What follows belongs to an exercise in optimizing a design on an open flow for small area and a short achievable clock period; a production flow would make more cautious choices.
The RTL was checked by simulation tests, not by an equivalence proof against the original design.
Not every run is shown, and edits may drop behaviour that the tests do not exercise.
Power is estimated from default activity; no workload was simulated.

--- flow/run.sh ---
#!/bin/bash
# synth_recipe.tcl (not shown) runs the flow's synth.tcl, then flattens the netlist and writes it again
# the make line also repeats each setting of config.mk as NAME=value (left out here)
make -C /OpenROAD-flow-scripts/flow DESIGN_CONFIG=/design/flow/config.mk WORK_HOME=/design/flow/orfs CLKGATE_MAP_FILE= SYNTH_SCRIPT=/design/flow/synth_recipe.tcl finish
--- flow/config.mk ---
export PLATFORM = sky130hd
export DESIGN_NAME = top_processor
export DESIGN_NICKNAME = top_processor
export VERILOG_FILES = /design/flow/design.v
export SDC_FILE = /design/flow/constraint.sdc
export NUM_CORES = 4
export LEC_CHECK = 0
export CAP_MARGIN = 20
export CORE_MARGIN = 2
export CORE_UTILIZATION = 40
export SLEW_MARGIN = 20
--- flow/constraint.sdc ---
create_clock -name core_clock -period 8.0 [get_ports {clk}]
set_input_delay 1.6000 -clock core_clock [delete_from_list [all_inputs] [get_ports {clk}]]
set_output_delay 1.6000 -clock core_clock [all_outputs]
set_load 0.01 [all_outputs]
--- flow/design.v ---
module add_op(input [31:0] A, input [31:0] B, output [31:0] result);
    assign result = A + B;
endmodule
module sub_op(input [31:0] A, input [31:0] B, output [31:0] result);
    assign result = A - B;
endmodule
module and_op(input [31:0] A, input [31:0] B, output [31:0] result);
    assign result = A & B;
endmodule
module or_op(input [31:0] A, input [31:0] B, output [31:0] result);
    assign result = A | B;
endmodule
module xor_op(input [31:0] A, input [31:0] B, output [31:0] result);
    assign result = A ^ B;
endmodule
module nor_op(input [31:0] A, input [31:0] B, output [31:0] result);
    assign result = ~(A | B);
endmodule
module not_op(input [31:0] A, output [31:0] result);
    assign result = ~A;
endmodule
module sll_op(input [31:0] A, input [31:0] B, output [31:0] result);
    assign result = A << B;
endmodule
module srl_op(input [31:0] A, input [31:0] B, output [31:0] result);
    assign result = A >> B;
endmodule
module sra_op(input [31:0] A, input [31:0] B, output [31:0] result);
    assign result = A >> B;
endmodule
module inc_op(input [31:0] A, output [31:0] result);
    assign result = A + 4;
endmodule
module dec_op(input [31:0] A, output [31:0] result);
    assign result = A - 4;
endmodule
module slt_op(input [31:0] A, input [31:0] B, output [31:0] result);
    assign result = (A < B) ? 32'b1 : 32'b0;
endmodule
module sgt_op(input [31:0] A, input [31:0] B, output [31:0] result);
    assign result = (A > B) ? 32'b1 : 32'b0;
endmodule
module lui_op(input [31:0] B, output [31:0] result);
    assign result = {B[15:0], 16'b0};
endmodule
module alu(
    input [31:0] A,
    input [31:0] B,
    input [3:0] opcode,
    output [31:0] result
);
    wire [31:0] add_result;
    wire [31:0] sub_result;
    wire [31:0] and_result;
    wire [31:0] or_result;
    wire [31:0] xor_result;
    wire [31:0] nor_result;
    wire [31:0] not_result;
    wire [31:0] sll_result;
    wire [31:0] srl_result;
    wire [31:0] sra_result;
    wire [31:0] inc_result;
    wire [31:0] dec_result;
    wire [31:0] slt_result;
    wire [31:0] sgt_result;
    wire [31:0] lui_result;
    add_op add(A, B, add_result);
    sub_op sub(A, B, sub_result);
    and_op and_gate(A, B, and_result);
    or_op or_gate(A, B, or_result);
    xor_op xor_gate(A, B, xor_result);
    nor_op nor_gate(A, B, nor_result);
    not_op not_gate(A, not_result);
    sll_op sll(A, B,sll_result);
    srl_op srl(A, B,srl_result);
    sra_op sra(A, B,sra_result);
    inc_op inc(A,  inc_result);
    dec_op dec(A, dec_result);
    slt_op slt(A, B, slt_result);
    sgt_op sgt(A, B, sgt_result);
    lui_op lui(B, lui_result);
    assign result = (opcode == 4'b0000) ? add_result : 
                    (opcode == 4'b0001) ? sub_result :
                    (opcode == 4'b0010) ? and_result :
                    (opcode == 4'b0011) ? or_result :
                    (opcode == 4'b0100) ? xor_result :
                    (opcode == 4'b0101) ? nor_result :
                    (opcode == 4'b0110) ? not_result :
                    (opcode == 4'b0111) ? sll_result :
                    (opcode == 4'b1000) ? srl_result :
                    (opcode == 4'b1001) ? sra_result :
                    (opcode == 4'b1010) ? inc_result :
                    (opcode == 4'b1011) ? dec_result :
                    (opcode == 4'b1100) ? slt_result :
                    (opcode == 4'b1101) ? sgt_result :
                    (opcode == 4'b1110) ? lui_result : 32'b0;
endmodule
module register_bank(
    input clk,
    input rst,
    input [3:0] read_reg1,
    input [3:0] read_reg2,
    input [3:0] write_reg,
    input [31:0] write_data,
    input write_enable,
    output reg [31:0] data_out1,
    output reg [31:0] data_out2,
    output [15:0] output_display
);
    reg [31:0] registers [15:0];  
    reg [15:0] out_display_reg;
    integer i;
    always @(posedge clk or posedge rst) begin
        if (rst) begin
            for (i = 0; i < 16; i = i + 1)
                registers[i] <= (i == 0 || i == 15) ? 32'd0 : i * 10;
        end else if (write_enable) begin
            registers[write_reg] <= write_data;  
        end
    end
    always @(*) begin
        data_out1 = registers[read_reg1];
        data_out2 = registers[read_reg2];
    end
    always @(posedge clk) begin
        out_display_reg <= registers[write_reg][15:0];  
    end
    assign output_display = out_display_reg;
endmodule
module top_processor(
    input clk,
    input rst,
    input [3:0] rx,      
    input [3:0] ry,      
    input [3:0] rz,      
    input [3:0] op,      
    input write_en,      
    output [31:0] result_out   
);
    wire [31:0] operand1;
    wire [31:0] operand2;
    wire [31:0] alu_result;
    reg [31:0] result_reg;
    always @(posedge clk or posedge rst) begin
        if (rst)
            result_reg <= 32'b0;
        else
            result_reg <= alu_result;
    end
    register_bank reg_bank(
        .clk(clk),
        .rst(rst),
        .read_reg1(ry),
        .read_reg2(rz),
        .write_reg(rx),
        .write_data(alu_result),
        .write_enable(write_en),
        .data_out1(operand1),
        .data_out2(operand2),
        .output_display()
    );
    alu alu_unit(
        .A(operand1),
        .B(operand2),
        .opcode(op),
        .result(alu_result)
    );
    assign result_out = result_reg;
endmodule
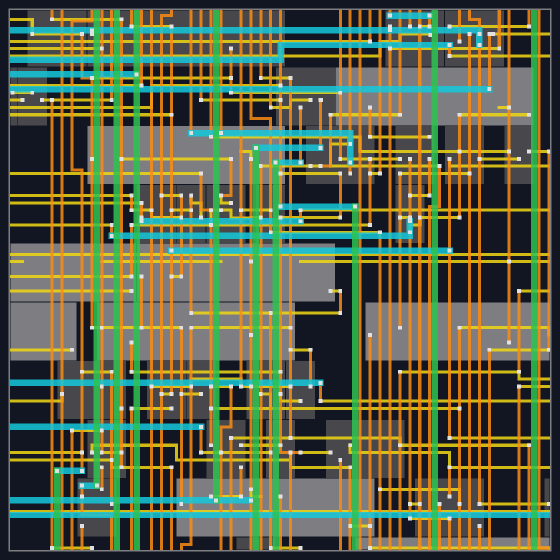
Run 1: zoomed window
Window x 151 to 176, y 217 to 242 um. Cells in gray, sequential cells in the stronger gray; small squares are vias.
| layer | color |
|---|---|
| metal 2 | orange |
| metal 3 | cyan |
| metal 1 | yellow |
| metal 4 | green |
cells with their middle in the window: 33
most frequent: nand2_1 (8), o21ai_0 (7), dfrtp_1 (7)
netlist names of flops here include: reg_bank.registers (7)
sequential cells in the window: 7

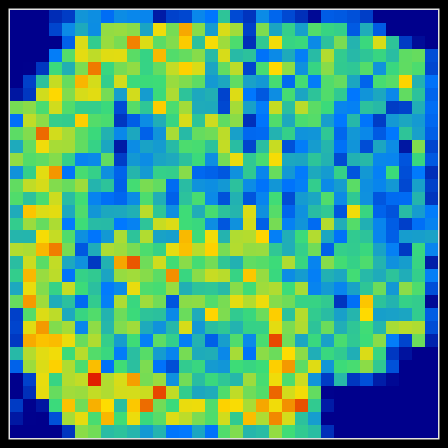
Run 1: local utilization
The die is cut into 33 by 33 equal tiles; dark blue is low, red is high, 0 to 100% covered.
nearly empty tiles: 7.3%
emptiest ninth of the die: bottom right
fullest tile: 97%

==> run notes, run 1 <==
* Fraction of area in registers at 0.290
* WL per Instance at between 30 and 40 um
* Setup Fix Bufs, Post-CTS at 0
* Die H at around 330 um
* CP Launch Point: ry[2]
* Die ar. at 0.107 mm^2
* Routed vias at between 40000 and 50000
* Post-route setup slack at 0.227 ns
* VDD IR max at 0.272 mV
* Post-synthesis mux area share at 0.130
* Bufs w/o clock at 454
* Non-clock buffering overhead at 0.0810
* Sw frac at 0.478
* Yosys warns at 3
* Seq. cell area at ~0.014 mm^2
* Multi-input gate share of total cell area at 0.538
* Worst slack, placed at 0.384 ns
* Power in sequential cells at 0.00522 W
* Max reg flops at 512
* Gate Count Post-Synth at around 4800
* CP endpoint kind: flop
* Pwr Density at between 300 and 400 mW/mm^2
* Clock network fraction of total power at 0.175
* Max Root-Sink Buffers at 3
* Clock-cell share at 0.0424
* Startpoint types: input pin
* Final min period at around 8 ns
* Starting density of the core at 0.404
* Largest class: multi-input gates
* Ant. Diodes at 5
* Total routed wirelength at 240000 um
* Htree depth at 2
* Count of unique library cells instantiated by Yosys at 119
* GPL Wtd Cong at 1.10
* Area of the multi-input gates at around 0.025 mm^2
* Routed vias/inst at 7.01
* Status: timing/DRC/antenna clean
* Final ANT Viol Nets at 0
* Largest net degree at the start of global routing at roughly 140
* Worst Setup EP: reg_bank.registers[1][0]
* R2R setup slack at 1.56 ns
* Clock Buffer Count at 74
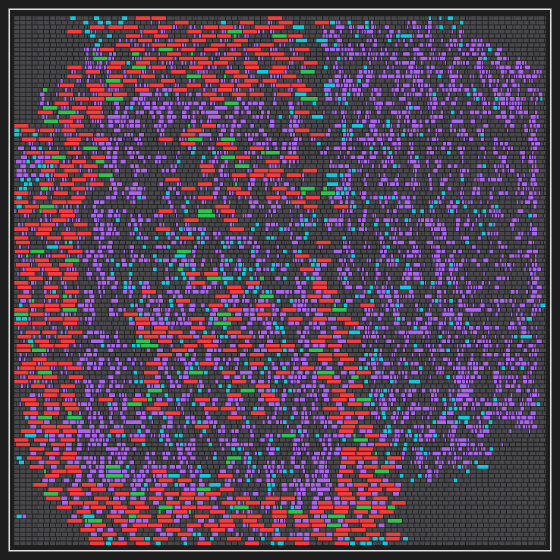
Run 1: cell classes on the final placement
Fill, decap, tap and diode cells in gray.
| class | color | cells | share of their area |
|---|---|---|---|
| clock drivers and dummy loads | green | 106 | 4.4% |
| combinational and other logic | purple | 3840 | 57% |
| other buffers and delay cells | cyan | 454 | 8.4% |
| flops | red | 544 | 30% |

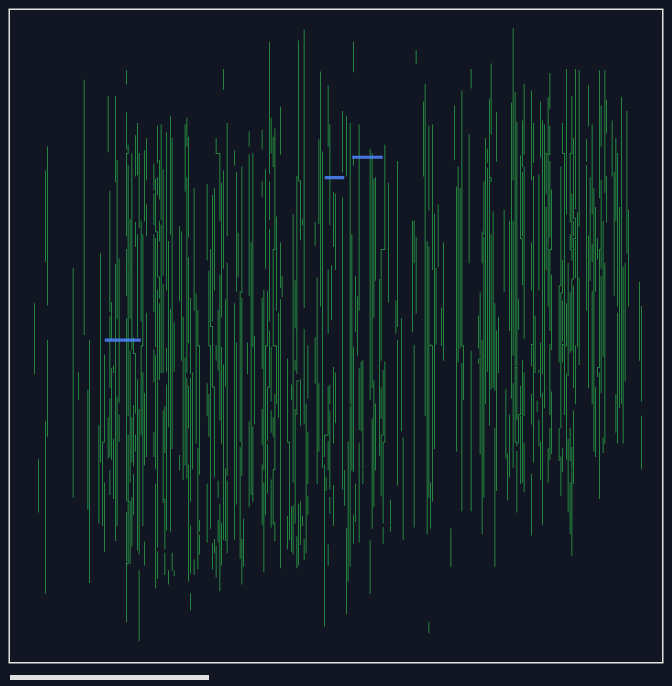
Run 1: metal layers overlaid
Scale bar: 100 um. Two of the layers only.
| layer | color | wire length |
|---|---|---|
| metal 5 | blue | 38.6 um |
| metal 4 | green | 23.0 mm |

==> run 1: critical path: stages <==
cell	delay, ns
buf_4	0.37
nor2b_1	1.01
buf_4	0.37
a22oi_1	0.14
o2111ai_1	0.30
o22a_1	0.31
ha_1	0.29
or4_1	0.58
or3_1	0.34
nor4_1	0.27
o21ai_1	0.34
a31oi_1	0.34
nor2_2	0.07
o21ai_1	0.61
buf_4	0.22
mux2_2	0.35
a311oi_4	0.39
buf_12	0.22
o21ai_0	0.11
==> run 1: routing by layer <==
metal  share of wire  wire [um]  vias up  GRT usage
li1                -          -    18137          -
met1            0.37      89000    21827      0.535
met2            0.43     102000     3369      0.656
met3            0.11      25800     1045      0.117
met4           0.096      23000        6      0.334
met5         0.00016         38        -          0
==> run 1: through the flow <==
step	hold WS (ns)	cell area, um^2	power (W)	util
after floorplan	0.456	41800	0.00948	-
after global placement	0.473	45100	0.0133	0.435
after detailed placement	0.476	45100	0.0133	0.435
after CTS	0.489	47100	0.0163	0.455
after global routing	0.510	47100	0.0173	0.455
final	0.484	47100	0.0167	0.455
==> inputs of run 2 (changes only) <==
==> flow/design.v (replaced) <==
module alu(
    input [31:0] A,
    input [31:0] B,
    input [3:0] opcode,
    output [31:0] result
);
    wire op_add = (opcode == 4'd0);
    wire op_sub = (opcode == 4'd1);
    wire op_and = (opcode == 4'd2);
    wire op_or  = (opcode == 4'd3);
    wire op_xor = (opcode == 4'd4);
    wire op_nor = (opcode == 4'd5);
    wire op_not = (opcode == 4'd6);
    wire op_sll = (opcode == 4'd7);
    wire op_srl = (opcode == 4'd8) | (opcode == 4'd9);
    wire op_inc = (opcode == 4'd10);
    wire op_dec = (opcode == 4'd11);
    wire op_slt = (opcode == 4'd12);
    wire op_sgt = (opcode == 4'd13);
    wire op_lui = (opcode == 4'd14);
    wire use_b  = op_add | op_sub | op_and | op_or | op_xor | op_nor | op_slt | op_sgt;
    wire inv_b  = op_sub | op_slt | op_sgt | op_not | op_dec;
    wire cin    = op_sub | op_dec | op_slt;
    wire arith  = op_add | op_sub | op_inc | op_dec;
    wire sel_p  = arith | op_or | op_xor | op_nor | op_not;
    wire sel_g  = op_and | op_or | op_nor;
    wire [31:0] bx;
    genvar i;
    generate
        for (i = 0; i < 32; i = i + 1) begin : BX
            if (i == 2)
                assign bx[i] = (B[i] & use_b) ^ (inv_b ? 1'b1 : 1'b0) ^ (op_inc | op_dec);
            else
                assign bx[i] = (B[i] & use_b) ^ inv_b;
        end
    endgenerate
    wire [31:0] p = A ^ bx;
    wire [31:0] g = A & bx;
    wire [32:0] c;
    prefix_carry pc(.p(p), .g(g), .cin(cin), .c(c));
    wire [31:0] core = ((p & {32{sel_p}}) | (g & {32{sel_g}})) ^
                       ((c[31:0] & {32{arith}}) | {32{op_nor}});
    wire [31:0] x;
    generate
        for (i = 0; i < 32; i = i + 1) begin : XS
            assign x[i] = (A[i] & op_srl) | (A[31-i] & op_sll);
        end
    endgenerate
    wire [31:0] s = x >> B[4:0];
    wire big = |B[31:5];
    wire en_r = op_srl & ~big;
    wire en_l = op_sll & ~big;
    wire [31:0] sh;
    generate
        for (i = 0; i < 32; i = i + 1) begin : SO
            assign sh[i] = (s[i] & en_r) | (s[31-i] & en_l);
        end
    endgenerate
    wire cmp = (c[32] ^ op_slt) & (op_slt | op_sgt);
    wire [31:0] lui = {B[15:0] & {16{op_lui}}, 16'd0};
    assign result = core | sh | lui | {31'd0, cmp};
endmodule
module prefix_carry(
    input [31:0] p,
    input [31:0] g,
    input cin,
    output [32:0] c
);
    wire [31:0] g0 = {g[31:1], g[0] | (p[0] & cin)};
    reg [31:0] G, P;
    integer k, j;
    always @(*) begin
        G = g0; P = p;
        for (k = 1; k < 32; k = k * 2)
            for (j = 2*k - 1; j < 32; j = j + 2*k) begin
                G[j] = G[j] | (P[j] & G[j-k]);
                P[j] = P[j] & P[j-k];
            end
        for (k = 8; k >= 1; k = k / 2)
            for (j = 3*k - 1; j < 32; j = j + 2*k) begin
                G[j] = G[j] | (P[j] & G[j-k]);
                P[j] = P[j] & P[j-k];
            end
    end
    assign c = {G, cin};
endmodule
module register_bank(
    input clk,
    input rst,
    input [3:0] read_reg1,
    input [3:0] read_reg2,
    input [3:0] write_reg,
    input [31:0] write_data,
    input write_enable,
    output reg [31:0] data_out1,
    output reg [31:0] data_out2
);
    wire [511:0] regs_flat;
    wire [15:0] sel1 = 16'd1 << read_reg1;
    wire [15:0] sel2 = 16'd1 << read_reg2;
    wire [15:0] wsel = {15'd0, write_enable} << write_reg;
    genvar g;
    generate
        for (g = 0; g < 16; g = g + 1) begin : R
            localparam [31:0] INIT = (g == 0 || g == 15) ? 32'd0 : g * 10;
            reg [31:0] q;
            always @(posedge clk or posedge rst) begin
                if (rst)
                    q <= INIT;
                else if (wsel[g])
                    q <= write_data;
            end
            assign regs_flat[g*32 +: 32] = q;
        end
    endgenerate
    integer i;
    always @(*) begin
        data_out1 = 32'd0;
        data_out2 = 32'd0;
        for (i = 0; i < 16; i = i + 1) begin
            data_out1 = data_out1 | ({32{sel1[i]}} & regs_flat[i*32 +: 32]);
            data_out2 = data_out2 | ({32{sel2[i]}} & regs_flat[i*32 +: 32]);
        end
    end
endmodule
module top_processor(
    input clk,
    input rst,
    input [3:0] rx,      
    input [3:0] ry,      
    input [3:0] rz,      
    input [3:0] op,      
    input write_en,      
    output [31:0] result_out   
);
    wire [31:0] operand1;
    wire [31:0] operand2;
    wire [31:0] alu_result;
    reg [31:0] result_reg;
    always @(posedge clk or posedge rst) begin
        if (rst)
            result_reg <= 32'b0;
        else
            result_reg <= alu_result;
    end
    register_bank reg_bank(
        .clk(clk),
        .rst(rst),
        .read_reg1(ry),
        .read_reg2(rz),
        .write_reg(rx),
        .write_data(alu_result),
        .write_enable(write_en),
        .data_out1(operand1),
        .data_out2(operand2)
    );
    alu alu_unit(
        .A(operand1),
        .B(operand2),
        .opcode(op),
        .result(alu_result)
    );
    assign result_out = result_reg;
endmodule
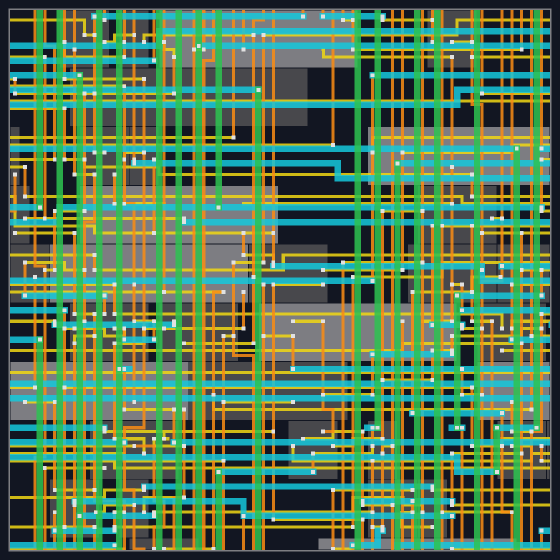
Run 2: zoomed window
Window x 138 to 163, y 198 to 223 um. Cells in gray, sequential cells in the stronger gray; small squares are vias.
| layer | color |
|---|---|
| metal 4 | green |
| metal 2 | orange |
| metal 1 | yellow |
| metal 3 | cyan |
most frequent: a31oi_1 (7), nor2_1 (6), dfrtp_1 (6)
sequential cells in the window: 6
netlist names of flops here include: reg_bank.R.q (6)
cells with their middle in the window: 30

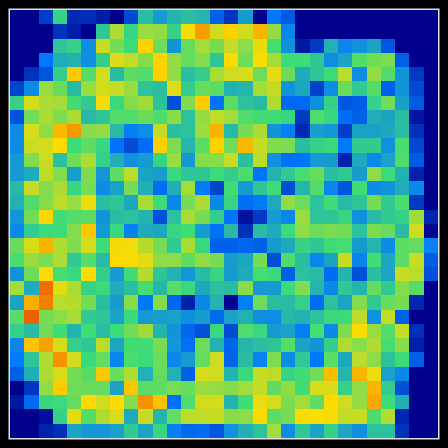
Run 2: local utilization
The die is cut into 30 by 30 equal tiles; dark blue is low, red is high, 0 to 100% covered.
nearly empty tiles: 8.1%
tiles over 75% full: 4.0%
fullest tile: 89%
emptiest ninth of the die: top right
mean over tiles: 43%
Final Util: 0.465
Core ar.: 0.0872 mm^2

==> run notes, run 2 <==
* Routed vias at roughly 39000
* Most used cell, CP: buf_4
* VDD IR max at around 0.21 mV
* Routed vias/inst at 7.27
* GPL Wtd Cong at 1.08
* Max reg flops at between 500 and 600
* Clock network fraction of total power at 0.206
* R2R setup slack at roughly 2.4 ns
* Htree depth at 2
* Starting density of the core at 0.405
* Startpoint types: input pin
* CP Launch Point: ry[1]
* Die H at about 300 um
* Critical path's slowest cell: nand3b_1
* Count of unique library cells instantiated by Yosys at around 100
* Final min period at 7.08 ns
* Yosys warns at 3
* DP Area at between 0.03 and 0.04 mm^2
* GR Layer Usage met3 at 0.186
* Top Usage Layer GRT: met2
* Sw frac at 0.454
* Gate Count Post-Synth at a little over 4000
* Status: timing/DRC/antenna clean
* CP endpoint kind: flop
* Die ar. at about 0.091 mm^2
* Power in sequential cells at a little over 0.005 W
* Cell family with most CP delay: compound AO/OA/AOI/OAI gates
* Hold WS at 0.483 ns
* Post-route setup slack at around 0.92 ns
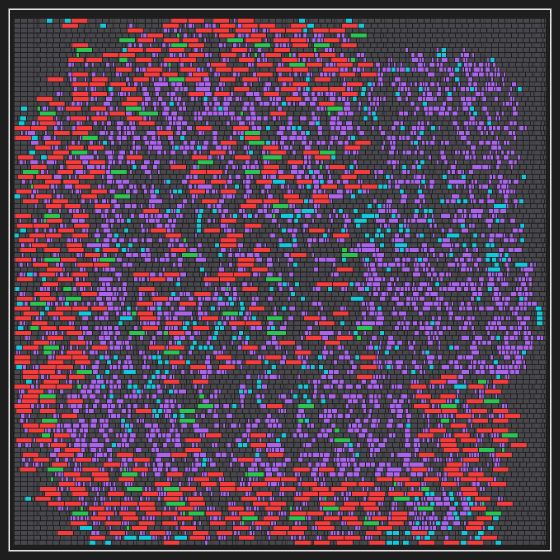
Run 2: cell classes on the final placement
Fill, decap, tap and diode cells in gray.
| class | color | cells | share of their area |
|---|---|---|---|
| combinational and other logic | purple | 3187 | 52% |
| flops | red | 544 | 35% |
| clock drivers and dummy loads | green | 114 | 5.2% |
| other buffers and delay cells | cyan | 367 | 8.0% |
num rows: 108
final instance area: 0.0405 mm^2
fraction of area in registers: 0.337

==> run 2: cells by family after synthesis <==
| group | share of synthesized area |
|---|---|
| compound gates | 0.270 |
| xor+xnor | 0.0151 |
| fa+ha+maj | 0.0113 |
| buf+inv | 0.0516 |
| flops | 0.387 |
| mux | 0.0735 |
| simple gates | 0.191 |
==> run 2: worst max path at each step <==
stage | end | cells after the start
2_1_floorplan | reg_bank.R[0].q[0] | 1
3_3_place_gp | reg_bank.R[6].q[27] | 18
3_5_place_dp | reg_bank.R[14].q[26] | 17
4_1_cts | reg_bank.R[6].q[13] | 20
5_1_grt | reg_bank.R[14].q[26] | 19
6_report | reg_bank.R[6].q[13] | 19
==> run 2: cell type report <==
type,instances,area (um^2),area share
sequential,544,13700,0.337
multi-input combinational,3155,20100,0.497
tap,1155,1450,0.0356
clock inverter,31,284,0.00700
clock buffer,83,1730,0.0427
antenna,15,37.5,0.000926
timing repair buffer,367,3130,0.0771
inverter,32,124,0.00305
Run 2, metal layers overlaid:
Scale bar: 100 um. Two of the layers only.
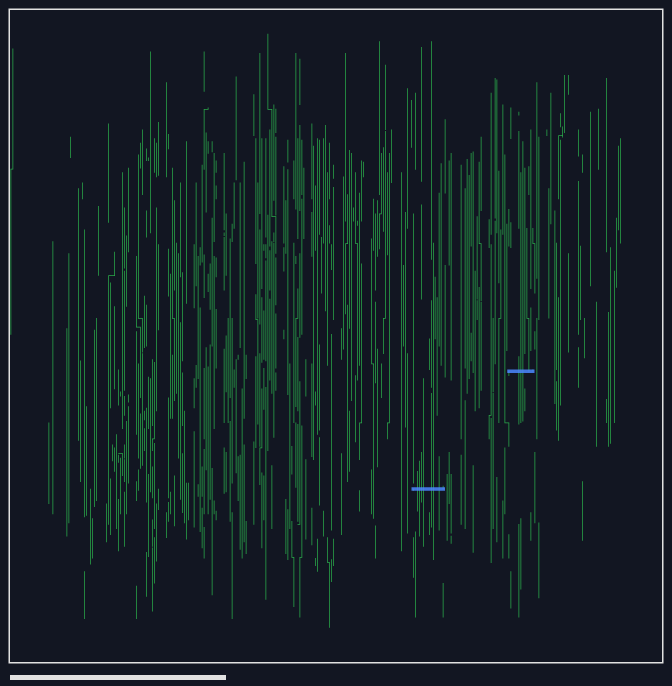

==> inputs of run 3 (changes only) <==
==> flow/flow/run.sh (new file) <==
#!/bin/bash
# Own flow: the standard ORFS flow, except that ABC maps the logic with an
# area-recovering script (flow/abc_area.scr) instead of ORFS's delay-first one.
# Registers are mapped by the unchanged dfflibmap step, so their names and cells
# are those of the standard synthesis.
set -euo pipefail
W=$(pwd)
F=$W/flow
{
  cat <<'T'
proc abc {args} {
  set i [lsearch $args -script]
  if {$i >= 0} { lset args [expr {$i + 1}] $::env(OWN_ABC_SCRIPT) }
  yosys abc {*}$args
}
T
  cat "$W/synth_recipe.tcl"
} > "$W/own_synth.tcl"
sed "s#$W/synth_recipe.tcl#$W/own_synth.tcl#g" "$W/standard.sh" > "$W/own_standard.sh"
grep -q own_synth.tcl "$W/own_standard.sh"
export OWN_ABC_SCRIPT=$F/abc_area.scr
bash "$W/own_standard.sh" > "$W/flow.log" 2>&1
==> flow/flow/abc_area.scr (new file) <==
&get -n
&st
&dch
&nf -R 1000
&put
topo
stime -c
==> flow/standard.sh (new file) <==
#!/bin/bash
# synth_recipe.tcl (not shown) runs the flow's synth.tcl, then flattens the netlist and writes it again
# the make line also repeats each setting of config.mk as NAME=value (left out here)
make -C /OpenROAD-flow-scripts/flow DESIGN_CONFIG=/design/flow/config.mk WORK_HOME=/design/flow/orfs CLKGATE_MAP_FILE= SYNTH_SCRIPT=/design/flow/synth_recipe.tcl "${@:-finish}"
removed: flow/run.sh
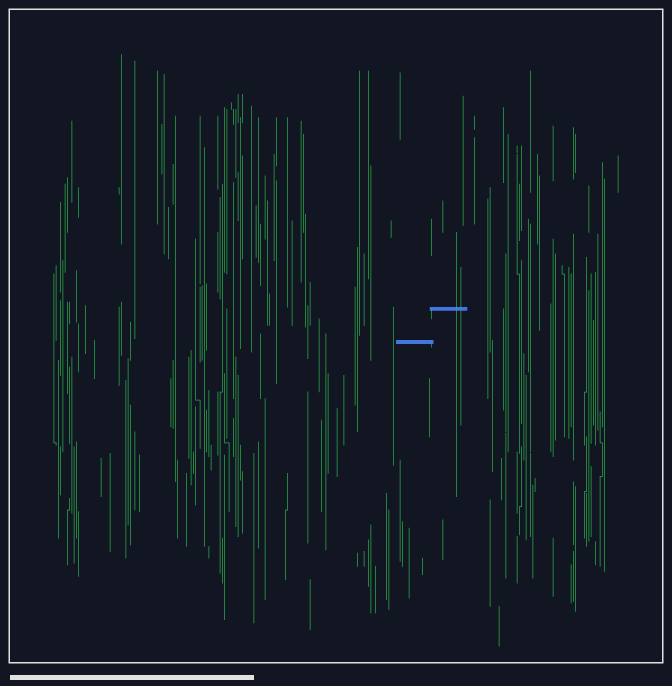
Run 3: metal layers overlaid
Scale bar: 100 um. Two of the layers only.
| layer | color | wire length |
|---|---|---|
| metal 5 | blue | 27.6 um |
| metal 4 | green | 9100 um |

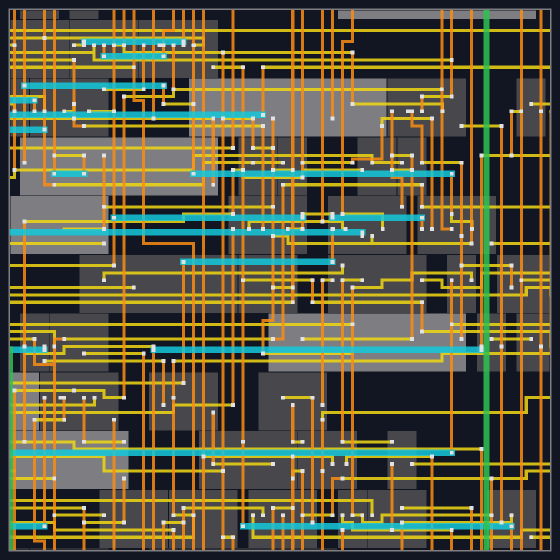
Run 3: zoomed window
Window x 121 to 146, y 174 to 199 um. Cells in gray, sequential cells in the stronger gray; small squares are vias.
| layer | color |
|---|---|
| metal 1 | yellow |
| metal 2 | orange |
| metal 3 | cyan |
| metal 4 | green |
most frequent: a221o_1 (7), nand2_1 (5)
cells with their middle in the window: 37
netlist names of flops here include: reg_bank.R.q (4)
sequential cells in the window: 4

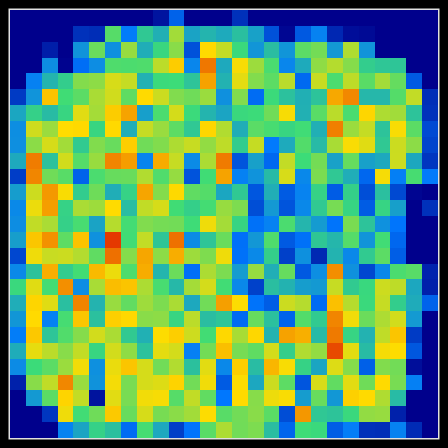
Run 3: local utilization
The die is cut into 27 by 27 equal tiles; dark blue is low, red is high, 0 to 100% covered.
nearly empty tiles: 9.9%
fullest tile: 94%
tiles over 75% full: 10%
mean over tiles: 46%
starting density of the core: 0.403
Core ar.: 0.0685 mm^2

==> run notes, run 3 <==
* Power, Total at ~0.011 W
* Multi-In Gates at 2387
* Clock Buffer Count at 84
* Status: timing/DRC/antenna clean
* Top Usage Layer GRT: met2
* Fraction of area in registers at 0.406
* Post-Synth Simple-Gate Area at 0.167
* Setup Fix Bufs, Post-CTS at 0
* Post-Synth Adder-Cell Area at 0.0145
* Critical path's slowest cell: clkdlybuf4s50_1
* Count of unique library cells instantiated by Yosys at 49
* WP buf/inv at 4
* Startpoint types: input pin
* GPL Wtd Cong at 1.06
* Final ANT Viol Nets at 0
* Sw frac at 0.380
* GR Layer Usage met3 at 0.0788
* Post-synthesis mux area share at 0.0160
* Clock network fraction of total power at 0.268
* Total routed wirelength at roughly 120000 um
* Gate Count Post-Synth at about 3000
* Max stage delay on crit path at ~0.44 ns
* Die H at around 270 um
* Multi-input gate share of total cell area at 0.422
* N_taps at a little under 900
* Routing usage on met1 at 0.439
* CP endpoint kind: flop
* Htree depth at 2
* Cell family with most CP delay: compound AO/OA/AOI/OAI gates
* Power in sequential cells at about 0.0045 W
* Worst Setup EP: reg_bank.R[13].q[23]
* VDD IR max at ~0.24 mV
* Largest class: multi-input gates
run 3: changes by cell type after synthesis, moves of 53 or more:
cell      before  now
nand3_1       95   42
buf_2        121    0
a31oi_1      304    5
a222oi_1      16  174
a21oi_1      226  331
clkbuf_1     222    0
mux2i_1      170   34
nand2_1      322  500
o22ai_1       80   15
o21ai_0      150  323
nor3_1        67   12
nor2_1       626  373
clkinv_1       0   54
run 3: cell families (layout without fill, tap and decap cells):
family,Yosys count,in the layout
AOI/OAI and AO/OA,1163,1163
and+or+nand+nor,1089,1089
buffers and inverters,54,427
xor gates and xnor gates,60,60
adders and majority gates,32,32
DFF,544,544
other,0,1
muxes,43,43
run 3: per-stage QoR:
step | setup slack [ns] | TNS [ns] | hold WS, ns | utilization
final | 0.558 | 0 | 0.490 | 0.492
after global routing | 0.0523 | 0 | 0.514 | 0.492
after CTS | 0.426 | 0 | 0.493 | 0.491
after detailed placement | -0.191 | -7.32 | 0.485 | 0.461
after global placement | -0.311 | -17.84 | 0.476 | 0.461
after floorplan | 0.0289 | 0 | 0.465 | -
Run 3, cell classes on the final placement:
Fill, decap, tap and diode cells in gray.
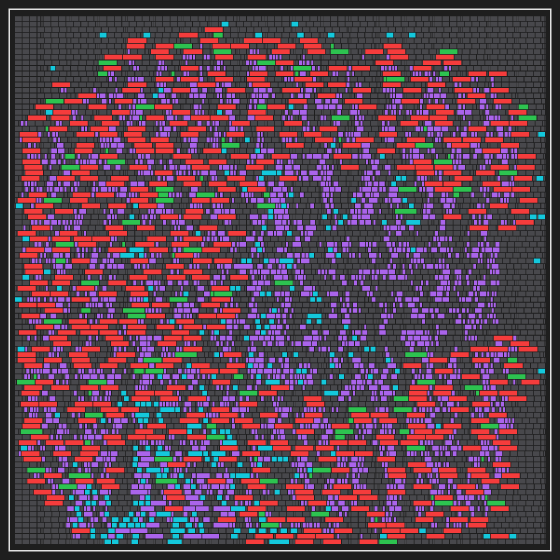

==> inputs of run 4 (changes only) <==
--- a/flow/design.v
+++ b/flow/design.v
@@ -28,5 +28,5 @@
     genvar i;
     generate
-        for (i = 0; i < 32; i = i + 1) begin : BX
+        for (i = 0; i < 32; i = i + 1) begin : BXG
             if (i == 2)
                 assign bx[i] = (B[i] & use_b) ^ (inv_b ? 1'b1 : 1'b0) ^ (op_inc | op_dec);
@@ -67,21 +67,22 @@
     output [32:0] c
 );
-    wire [31:0] g0 = {g[31:1], g[0] | (p[0] & cin)};
-    reg [31:0] G, P;
-    integer k, j;
-    always @(*) begin
-        G = g0; P = p;
-        for (k = 1; k < 32; k = k * 2)
-            for (j = 2*k - 1; j < 32; j = j + 2*k) begin
-                G[j] = G[j] | (P[j] & G[j-k]);
-                P[j] = P[j] & P[j-k];
-            end
-        for (k = 8; k >= 1; k = k / 2)
-            for (j = 3*k - 1; j < 32; j = j + 2*k) begin
-                G[j] = G[j] | (P[j] & G[j-k]);
-                P[j] = P[j] & P[j-k];
-            end
-    end
-    assign c = {G, cin};
+    function [32:0] carries(input [31:0] pv, input [31:0] gv, input ci);
+        reg [31:0] G, P;
+        integer l, j, m;
+        begin
+            G = gv;
+            G[0] = gv[0] | (pv[0] & ci);
+            P = pv;
+            for (l = 0; l < 5; l = l + 1)
+                for (j = 0; j < 32; j = j + 1)
+                    if (((j >> l) & 1) == 1) begin
+                        m = ((j >> l) << l) - 1;
+                        G[j] = G[j] | (P[j] & G[m]);
+                        P[j] = P[j] & P[m];
+                    end
+            carries = {G, ci};
+        end
+    endfunction
+    assign c = carries(p, g, cin);
 endmodule
 module register_bank(
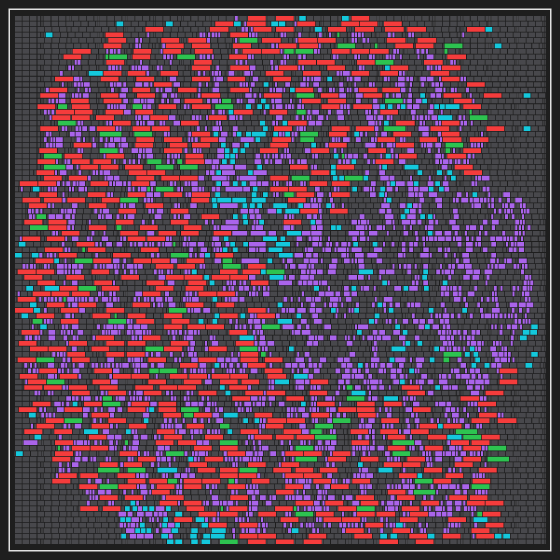
Run 4: cell classes on the final placement
Fill, decap, tap and diode cells in gray.
| class | color | cells | share of their area |
|---|---|---|---|
| clock drivers and dummy loads | green | 108 | 6.5% |
| flops | red | 544 | 42% |
| other buffers and delay cells | cyan | 263 | 7.7% |
| combinational and other logic | purple | 2425 | 44% |
fraction of area in registers: 0.404
Final Util: 0.494
num rows: 96

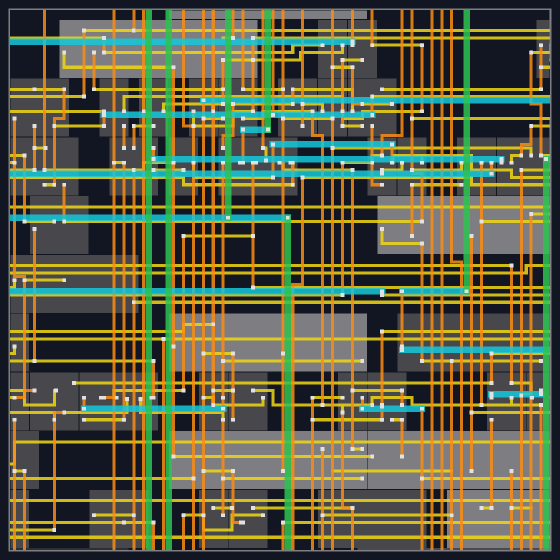
Run 4: zoomed window
Window x 121 to 146, y 174 to 199 um. Cells in gray, sequential cells in the stronger gray; small squares are vias.
| layer | color |
|---|---|
| metal 3 | cyan |
| metal 2 | orange |
| metal 1 | yellow |
| metal 4 | green |
sequential cells in the window: 6
cells with their middle in the window: 39
most frequent: nand2_1 (7)
netlist names of flops here include: reg_bank.R.q (6)

==> run notes, run 4 <==
* Top Layer Used: met4
* Post-synthesis mux area share at 0.0133
* Core ar. at between 0.06 and 0.07 mm^2
* Top Usage Layer GRT: met2
* Sw frac at 0.381
* Multi-In Gates at between 2000 and 2500
* Total routed wirelength at between 100000 and 150000 um
* GPL Wtd Cong at between 1 and 1.5
* Power, Total at approximately 0.011 W
* Seq. cell area at about 0.014 mm^2
* Total negative setup slack at 0 ns
* Post-Synth Simple-Gate Area at 0.163
* Die H at ~270 um
* Htree depth at 2
* Setup Fix Bufs, Post-CTS at 0
* CP endpoint kind: flop
* Worst slack, placed at -0.460 ns
* Met2 usage at 0.519
* Most used cell, CP: nor2_1
* Area of the multi-input gates at about 0.014 mm^2
* GR Layer Usage met3 at 0.0828
* Starting density of the core at 0.403
* Seq Cell Count at roughly 540
* WP buf/inv at 4
* Clock Buffer Count at 80
* Compound-Gate Fraction of Synth Area at 0.286
* Max stage delay on crit path at between 0.5 and 0.6 ns
* Met2 wire len at ~54000 um
* Clock-cell share at 0.0629
* Routed vias/inst at around 6.6
* VDD IR max at 0.179 mV
* Synth Area in XOR/XNOR at 0.0203
* Count of unique library cells instantiated by Yosys at 53
* Cell family with most CP delay: compound AO/OA/AOI/OAI gates
* Status: timing/DRC/antenna clean
* Die ar. at 0.0711 mm^2
* Critical path's slowest cell: a222oi_1
* Ant. Diodes at 2
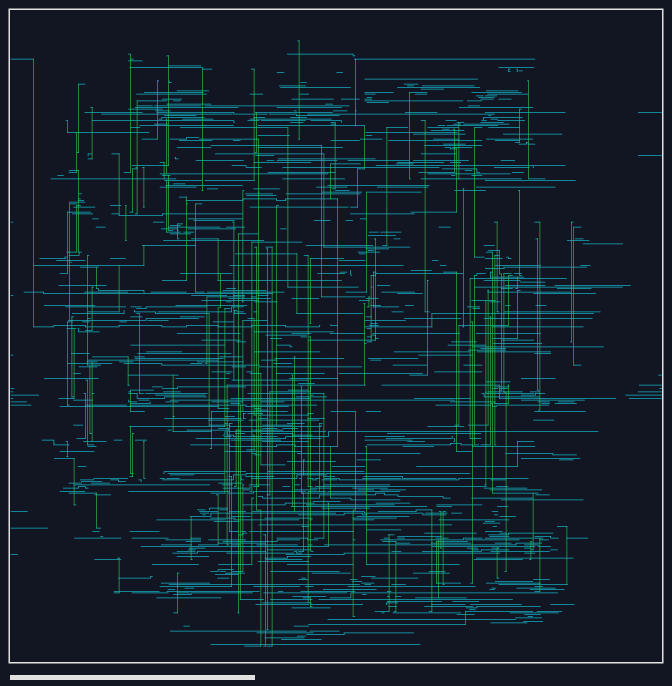
Run 4: metal layers overlaid
Scale bar: 100 um. Two of the layers only.
| layer | color | wire length |
|---|---|---|
| metal 4 | green | 6470 um |
| metal 3 | cyan | 14400 um |

-- run 4: cell count changes in the layout (fill, tap and decap cells not counted), sizes merged, moves of 11 or more --
cell / previous run / this run
nand2: 500 / 478
a221o: 51 / 71
o21ai: 323 / 304
a21oi: 331 / 344
a222oi: 174 / 163
-- run 4: path summary, 6_finish.rpt --
kind	slack [ns]	depth (start not counted)	from	end
max in group asynchronous	4.84	3	rst	reg_bank.R[13].q[14]
hold / removal	0.49	2	reg_bank.R[8].q[6]	reg_bank.R[8].q[6]
min in group asynchronous	1.57	2	rst	result_reg[28]
hold reg to reg	0.49	2	reg_bank.R[8].q[6]	reg_bank.R[8].q[6]
setup / recovery	0.42	32	rz[3]	reg_bank.R[15].q[25]
setup reg to reg	1.71	29	reg_bank.R[2].q[3]	reg_bank.R[15].q[25]
-- run 4: logic make-up (layout without fill, tap and decap cells) --
family | Yosys count | in the layout
buffers and inverters | 54 | 425
multiplexers | 36 | 36
adder cells (fa/ha/maj) | 32 | 32
XOR/XNOR | 64 | 64
flip-flops | 544 | 544
AND/OR/NAND/NOR | 1064 | 1064
other | 0 | 2
AO/OA/AOI/OAI | 1175 | 1175
Run 4, local utilization:
The die is cut into 27 by 27 equal tiles; dark blue is low, red is high, 0 to 100% covered.
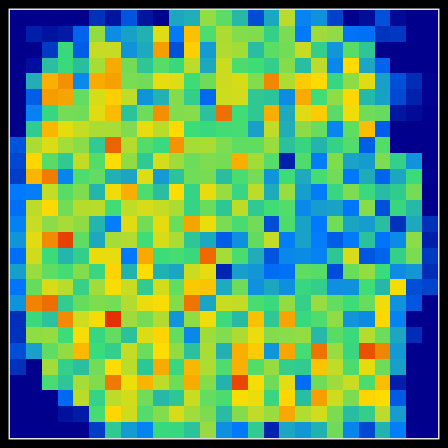

==> inputs of run 5 (changes only) <==
--- a/flow/design.v
+++ b/flow/design.v
@@ -94,6 +94,6 @@
     input [31:0] write_data,
     input write_enable,
-    output reg [31:0] data_out1,
-    output reg [31:0] data_out2
+    output [31:0] data_out1,
+    output [31:0] data_out2
 );
     wire [511:0] regs_flat;
@@ -115,13 +115,15 @@
         end
     endgenerate
-    integer i;
-    always @(*) begin
-        data_out1 = 32'd0;
-        data_out2 = 32'd0;
-        for (i = 0; i < 16; i = i + 1) begin
-            data_out1 = data_out1 | ({32{sel1[i]}} & regs_flat[i*32 +: 32]);
-            data_out2 = data_out2 | ({32{sel2[i]}} & regs_flat[i*32 +: 32]);
+    genvar b, r;
+    generate
+        for (b = 0; b < 32; b = b + 1) begin : RD
+            wire [15:0] col;
+            for (r = 0; r < 16; r = r + 1) begin : C
+                assign col[r] = regs_flat[r*32 + b];
+            end
+            assign data_out1[b] = |(sel1 & col);
+            assign data_out2[b] = |(sel2 & col);
         end
-    end
+    endgenerate
 endmodule
 module top_processor(
--- a/flow/config.mk
+++ b/flow/config.mk
@@ -8,4 +8,6 @@
 export CAP_MARGIN = 20
 export CORE_MARGIN = 2
-export CORE_UTILIZATION = 40
+export CORE_UTILIZATION = 55
+export CTS_BUF_LIST = sky130_fd_sc_hd__clkbuf_8
+export SETUP_SLACK_MARGIN = 2.5
 export SLEW_MARGIN = 20
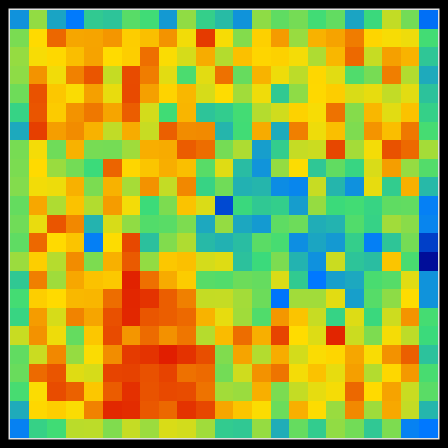
Run 5: local utilization
The die is cut into 23 by 23 equal tiles; dark blue is low, red is high, 0 to 100% covered.
mean over tiles: 67%
fullest tile: 97%
tiles over 75% full: 39%
emptiest ninth of the die: right middle
Core ar.: 0.0500 mm^2
starting density of the core: 0.556

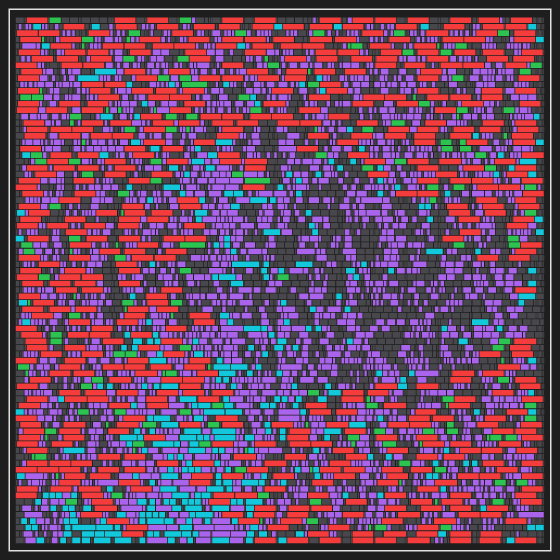
Run 5: cell classes on the final placement
Fill, decap, tap and diode cells in gray.
| class | color | cells | share of their area |
|---|---|---|---|
| other buffers and delay cells | cyan | 340 | 10% |
| combinational and other logic | purple | 2477 | 45% |
| clock drivers and dummy loads | green | 168 | 5.5% |
| flops | red | 544 | 39% |
fraction of area in registers: 0.383
num rows: 82

==> run notes, run 5 <==
* Largest family of logic cells by synthesized area: compound AO/OA/AOI/OAI gates
* Die H at 229 um
* Met3 wire length at around 20000 um
* Max stage delay on crit path at 0.52 ns
* Worst slack, placed at approximately 0.33 ns
* Final ANT Viol Nets at 0
* Status: timing/DRC/antenna clean
* R2R setup slack at 3.41 ns
* Post-Synth Adder-Cell Area at 0.0144
* CP Depth at 22
* Reg2Reg Depth at 19
* Post-synthesis mux area share at 0.0268
* Post-route setup slack at about 2.3 ns
* Routed vias at approximately 30000
* CP endpoint kind: flop
* Gate Count Post-Synth at ~3000
* Worst R2R End: reg_bank.R[14].q[28]
* DP Area at ~0.031 mm^2
* Reg2Reg Launch Point: reg_bank.R[14].q[1]
* Final min period at ~5.7 ns
* Compound-Gate Fraction of Synth Area at 0.267
* Final Util at 0.714
* Hold Path Sink: reg_bank.R[9].q[3]
* Met1 wire length at between 40000 and 50000 um
* VDD IR max at 0.219 mV
* Max reg flops at just over 500
* Worst hold start: reg_bank.R[9].q[3]
* CP cell instances: buf_12, clkbuf_16, and3_4, a222oi_1, nand3_1, nor2_4, nor2_1, xnor2_2, ha_4, a21o_1, a21o_1, a21oi_4, o21ai_2, a221o_1, nand4_1, nand2_2, and3_4, a221oi_2, xor2_1, nor3_4, buf_6, o21ai_0
* Worst Setup EP: reg_bank.R[14].q[28]
* Routed vias/inst at approximately 7
* Met2 wire len at approximately 54000 um
* Post-Synth Simple-Gate Area at 0.169
* Clock network fraction of total power at 0.236
* WP buf/inv at 3
* Final instance area at ~0.036 mm^2
* Yosys warns at 3
* Total negative setup slack at 0 ns
* Largest net degree at the start of global routing at 178
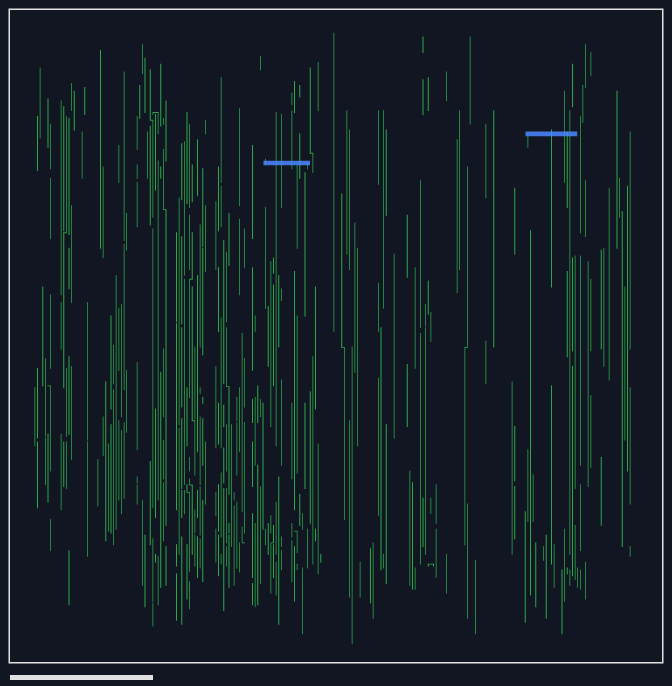
Run 5: metal layers overlaid
Scale bar: 50 um. Two of the layers only.
| layer | color | wire length |
|---|---|---|
| metal 4 | green | 10400 um |
| metal 5 | blue | 31.3 um |

==> run 5: layer usage <==
metal,global-route usage,vias up
li1,-,12469
met1,0.595,14300
met2,0.681,2697
met3,0.183,795
met4,0.297,4
met5,0,-
==> run 5: logic make-up after synthesis <==
logic type / Yosys count
simple gates: 1111
fa+ha+maj: 32
compound gates: 1113
mux: 74
xor+xnor: 63
flops: 544
buf+inv: 75
==> run 5: power by group through the flow <==
stage	sequential [W]	clock [W]	combinational (W)
global placement	0.00445	0	0.00307
floorplan	0.00432	0	0.00202
global route	0.00462	0.00272	0.00407
finish	0.00453	0.00258	0.00381
CTS	0.00446	0.00257	0.00338
detailed placement	0.00450	0	0.00316
==> run 5: repair_timing <==
action                     4_1_cts  5_1_grt
buffers inserted                96       46
setup endpoints to repair      544      507
cloned                          14        8
resized for setup              162      156
pin swaps                       74       99
==> run 5: layout make-up <==
type,instances,area [um^2],share of cell area
Antenna cell,3,7.51,0.000210
Inverter,75,315,0.00883
Clock inverter,55,348,0.00974
Sequential cell,544,13700,0.383
Multi-Input combinational cell,2402,15400,0.432
Tap cell,672,841,0.0236
Clock buffer,113,1560,0.0436
Timing Repair Buffer,340,3530,0.0988
Run 5, zoomed window:
Window x 102 to 127, y 148 to 173 um. Cells in gray, sequential cells in the stronger gray; small squares are vias.
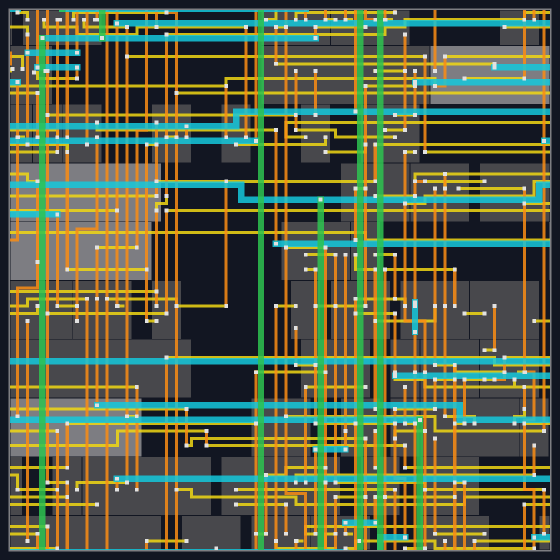

==> inputs of run 6 (changes only) <==
--- a/flow/config.mk
+++ b/flow/config.mk
@@ -8,6 +8,8 @@
 export CAP_MARGIN = 20
 export CORE_MARGIN = 2
-export CORE_UTILIZATION = 55
-export CTS_BUF_LIST = sky130_fd_sc_hd__clkbuf_8
+export CORE_UTILIZATION = 45
+export CTS_BUF_LIST = sky130_fd_sc_hd__clkbuf_16
+export CTS_CLUSTER_DIAMETER = 80
+export CTS_CLUSTER_SIZE = 24
 export SETUP_SLACK_MARGIN = 2.5
 export SLEW_MARGIN = 20
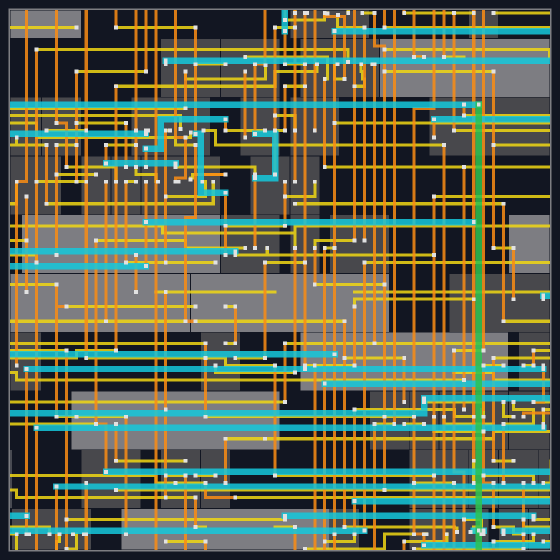
Run 6: zoomed window
Window x 114 to 139, y 164 to 189 um. Cells in gray, sequential cells in the stronger gray; small squares are vias.
| layer | color |
|---|---|
| metal 1 | yellow |
| metal 2 | orange |
| metal 4 | green |
| metal 3 | cyan |
netlist names of flops here include: reg_bank.R.q (7)
cells with their middle in the window: 43
sequential cells in the window: 7
most frequent: nand2_1 (9), a222oi_1 (5), buf_4 (5)

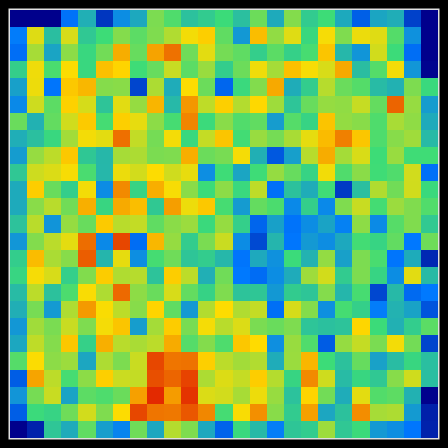
Run 6: local utilization
The die is cut into 25 by 25 equal tiles; dark blue is low, red is high, 0 to 100% covered.
mean over tiles: 55%
nearly empty tiles: 1.4%
fullest tile: 95%
tiles over 75% full: 13%
Core ar.: 0.0614 mm^2
Final Util: 0.582
starting density of the core: 0.453

==> run notes, run 6 <==
* Bufs w/o clock at ~340
* Final instance area at approximately 0.036 mm^2
* Max Root-Sink Buffers at 3
* Non-clock buffering overhead at 0.110
* Htree depth at 2
* Yosys warns at 3
* VDD IR max at between 0.2 and 0.25 mV
* Clock Buffer Count at 35
* Cell family with most CP delay: compound AO/OA/AOI/OAI gates
* Cts repair resizes at about 210
* Hold WS at 0.494 ns
* Count of unique library cells instantiated by Yosys at 52
* Total routed wirelength at approximately 130000 um
* Seq. cell area at 0.0137 mm^2
* Status: timing/DRC/antenna clean
* WP buf/inv at 7
* Gate Count Post-Synth at around 3000
* Largest net degree at the start of global routing at about 170
* Max reg flops at 512
* Post-route setup slack at 2.16 ns
* WL per Instance at around 32 um
* Clock-cell share at 0.0320
* Ant. Diodes at 3
* CP endpoint kind: flop
* Top pwr grp: sequential cells
* Multi-input gate share of total cell area at 0.439
* Startpoint types: input pin
* Final min period at approximately 5.8 ns
* Setup Fix Bufs, Post-CTS at 97
* Max stage delay on crit path at ~0.46 ns
* Total negative setup slack at 0 ns
* Most used cell, CP: a21o_1
* CP cell instances: clkdlybuf4s15_1, clkinv_2, buf_12, and3_4, a222oi_1, nand3_1, nor2_2, clkinv_2, ha_4, a21o_1, a21o_1, a21o_1, a21oi_2, o21ai_4, a221o_1, nand4_1, nand2_2, buf_4, buf_4, a311oi_4, xnor2_2, a21oi_4, buf_12, o21ai_0
* Multi-In Gates at 2398
* Sw frac at 0.408
* Die ar. at around 0.064 mm^2
* Signal inverters at 75
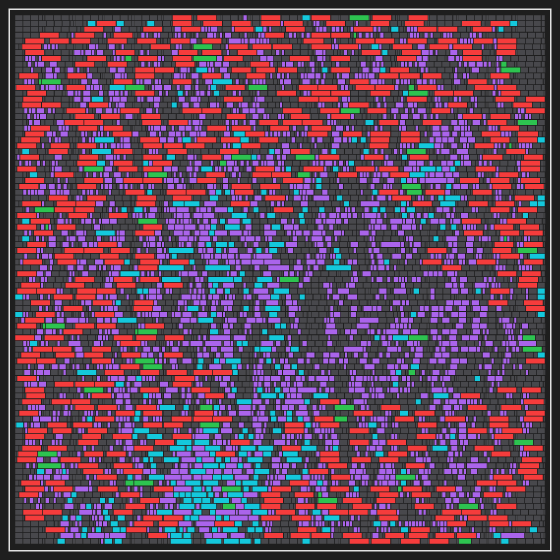
Run 6: cell classes on the final placement
Fill, decap, tap and diode cells in gray.
| class | color | cells | share of their area |
|---|---|---|---|
| flops | red | 544 | 39% |
| clock drivers and dummy loads | green | 59 | 3.3% |
| combinational and other logic | purple | 2473 | 46% |
| other buffers and delay cells | cyan | 342 | 11% |

[run 6: cell counts after synthesis]
No cell type changed its count.
[run 6: metal layers]
layer	GRT usage	up-vias	part of all wire
li1	-	12315	-
met1	0.537	14314	0.37
met2	0.615	2174	0.43
met3	0.108	533	0.12
met4	0.243	2	0.069
met5	0	-	0.000097
[run 6: final timing paths]
path	startpoint	end	slack, ns	cells past startpoint
max	ry[3]	reg_bank.R[15].q[0]	2.16	24
min	reg_bank.R[8].q[6]	reg_bank.R[8].q[6]	0.49	2
max reg2reg	reg_bank.R[0].q[0]	reg_bank.R[15].q[0]	3.39	20
min reg2reg	reg_bank.R[8].q[6]	reg_bank.R[8].q[6]	0.49	2
max in group asynchronous	rst	reg_bank.R[2].q[10]	4.70	4
min in group asynchronous	rst	result_reg[5]	1.57	2
[run 6: cell families after synthesis]
kind of cell,Yosys count,share of synthesized area
xor gates and xnor gates,63,0.0199
DFF,544,0.492
and+or+nand+nor,1111,0.169
buffers and inverters,75,0.0101
adders and majority gates,32,0.0144
AOI/OAI and AO/OA,1113,0.267
muxes,74,0.0268
Run 6, metal layers overlaid:
Scale bar: 100 um. Two of the layers only.
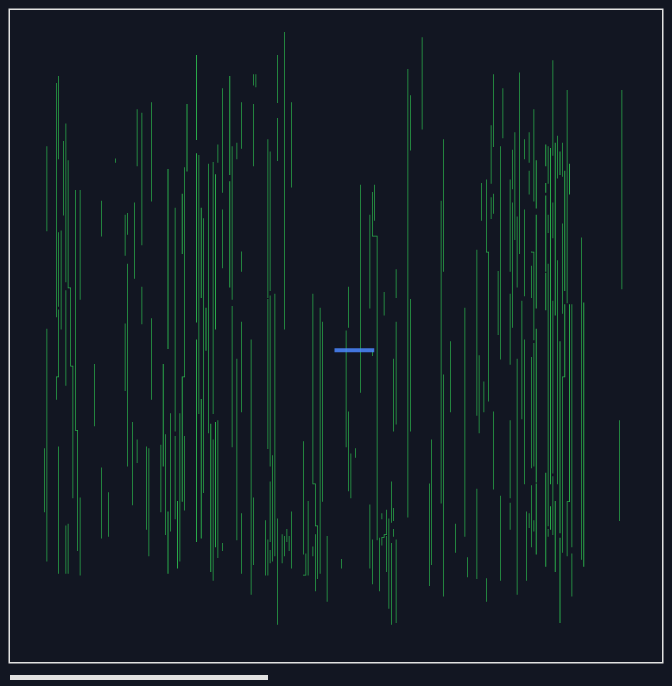

==> inputs of run 7 (changes only) <==
--- a/flow/config.mk
+++ b/flow/config.mk
@@ -12,4 +12,4 @@
 export CTS_CLUSTER_DIAMETER = 80
 export CTS_CLUSTER_SIZE = 24
-export SETUP_SLACK_MARGIN = 2.5
+export SETUP_SLACK_MARGIN = 2.8
 export SLEW_MARGIN = 20
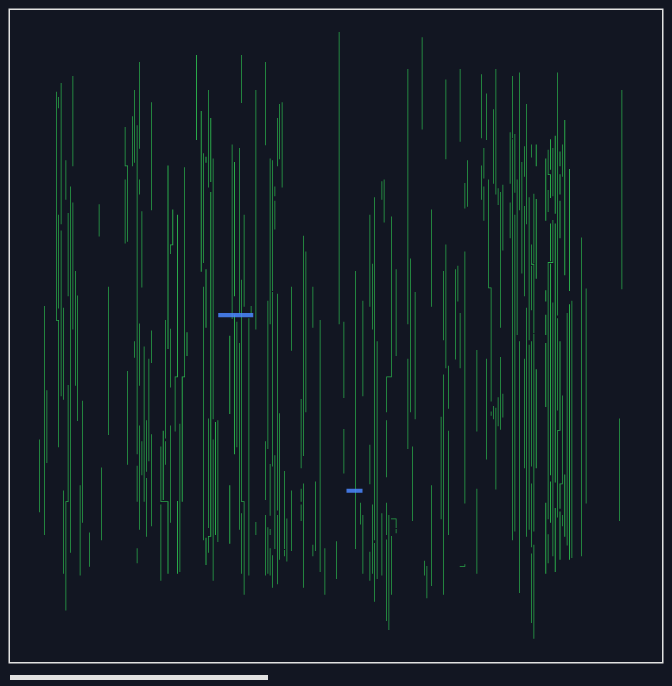
Run 7: metal layers overlaid
Scale bar: 100 um. Two of the layers only.
| layer | color | wire length |
|---|---|---|
| metal 4 | green | 10600 um |
| metal 5 | blue | 16.6 um |
WL per Instance: 32.6 um
routed vias: 30260
total routed wirelength: 140000 um
All-Layer GR Usage: 0.415

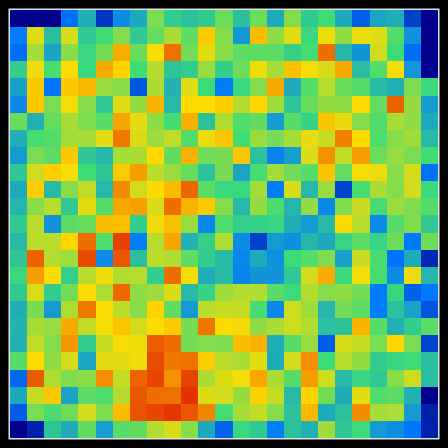
Run 7: local utilization
The die is cut into 25 by 25 equal tiles; dark blue is low, red is high, 0 to 100% covered.
fullest tile: 94%
tiles over 75% full: 17%
mean over tiles: 56%

==> run notes, run 7 <==
* Status: timing/DRC/antenna clean
* Worst hold start: reg_bank.R[12].q[4]
* Area of the multi-input gates at 0.0161 mm^2
* Post-route setup slack at around 2.2 ns
* Final Util at 0.603
* Fraction of area in registers at 0.369
* Yosys warns at 3
* Multi-input gate share of total cell area at 0.436
* Critical path's slowest cell: a221o_1
* Top pwr grp: sequential cells
* CP endpoint kind: flop
* Final min period at between 5 and 6 ns
* Gate Count Post-Synth at 3012
* Cts repair resizes at ~310
* Core ar. at between 0.06 and 0.07 mm^2
* Pwr Density at slightly below 300 mW/mm^2
* Bufs w/o clock at between 400 and 500
* Final instance area at between 0.03 and 0.04 mm^2
* Seq. cell area at between 0.01 and 0.015 mm^2
* Htree depth at 2
* Power in sequential cells at 0.00459 W
* Count of unique library cells instantiated by Yosys at 52
* Cell family with most CP delay: compound AO/OA/AOI/OAI gates
* Combinational power at 0.00438 W
* Largest net degree at the start of global routing at 166
* GPL Wtd Cong at a little over 1
* Seq Cell Count at roughly 540
* Max Root-Sink Buffers at 3
* WP buf/inv at 5
* Clock-cell share at 0.0309
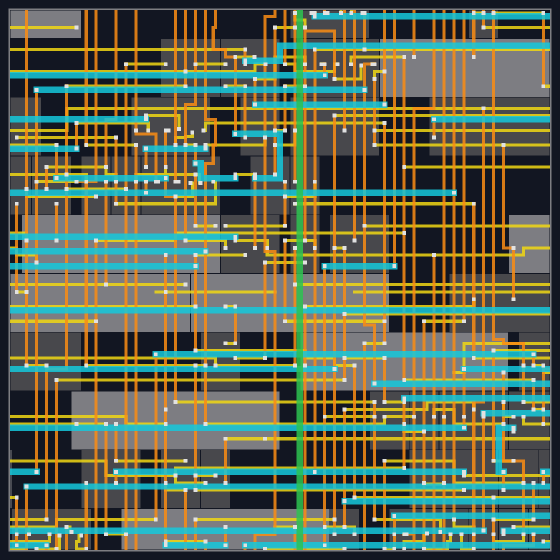
Run 7: zoomed window
Window x 114 to 139, y 164 to 189 um. Cells in gray, sequential cells in the stronger gray; small squares are vias.
| layer | color |
|---|---|
| metal 2 | orange |
| metal 1 | yellow |
| metal 4 | green |
| metal 3 | cyan |
most frequent: nand2_1 (9), a222oi_1 (5)
sequential cells in the window: 7
netlist names of flops here include: reg_bank.R.q (7)
cells with their middle in the window: 43

run 7: cell families after synthesis:
logic type      count (synthesis)  synth area share
compound gates               1113             0.267
simple gates                 1111             0.169
flops                         544             0.492
buf+inv                        75            0.0101
mux                            74            0.0268
xor+xnor                       63            0.0199
fa+ha+maj                      32            0.0144
run 7: per-layer routing:
layer / global-route usage / vias up / share of wire
li1: - / 12494 / -
met1: 0.543 / 14738 / 0.37
met2: 0.620 / 2406 / 0.43
met3: 0.109 / 618 / 0.13
met4: 0.244 / 4 / 0.076
met5: 0 / - / 0.00011
run 7: worst paths after layout:
| kind | slack [ns] | cells after the start | endpoint |
|---|---|---|---|
| worst max-delay path | 2.22 | 25 | reg_bank.R[5].q[28] |
| worst max register to register | 3.47 | 21 | reg_bank.R[5].q[28] |
| max in group asynchronous | 4.69 | 4 | reg_bank.R[15].q[10] |
| worst min-delay path | 0.48 | 2 | reg_bank.R[12].q[4] |
| worst min register to register | 0.48 | 2 | reg_bank.R[12].q[4] |
| min in group asynchronous | 1.56 | 2 | result_reg[5] |
run 7: worst min-delay path, cell delays in order, from the launching register on:
cell and delay (ns):
dfstp_2 0.38, nand2_1 0.05, o21ai_1 0.05
Run 7, cell classes on the final placement:
Fill, decap, tap and diode cells in gray.
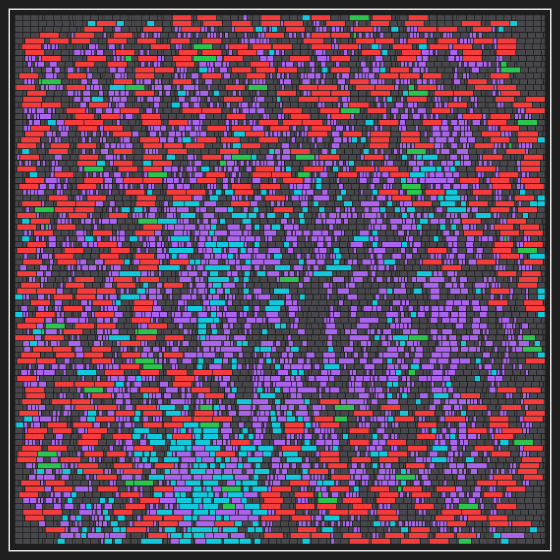

==> inputs of run 8 (changes only) <==
--- a/flow/config.mk
+++ b/flow/config.mk
@@ -8,8 +8,8 @@
 export CAP_MARGIN = 20
 export CORE_MARGIN = 2
-export CORE_UTILIZATION = 45
+export CORE_UTILIZATION = 55
 export CTS_BUF_LIST = sky130_fd_sc_hd__clkbuf_16
 export CTS_CLUSTER_DIAMETER = 80
 export CTS_CLUSTER_SIZE = 24
-export SETUP_SLACK_MARGIN = 2.8
+export SETUP_SLACK_MARGIN = 2.5
 export SLEW_MARGIN = 20
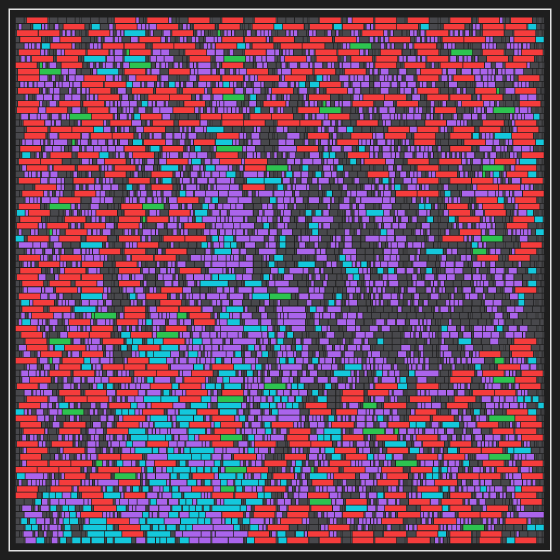
Run 8: cell classes on the final placement
Fill, decap, tap and diode cells in gray.
| class | color | cells | share of their area |
|---|---|---|---|
| other buffers and delay cells | cyan | 395 | 12% |
| flops | red | 544 | 39% |
| combinational and other logic | purple | 2478 | 46% |
| clock drivers and dummy loads | green | 51 | 2.7% |
Final Util: 0.722
final instance area: 0.0361 mm^2
fraction of area in registers: 0.379
Core ar.: 0.0500 mm^2

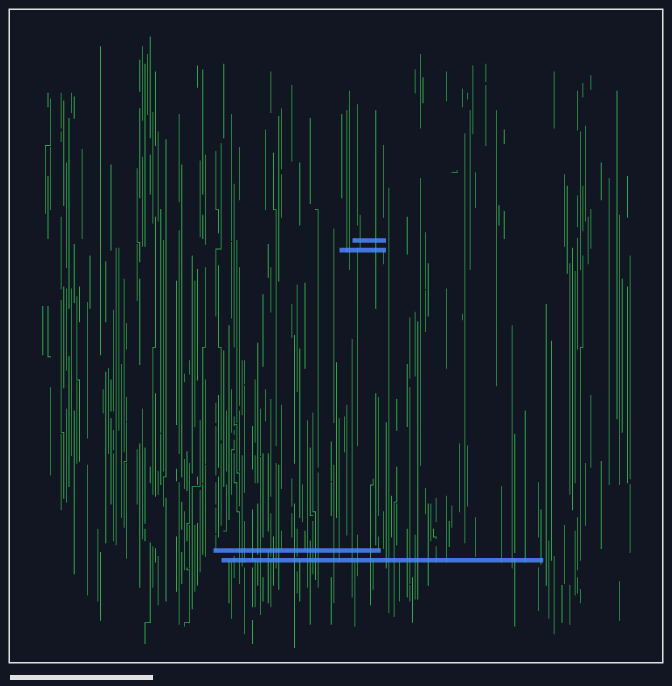
Run 8: metal layers overlaid
Scale bar: 50 um. Two of the layers only.
| layer | color | wire length |
|---|---|---|
| metal 5 | blue | 193 um |
| metal 4 | green | 10800 um |
total routed wirelength: 131000 um
routed vias: 30601
WL per Instance: 31.7 um
All-Layer GR Usage: 0.478

==> run notes, run 8 <==
* Num rows at 82
* Area of the multi-input gates at between 0.015 and 0.02 mm^2
* Reg2Reg Depth at 20
* Routing usage on met1 at 0.607
* CP endpoint kind: flop
* Status: timing/DRC/antenna clean
* Worst Setup EP: reg_bank.R[8].q[28]
* Top pwr grp: sequential cells
* CP Depth at 25
* Met3 wire length at between 20000 and 25000 um
* Met2 wire len at 55000 um
* Max Root-Sink Buffers at 3
* Worst slack, placed at between 0.3 and 0.4 ns
* Met2 usage at 0.693
* Combinational power at 0.00422 W
* CP Launch Point: rz[3]
* Clock network fraction of total power at 0.167
* Htree depth at 1
* Pwr Density at between 200 and 300 mW/mm^2
* Power, Total at about 0.011 W
* Top Layer Used: met5
* VDD IR max at about 0.25 mV
* Clk pwr at around 0.0018 W
* Die H at between 200 and 250 um
* Cell family with most CP delay: compound AO/OA/AOI/OAI gates
* DP Area at 0.0310 mm^2
* Worst R2R End: reg_bank.R[8].q[28]
* Die ar. at between 0.05 and 0.06 mm^2
* Gate Count Post-Synth at between 3000 and 4000
* Starting density of the core at 0.556
* Cts repair resizes at 223
* Largest net degree at the start of global routing at about 180
* R2R setup slack at 3.21 ns
* GPL Wtd Cong at just over 1
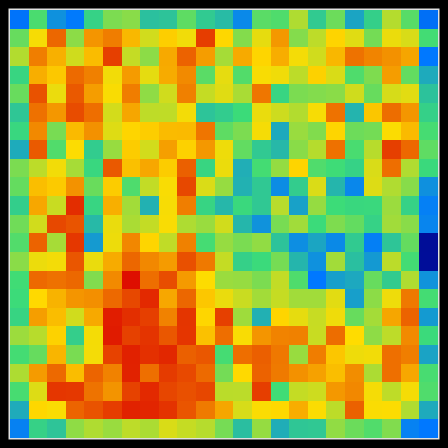
Run 8: local utilization
The die is cut into 23 by 23 equal tiles; dark blue is low, red is high, 0 to 100% covered.
fullest tile: 98%
emptiest ninth of the die: right middle
tiles over 75% full: 38%
mean over tiles: 67%

run 8: cell counts after synthesis:
No cell type changed its count.
run 8: cells by family after synthesis:
group                    synth area share
adder cells (fa/ha/maj)            0.0144
flip-flops                          0.492
XOR/XNOR                           0.0199
buffers and inverters              0.0101
multiplexers                       0.0268
AND/OR/NAND/NOR                     0.169
AO/OA/AOI/OAI                       0.267
run 8: cell type report:
class / instances / area share
multi-input combinational: 2403 / 0.443
sequential: 544 / 0.379
timing repair buffer: 395 / 0.120
tap: 672 / 0.0233
clock buffer: 29 / 0.0201
inverter: 75 / 0.00888
clock inverter: 22 / 0.00607
antenna: 4 / 0.000278
run 8: how the worst min path moves through the flow:
stage                              from                   to  cells past startpoint
detailed placement   reg_bank.R[9].q[3]   reg_bank.R[9].q[3]                      2
floorplan           reg_bank.R[13].q[1]  reg_bank.R[13].q[1]                      2
global route        reg_bank.R[11].q[6]  reg_bank.R[11].q[6]                      2
CTS                  reg_bank.R[9].q[3]   reg_bank.R[9].q[3]                      2
finish               reg_bank.R[9].q[3]   reg_bank.R[9].q[3]                      2
global placement     reg_bank.R[9].q[3]   reg_bank.R[9].q[3]                      2
Run 8, zoomed window:
Window x 102 to 127, y 148 to 173 um. Cells in gray, sequential cells in the stronger gray; small squares are vias.
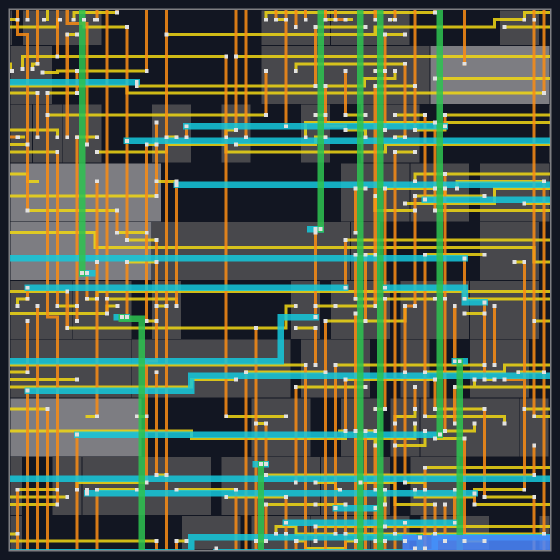

==> inputs of run 9 (changes only) <==
==> flow/flow/run.sh (replaced) <==
#!/bin/bash
# Own flow: the standard ORFS flow with two changes to synthesis.
# - The carry network module (prefix_carry) is kept apart until ABC has
#   mapped it, with ORFS's delay-oriented ABC script (flow/abc_speed.scr, a
#   copy of ORFS's abc_speed.script), so its parallel-prefix depth survives.
# - Everything else is mapped by ABC with an area-recovering script
#   (flow/abc_area.scr) instead of ORFS's delay-first one.
# The design is flattened at the end exactly as synth_recipe.tcl does, and
# registers are mapped by the unchanged dfflibmap step, so their names and
# cells are those of the standard synthesis.
set -euo pipefail
W=$(pwd)
F=$W/flow
{
  cat <<'T'
proc abc {args} {
  set i [lsearch $args -script]
  set a_area $args
  lset a_area [expr {$i + 1}] $::env(OWN_ABC_SCRIPT)
  set a_speed $args
  lset a_speed [expr {$i + 1}] $::env(OWN_ABC_SPEED_SCRIPT)
  yosys abc {*}$a_area top_processor
  yosys abc {*}$a_speed prefix_carry
}
proc synth {args} {
  if {![info exists ::own_kept]} {
    set ::own_kept 1
    yosys setattr -mod -set keep_hierarchy 1 prefix_carry
  }
  yosys synth -nofsm -noshare {*}$args
}
T
  # synth_recipe.tcl's first line defines synth as above, without the keep
  tail -n +2 "$W/synth_recipe.tcl"
} > "$W/own_synth.tcl"
head -1 "$W/synth_recipe.tcl" | grep -q '^proc synth {args} { yosys synth -nofsm -noshare {\*}$args }$'
sed "s#$W/synth_recipe.tcl#$W/own_synth.tcl#g" "$W/standard.sh" > "$W/own_standard.sh"
grep -q own_synth.tcl "$W/own_standard.sh"
export OWN_ABC_SCRIPT=$F/abc_area.scr
export OWN_ABC_SPEED_SCRIPT=$F/abc_speed.scr
bash "$W/own_standard.sh" > "$W/flow.log" 2>&1
==> flow/flow/abc_speed.scr (new file) <==
&get -n
&st
&dch
&nf
&st
&syn2
&if -g -K 6
&synch2
&nf
&st
&syn2
&if -g -K 6
&synch2
&nf
&st
&syn2
&if -g -K 6
&synch2
&nf
&st
&syn2
&if -g -K 6
&synch2
&nf
&st
&syn2
&if -g -K 6
&synch2
&nf
&put
buffer -c
topo
stime -c
upsize -c
dnsize -c
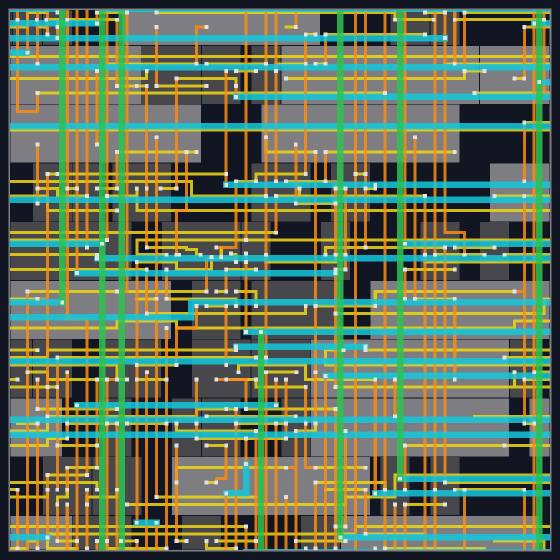
Run 9: zoomed window
Window x 102 to 127, y 148 to 173 um. Cells in gray, sequential cells in the stronger gray; small squares are vias.
| layer | color |
|---|---|
| metal 4 | green |
| metal 2 | orange |
| metal 1 | yellow |
| metal 3 | cyan |
sequential cells in the window: 11
most frequent: dfrtp_1 (11), nor2_1 (9)
cells with their middle in the window: 48
netlist names of flops here include: reg_bank.R.q (11)

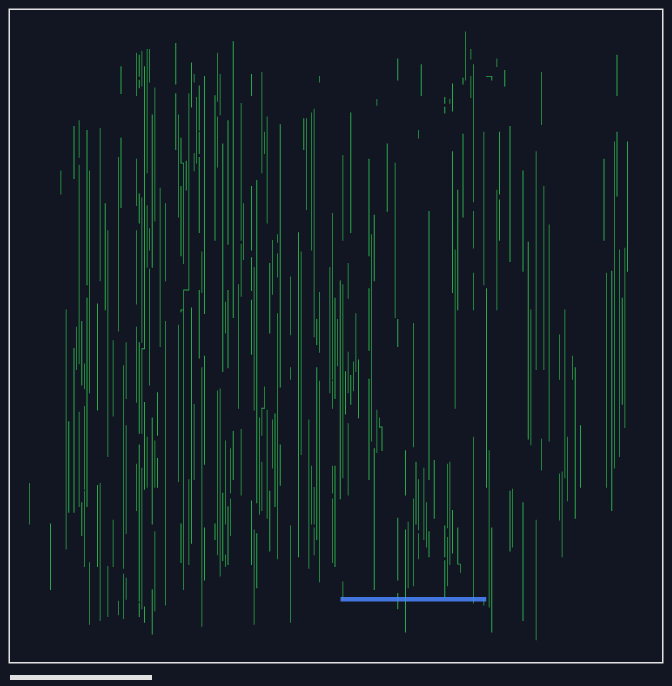
Run 9: metal layers overlaid
Scale bar: 50 um. Two of the layers only.
| layer | color | wire length |
|---|---|---|
| metal 4 | green | 8970 um |
| metal 5 | blue | 49.7 um |
WL per Instance: 30.4 um
total routed wirelength: 126000 um
routed vias: 30177

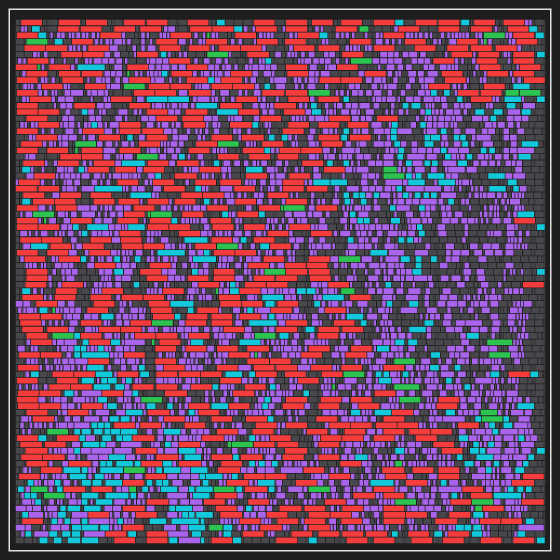
Run 9: cell classes on the final placement
Fill, decap, tap and diode cells in gray.
| class | color | cells | share of their area |
|---|---|---|---|
| clock drivers and dummy loads | green | 60 | 3.1% |
| flops | red | 544 | 39% |
| combinational and other logic | purple | 2498 | 46% |
| other buffers and delay cells | cyan | 381 | 12% |

==> run notes, run 9 <==
* Routing usage on met1 at 0.601
* Routed vias/inst at between 7 and 8
* Reg2Reg Launch Point: reg_bank.R[0].q[0]
* Total negative setup slack at 0 ns
* Met3 wire length at ~19000 um
* Met2 wire len at about 53000 um
* Vias in the first global route at about 28000
* Top Usage Layer GRT: met2
* Worst R2R End: reg_bank.R[1].q[19]
* Status: timing/DRC/antenna clean
* Post-synthesis mux area share at 0.0255
* Htree depth at 2
* Max reg flops at approximately 510
* Max Root-Sink Buffers at 3
* Sw frac at 0.415
* Die H at 230 um
* Count of unique library cells instantiated by Yosys at 61
* Cell family with most CP delay: compound AO/OA/AOI/OAI gates
* All-Layer GR Usage at 0.460
* Yosys warns at 3
* GPL Wtd Cong at slightly above 1
* Post-route setup slack at ~2.1 ns
* Clock network fraction of total power at 0.178
* Largest net degree at the start of global routing at around 170
* Final instance area at approximately 0.036 mm^2
* Post-Synth Simple-Gate Area at 0.155
* Top Layer Used: met5
* Reg2Reg Depth at 21
* Final ANT Viol Nets at 0
* Starting density of the core at 0.558
* Cts repair resizes at about 270
* Clock sinks at 544
* Met1 wire length at roughly 45000 um
* Core ar. at 0.0503 mm^2
* CP endpoint kind: flop
* Num rows at ~80
* Startpoint types: input pin
* Post-Synth Adder-Cell Area at 0.0143
* Power, Total at roughly 0.011 W
* Pwr Density at around 300 mW/mm^2
* Synth Area in XOR/XNOR at 0.0203
* WP buf/inv at 7
* Most used cell, CP: buf_6
* Worst slack, placed at approximately 0.47 ns
* R2R setup slack at about 3.2 ns
* Critical path's slowest cell: a222oi_1
* Gate Count Post-Synth at between 3000 and 4000
* DP Area at approximately 0.031 mm^2
* DIE WIDTH at ~230 um
* Hold Path Sink: reg_bank.R[12].q[6]
* Met2 usage at 0.673
[run 9: area by class of cell]
type                            instances  area (um^2)  area share
Multi-Input combinational cell       2416        15700       0.435
Sequential cell                       544        13700       0.379
Timing Repair Buffer                  381         4380       0.122
Clock buffer                           34          851      0.0236
Tap cell                              672          841      0.0233
Inverter                               82          345     0.00959
Clock inverter                         26          256     0.00712
Antenna cell                            2         5.00    0.000139
[run 9: power by group through the flow]
stage	Sequential (W)	Combinational (W)	Clock, W
final	0.00455	0.00434	0.00192
after global routing	0.00461	0.00461	0.00202
after CTS	0.00446	0.00376	0.00191
after global placement	0.00446	0.00326	0
after floorplan	0.00430	0.00204	0
after detailed placement	0.00450	0.00334	0
[run 9: how the worst max path moves through the flow]
stage | from | end | slack [ns] | depth (start not counted)
2_1_floorplan | rz[1] | reg_bank.R[0].q[22] | -1.52 | 18
3_3_place_gp | rz[0] | reg_bank.R[12].q[29] | 0.54 | 24
3_5_place_dp | rz[0] | reg_bank.R[7].q[19] | 0.47 | 24
4_1_cts | rz[3] | reg_bank.R[0].q[18] | 2.34 | 27
5_1_grt | rz[2] | reg_bank.R[1].q[18] | 1.91 | 26
6_report | rz[1] | reg_bank.R[1].q[19] | 2.05 | 25
Run 9, local utilization:
The die is cut into 23 by 23 equal tiles; dark blue is low, red is high, 0 to 100% covered.
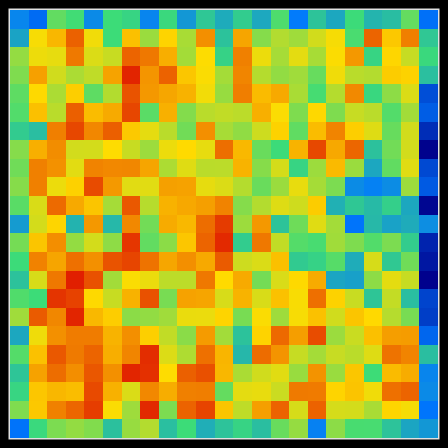

--- run 10 (changed files replaced; the others as in run 9) ---
removed: flow/flow/abc_speed.scr
==> flow/design.v <==
module alu(
    input [31:0] A,
    input [31:0] B,
    input [3:0] opcode,
    output [31:0] result
);
    wire op_add = (opcode == 4'd0);
    wire op_sub = (opcode == 4'd1);
    wire op_and = (opcode == 4'd2);
    wire op_or  = (opcode == 4'd3);
    wire op_xor = (opcode == 4'd4);
    wire op_nor = (opcode == 4'd5);
    wire op_not = (opcode == 4'd6);
    wire op_sll = (opcode == 4'd7);
    wire op_srl = (opcode == 4'd8) | (opcode == 4'd9);
    wire op_inc = (opcode == 4'd10);
    wire op_dec = (opcode == 4'd11);
    wire op_slt = (opcode == 4'd12);
    wire op_sgt = (opcode == 4'd13);
    wire op_lui = (opcode == 4'd14);
    wire use_b  = op_add | op_sub | op_and | op_or | op_xor | op_nor | op_slt | op_sgt;
    wire inv_b  = op_sub | op_slt | op_sgt | op_not | op_dec;
    wire cin    = op_sub | op_dec | op_slt;
    wire arith  = op_add | op_sub | op_inc | op_dec;
    wire sel_p  = arith | op_or | op_xor | op_nor | op_not;
    wire sel_g  = op_and | op_or | op_nor;
    wire [31:0] bx = (B & {32{use_b}}) ^ {32{inv_b}} ^ {29'd0, op_inc | op_dec, 2'd0};
    wire [31:0] p = A ^ bx;
    wire [31:0] g = A & bx;
    wire [32:0] c;
    prefix_carry pc(.p(p), .g(g), .cin(cin), .c(c));
    wire [31:0] core = ((p & {32{sel_p}}) | (g & {32{sel_g}})) ^
                       ((c[31:0] & {32{arith}}) | {32{op_nor}});
    function [31:0] rev(input [31:0] v);
        integer k;
        begin
            for (k = 0; k < 32; k = k + 1)
                rev[k] = v[31-k];
        end
    endfunction
    wire [31:0] x = (A & {32{op_srl}}) | (rev(A) & {32{op_sll}});
    wire [31:0] s = x >> B[4:0];
    wire big = |B[31:5];
    wire en_r = op_srl & ~big;
    wire en_l = op_sll & ~big;
    wire [31:0] sh = (s & {32{en_r}}) | (rev(s) & {32{en_l}});
    wire cmp = (c[32] ^ op_slt) & (op_slt | op_sgt);
    wire [31:0] lui = {B[15:0] & {16{op_lui}}, 16'd0};
    assign result = core | sh | lui | {31'd0, cmp};
endmodule
module prefix_carry(
    input [31:0] p,
    input [31:0] g,
    input cin,
    output [32:0] c
);
    function [32:0] carries(input [31:0] pv, input [31:0] gv, input ci);
        reg [31:0] G, P;
        integer b;
        begin
            G = gv;
            G[0] = gv[0] | (pv[0] & ci);
            P = pv;
            for (b = 0; b < 16; b = b + 1) begin
                G[b*2+1 +: 1] = G[b*2+1 +: 1] | (P[b*2+1 +: 1] & {1{G[b*2]}});
                P[b*2+1 +: 1] = P[b*2+1 +: 1] & {1{P[b*2]}};
            end
            for (b = 0; b < 8; b = b + 1) begin
                G[b*4+2 +: 2] = G[b*4+2 +: 2] | (P[b*4+2 +: 2] & {2{G[b*4+1]}});
                P[b*4+2 +: 2] = P[b*4+2 +: 2] & {2{P[b*4+1]}};
            end
            for (b = 0; b < 4; b = b + 1) begin
                G[b*8+4 +: 4] = G[b*8+4 +: 4] | (P[b*8+4 +: 4] & {4{G[b*8+3]}});
                P[b*8+4 +: 4] = P[b*8+4 +: 4] & {4{P[b*8+3]}};
            end
            for (b = 0; b < 2; b = b + 1) begin
                G[b*16+8 +: 8] = G[b*16+8 +: 8] | (P[b*16+8 +: 8] & {8{G[b*16+7]}});
                P[b*16+8 +: 8] = P[b*16+8 +: 8] & {8{P[b*16+7]}};
            end
            G[31:16] = G[31:16] | (P[31:16] & {16{G[15]}});
            carries = {G, ci};
        end
    endfunction
    assign c = carries(p, g, cin);
endmodule
module register_bank(
    input clk,
    input rst,
    input [3:0] read_reg1,
    input [3:0] read_reg2,
    input [3:0] write_reg,
    input [31:0] write_data,
    input write_enable,
    output [31:0] data_out1,
    output [31:0] data_out2
);
    wire [511:0] regs_flat;
    wire [15:0] sel1 = 16'd1 << read_reg1;
    wire [15:0] sel2 = 16'd1 << read_reg2;
    wire [15:0] wsel = {15'd0, write_enable} << write_reg;
    genvar g;
    generate
        for (g = 0; g < 16; g = g + 1) begin : R
            localparam [31:0] INIT = (g == 0 || g == 15) ? 32'd0 : g * 10;
            reg [31:0] q;
            always @(posedge clk or posedge rst) begin
                if (rst)
                    q <= INIT;
                else if (wsel[g])
                    q <= write_data;
            end
            assign regs_flat[g*32 +: 32] = q;
        end
    endgenerate
    function [31:0] read_port(input [511:0] r, input [15:0] sel);
        reg [31:0] t [0:15];
        integer k;
        begin
            for (k = 0; k < 16; k = k + 1)
                t[k] = r[k*32 +: 32] & {32{sel[k]}};
            for (k = 0; k < 8; k = k + 1)
                t[k] = t[2*k] | t[2*k+1];
            for (k = 0; k < 4; k = k + 1)
                t[k] = t[2*k] | t[2*k+1];
            read_port = (t[0] | t[1]) | (t[2] | t[3]);
        end
    endfunction
    assign data_out1 = read_port(regs_flat, sel1);
    assign data_out2 = read_port(regs_flat, sel2);
endmodule
module top_processor(
    input clk,
    input rst,
    input [3:0] rx,      
    input [3:0] ry,      
    input [3:0] rz,      
    input [3:0] op,      
    input write_en,      
    output [31:0] result_out   
);
    wire [31:0] operand1;
    wire [31:0] operand2;
    wire [31:0] alu_result;
    reg [31:0] result_reg;
    always @(posedge clk or posedge rst) begin
        if (rst)
            result_reg <= 32'b0;
        else
            result_reg <= alu_result;
    end
    register_bank reg_bank(
        .clk(clk),
        .rst(rst),
        .read_reg1(ry),
        .read_reg2(rz),
        .write_reg(rx),
        .write_data(alu_result),
        .write_enable(write_en),
        .data_out1(operand1),
        .data_out2(operand2)
    );
    alu alu_unit(
        .A(operand1),
        .B(operand2),
        .opcode(op),
        .result(alu_result)
    );
    assign result_out = result_reg;
endmodule
==> flow/flow/run.sh <==
#!/bin/bash
# Own flow: the standard ORFS flow, except that ABC maps the logic with an
# area-recovering script (flow/abc_area.scr) instead of ORFS's delay-first one.
# Registers are mapped by the unchanged dfflibmap step, so their names and cells
# are those of the standard synthesis.
set -euo pipefail
W=$(pwd)
F=$W/flow
{
  cat <<'T'
proc abc {args} {
  set i [lsearch $args -script]
  if {$i >= 0} { lset args [expr {$i + 1}] $::env(OWN_ABC_SCRIPT) }
  yosys abc {*}$args
}
T
  cat "$W/synth_recipe.tcl"
} > "$W/own_synth.tcl"
sed "s#$W/synth_recipe.tcl#$W/own_synth.tcl#g" "$W/standard.sh" > "$W/own_standard.sh"
grep -q own_synth.tcl "$W/own_standard.sh"
export OWN_ABC_SCRIPT=$F/abc_area.scr
bash "$W/own_standard.sh" > "$W/flow.log" 2>&1
==> flow/config.mk <==
export PLATFORM = sky130hd
export DESIGN_NAME = top_processor
export DESIGN_NICKNAME = top_processor
export VERILOG_FILES = /design/flow/design.v
export SDC_FILE = /design/flow/constraint.sdc
export NUM_CORES = 4
export LEC_CHECK = 0
export CAP_MARGIN = 20
export CORE_MARGIN = 2
export CORE_UTILIZATION = 55
export CTS_BUF_LIST = sky130_fd_sc_hd__clkbuf_8
export SETUP_SLACK_MARGIN = 2.5
export SLEW_MARGIN = 20
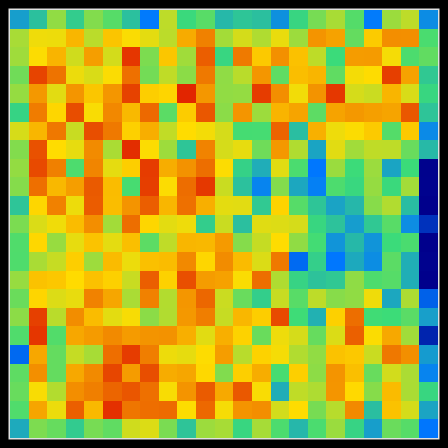
Run 10: local utilization
The die is cut into 23 by 23 equal tiles; dark blue is low, red is high, 0 to 100% covered.
mean over tiles: 67%
emptiest ninth of the die: right middle
nearly empty tiles: 1.1%
tiles over 75% full: 39%
Final Util: 0.716
starting density of the core: 0.556

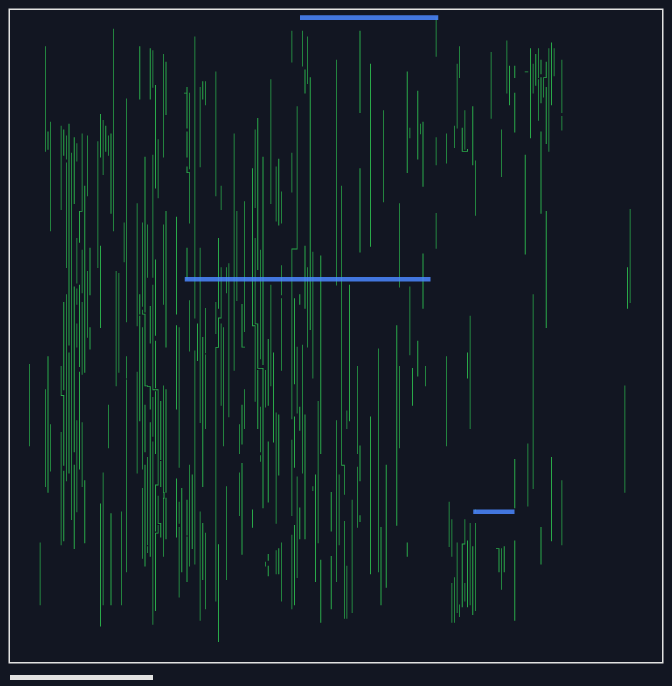
Run 10: metal layers overlaid
Scale bar: 50 um. Two of the layers only.
| layer | color | wire length |
|---|---|---|
| metal 4 | green | 8530 um |
| metal 5 | blue | 144 um |

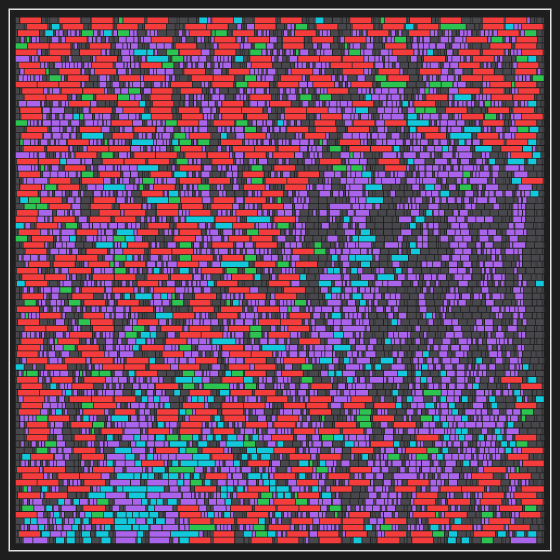
Run 10: cell classes on the final placement
Fill, decap, tap and diode cells in gray.
| class | color | cells | share of their area |
|---|---|---|---|
| flops | red | 544 | 39% |
| other buffers and delay cells | cyan | 321 | 9.9% |
| clock drivers and dummy loads | green | 170 | 5.9% |
| combinational and other logic | purple | 2453 | 45% |

==> run notes, run 10 <==
* Status: timing/DRC/antenna clean
* Met2 wire len at between 50000 and 60000 um
* VDD IR max at 0.274 mV
* Clock network fraction of total power at 0.235
* Hold WS at 0.496 ns
* Top Layer Used: met5
* CP Depth at 26
* Critical path's slowest cell: nor2_4
* Htree depth at 3
* Count of unique library cells instantiated by Yosys at 50
* Top Usage Layer GRT: met2
* DP Area at between 0.03 and 0.04 mm^2
* Clock sinks at around 540
* Post-synthesis mux area share at 0.0277
* Final min period at 5.80 ns
* Setup Fix Bufs, Post-CTS at 65
* Gate Count Post-Synth at 2996
* Post-route setup slack at 2.20 ns
* Met2 usage at 0.652
* Vias in the first global route at around 29000
* Die ar. at 0.0523 mm^2
* Max stage delay on crit path at approximately 0.43 ns
* Reg2Reg Depth at 23
* Cts repair resizes at 198
* Largest net degree at the start of global routing at roughly 290
## run 10: cell types whose count changed after synthesis, sizes merged, moves of 15 or more
cell / delta
nand2: +55
nand4: -45
nor2: -22
a211oi: -16
a221oi: +15
nand3: +25
a21o: -15
nor3: +22
a22oi: -207
a22o: +25
nor2b: +26
a222oi: +102
a21oi: -32
## run 10: power by group through the flow
stage               clock network (W)  logic, W  registers (W)
floorplan                           0   0.00212        0.00439
global placement                    0   0.00328        0.00459
detailed placement                  0   0.00336        0.00463
CTS                           0.00276   0.00363        0.00460
global route                  0.00290   0.00460        0.00475
finish                        0.00277   0.00431        0.00469
## run 10: area by class of cell
cell class              instances  area [um^2]
diodes                          5         12.5
clock buffers                 120         1650
clock inverters                50          409
fillers                      3796        14200
inverters                      76          319
multi-input cells            2377        15400
flip-flops and latches        544        13700
well taps                     672          841
repair buffers                321         3460
## run 10: stage by stage
step	instances	TNS (ns)	total power, W
5_1_grt	4162	0	0.0122
4_1_cts	4121	0	0.0110
6_report	4165	0	0.0118
3_5_place_dp	3876	0	0.00799
3_3_place_gp	3876	0	0.00787
2_1_floorplan	2996	-0.0274	0.00651
Run 10, zoomed window:
Window x 102 to 127, y 148 to 173 um. Cells in gray, sequential cells in the stronger gray; small squares are vias.
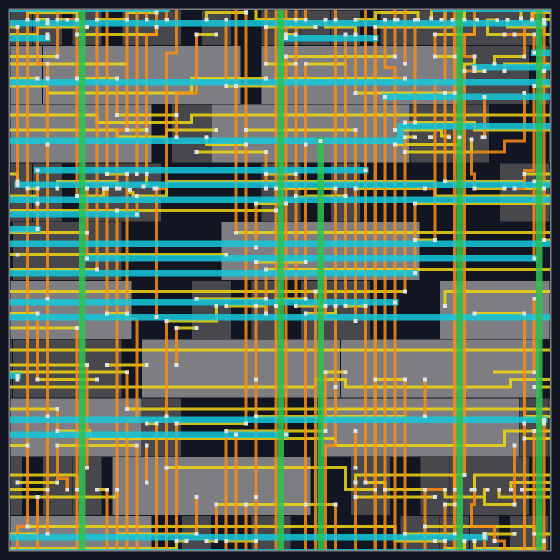

==> inputs of run 11 (changes only) <==
--- a/flow/config.mk
+++ b/flow/config.mk
@@ -8,5 +8,5 @@
 export CAP_MARGIN = 20
 export CORE_MARGIN = 2
-export CORE_UTILIZATION = 55
+export CORE_UTILIZATION = 40
 export CTS_BUF_LIST = sky130_fd_sc_hd__clkbuf_8
 export SETUP_SLACK_MARGIN = 2.5
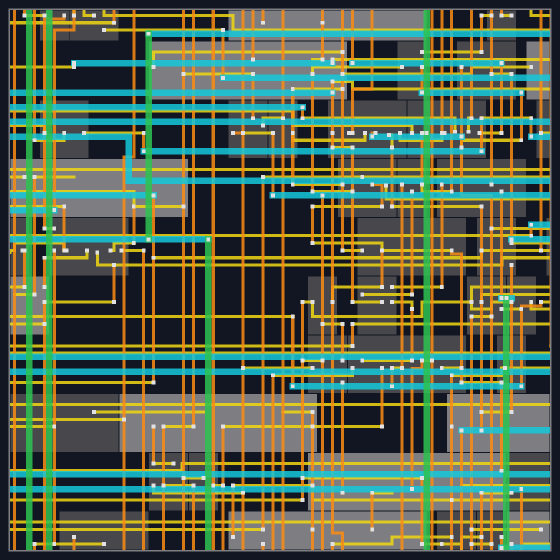
Run 11: zoomed window
Window x 121 to 146, y 175 to 200 um. Cells in gray, sequential cells in the stronger gray; small squares are vias.
| layer | color |
|---|---|
| metal 1 | yellow |
| metal 3 | cyan |
| metal 4 | green |
| metal 2 | orange |
cells with their middle in the window: 36
most frequent: nand2_1 (8), dfrtp_1 (7), o21ai_0 (4)
sequential cells in the window: 7
netlist names of flops here include: reg_bank.R.q (7)

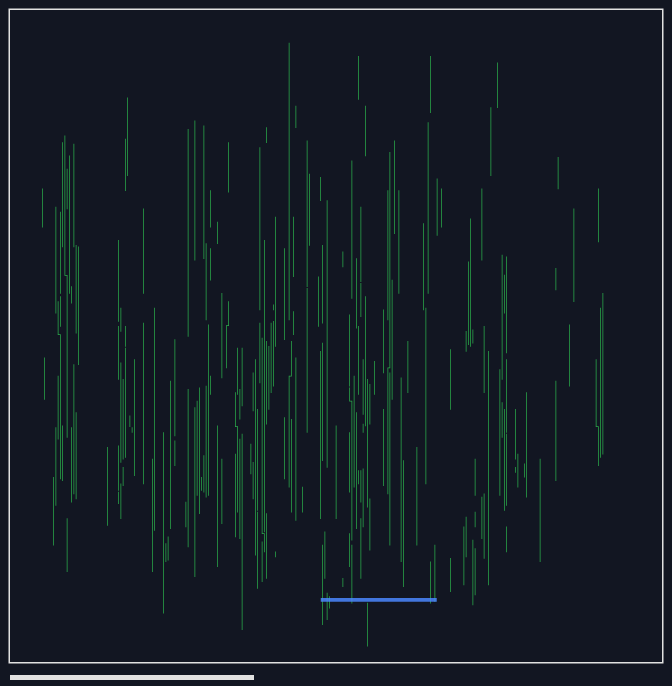
Run 11: metal layers overlaid
Scale bar: 100 um. Two of the layers only.
| layer | color | wire length |
|---|---|---|
| metal 4 | green | 7210 um |
| metal 5 | blue | 46.0 um |
All-Layer GR Usage: 0.351
total routed wirelength: 128000 um
routed vias: 29419
WL per Instance: 29.0 um

==> run notes, run 11 <==
* Status: timing/DRC/antenna clean
* Final instance area at ~0.036 mm^2
* Post-route setup slack at around 2.3 ns
* Largest class: multi-input gates
* Clk pwr at 0.00268 W
* Routed vias/inst at ~6.6
* Power in sequential cells at roughly 0.0046 W
* DP Area at ~0.031 mm^2
* Max reg flops at 512
* Seq. cell area at 0.0137 mm^2
* Max Root-Sink Buffers at 3
* Largest family of logic cells by synthesized area: compound AO/OA/AOI/OAI gates
* Final min period at 5.65 ns
* Number of fill cells at 6307
* Power, Total at about 0.012 W
* Reg2Reg Launch Point: reg_bank.R[4].q[0]
* Non-clock buffering overhead at 0.0973
* Post-Synth Simple-Gate Area at 0.167
* Yosys warns at 6
* WP buf/inv at 6
* Die H at ~270 um
* Synth Area in XOR/XNOR at 0.0199
* Ant. Diodes at 2
* Area of the multi-input gates at approximately 0.015 mm^2
* Combinational power at about 0.0042 W
* Post-Layout Cell Count at 4430
* Htree depth at 3
* Cell family with most CP delay: compound AO/OA/AOI/OAI gates
* Clock-cell share at 0.0556
* Largest net degree at the start of global routing at approximately 190
* Sw frac at 0.403
* Multi-In Gates at about 2400
* Worst slack, placed at about 0.33 ns
* DIE WIDTH at ~270 um
* Gate Count Post-Synth at between 2000 and 3000
* Hold WS at slightly below 0.5 ns
* Num rows at between 90 and 100
* CTS tree: yes
* Top pwr grp: sequential cells
* Post-Synth Adder-Cell Area at 0.0144
* VDD IR max at 0.164 mV
* Signal inverters at between 70 and 80
* Startpoint types: input pin
* Bufs w/o clock at 323
* Fraction of area in registers at 0.380
* Vias in the first global route at between 20000 and 30000
* Clock network fraction of total power at 0.233
* Final ANT Viol Nets at 0
* Critical path's slowest cell: a222oi_1
* CP Launch Point: rz[0]
* Total negative setup slack at 0 ns
* Max stage delay on crit path at between 0.3 and 0.4 ns
* Count of unique library cells instantiated by Yosys at 50
* Compound-Gate Fraction of Synth Area at 0.269
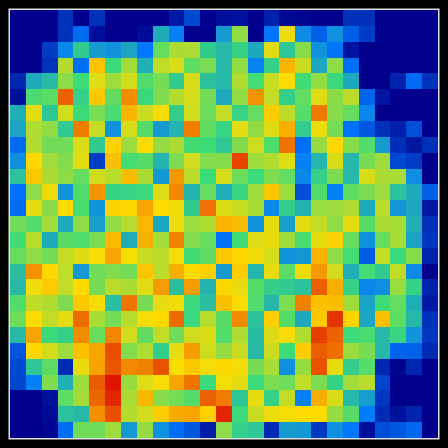
Run 11: local utilization
The die is cut into 27 by 27 equal tiles; dark blue is low, red is high, 0 to 100% covered.
mean over tiles: 49%
tiles over 75% full: 15%
fullest tile: 98%
Final Util: 0.523
starting density of the core: 0.404
Core ar.: 0.0687 mm^2

-- run 11: metal layers --
layer | vias up | global-route usage | share of wire | wire [um]
met3 | 483 | 0.112 | 0.14 | 18100
li1 | 12404 | - | - | -
met1 | 14246 | 0.466 | 0.38 | 48500
met4 | 2 | 0.176 | 0.056 | 7210
met5 | - | 0 | 0.00036 | 46
met2 | 2284 | 0.514 | 0.43 | 54600
-- run 11: final timing paths --
| check | endpoint | slack (ns) | depth (start not counted) |
|---|---|---|---|
| max | reg_bank.R[15].q[28] | 2.35 | 25 |
| min | reg_bank.R[11].q[1] | 0.48 | 2 |
| max reg2reg | reg_bank.R[15].q[28] | 3.46 | 23 |
| min reg2reg | reg_bank.R[11].q[1] | 0.48 | 2 |
| max in group asynchronous | reg_bank.R[9].q[26] | 5.09 | 3 |
| min in group asynchronous | result_reg[7] | 1.41 | 2 |
-- run 11: timing repair --
item / CTS / global route
gates cloned: 11 / 10
gates resized for setup: 192 / 188
endpoints found under the hold margin: 0 / 0
endpoints found under the setup margin: 544 / 489
setup buffers: 94 / 26
pin swaps: 71 / 74

==> what the ideal ports hide <==
No port has a modelled driver above. Below, the same layouts with a new extraction and two added sets of constraints. Step 1 (the two cells are an assumption about what drives the block):
set clk [get_ports {clk}]
set_driving_cell -lib_cell sky130_fd_sc_hd__clkbuf_16 $clk
set_driving_cell -lib_cell sky130_fd_sc_hd__buf_2 [delete_from_list [all_inputs] $clk]
Step 2 times the ports against the registers' clock, not the clock port: input delays grow and output delays shrink by t, the midpoint of the rising clock arrivals with the driver on. Slacks: ideal / step 1 / step 2; pairs: ideal / step 1.
run | shift t [ns] | setup slack, ns | hold WS [ns] | worst setup path at the end | latest minus earliest clock arrival (ns)
run 1 | 0.740 | 0.227 / 0.275 / -0.465 | 0.484 / 0.484 / 0.484 | input to register | 0.061 / 0.062
run 2 | 0.732 | 0.921 / 0.932 / 0.200 | 0.483 / 0.483 / 0.483 | input to register | 0.023 / 0.022
run 3 | 0.706 | 0.558 / 0.596 / -0.110 | 0.490 / 0.490 / 0.490 | input to register | 0.049 / 0.049
run 4 | 0.703 | 0.419 / 0.460 / -0.243 | 0.493 / 0.493 / 0.493 | input to register | 0.034 / 0.035
run 5 | 0.772 | 2.306 / 2.323 / 1.551 | 0.492 / 0.492 / 0.492 | input to register | 0.045 / 0.046
run 6 | 0.650 | 2.160 / 2.197 / 1.547 | 0.494 / 0.494 / 0.494 | input to register | 0.030 / 0.030
run 7 | 0.650 | 2.215 / 2.236 / 1.586 | 0.481 / 0.481 / 0.481 | input to register | 0.030 / 0.030
run 8 | 0.685 | 2.158 / 2.163 / 1.478 | 0.494 / 0.494 / 0.494 | input to register | 0.022 / 0.021
run 9 | 0.656 | 2.051 / 2.046 / 1.390 | 0.491 / 0.491 / 0.491 | input to register | 0.035 / 0.036
run 10 | 0.766 | 2.200 / 2.237 / 1.472 | 0.496 / 0.496 / 0.496 | input to register | 0.048 / 0.049
run 11 | 0.770 | 2.348 / 2.361 / 1.591 | 0.482 / 0.482 / 0.482 | input to register | 0.070 / 0.070
With both steps, setup timing fails in run 1, run 3 and run 4, where it was met with ideal ports. For run 11, which loses most, drivers alone change the setup slack by +0.013 ns; drivers and shift together by -0.757 ns.
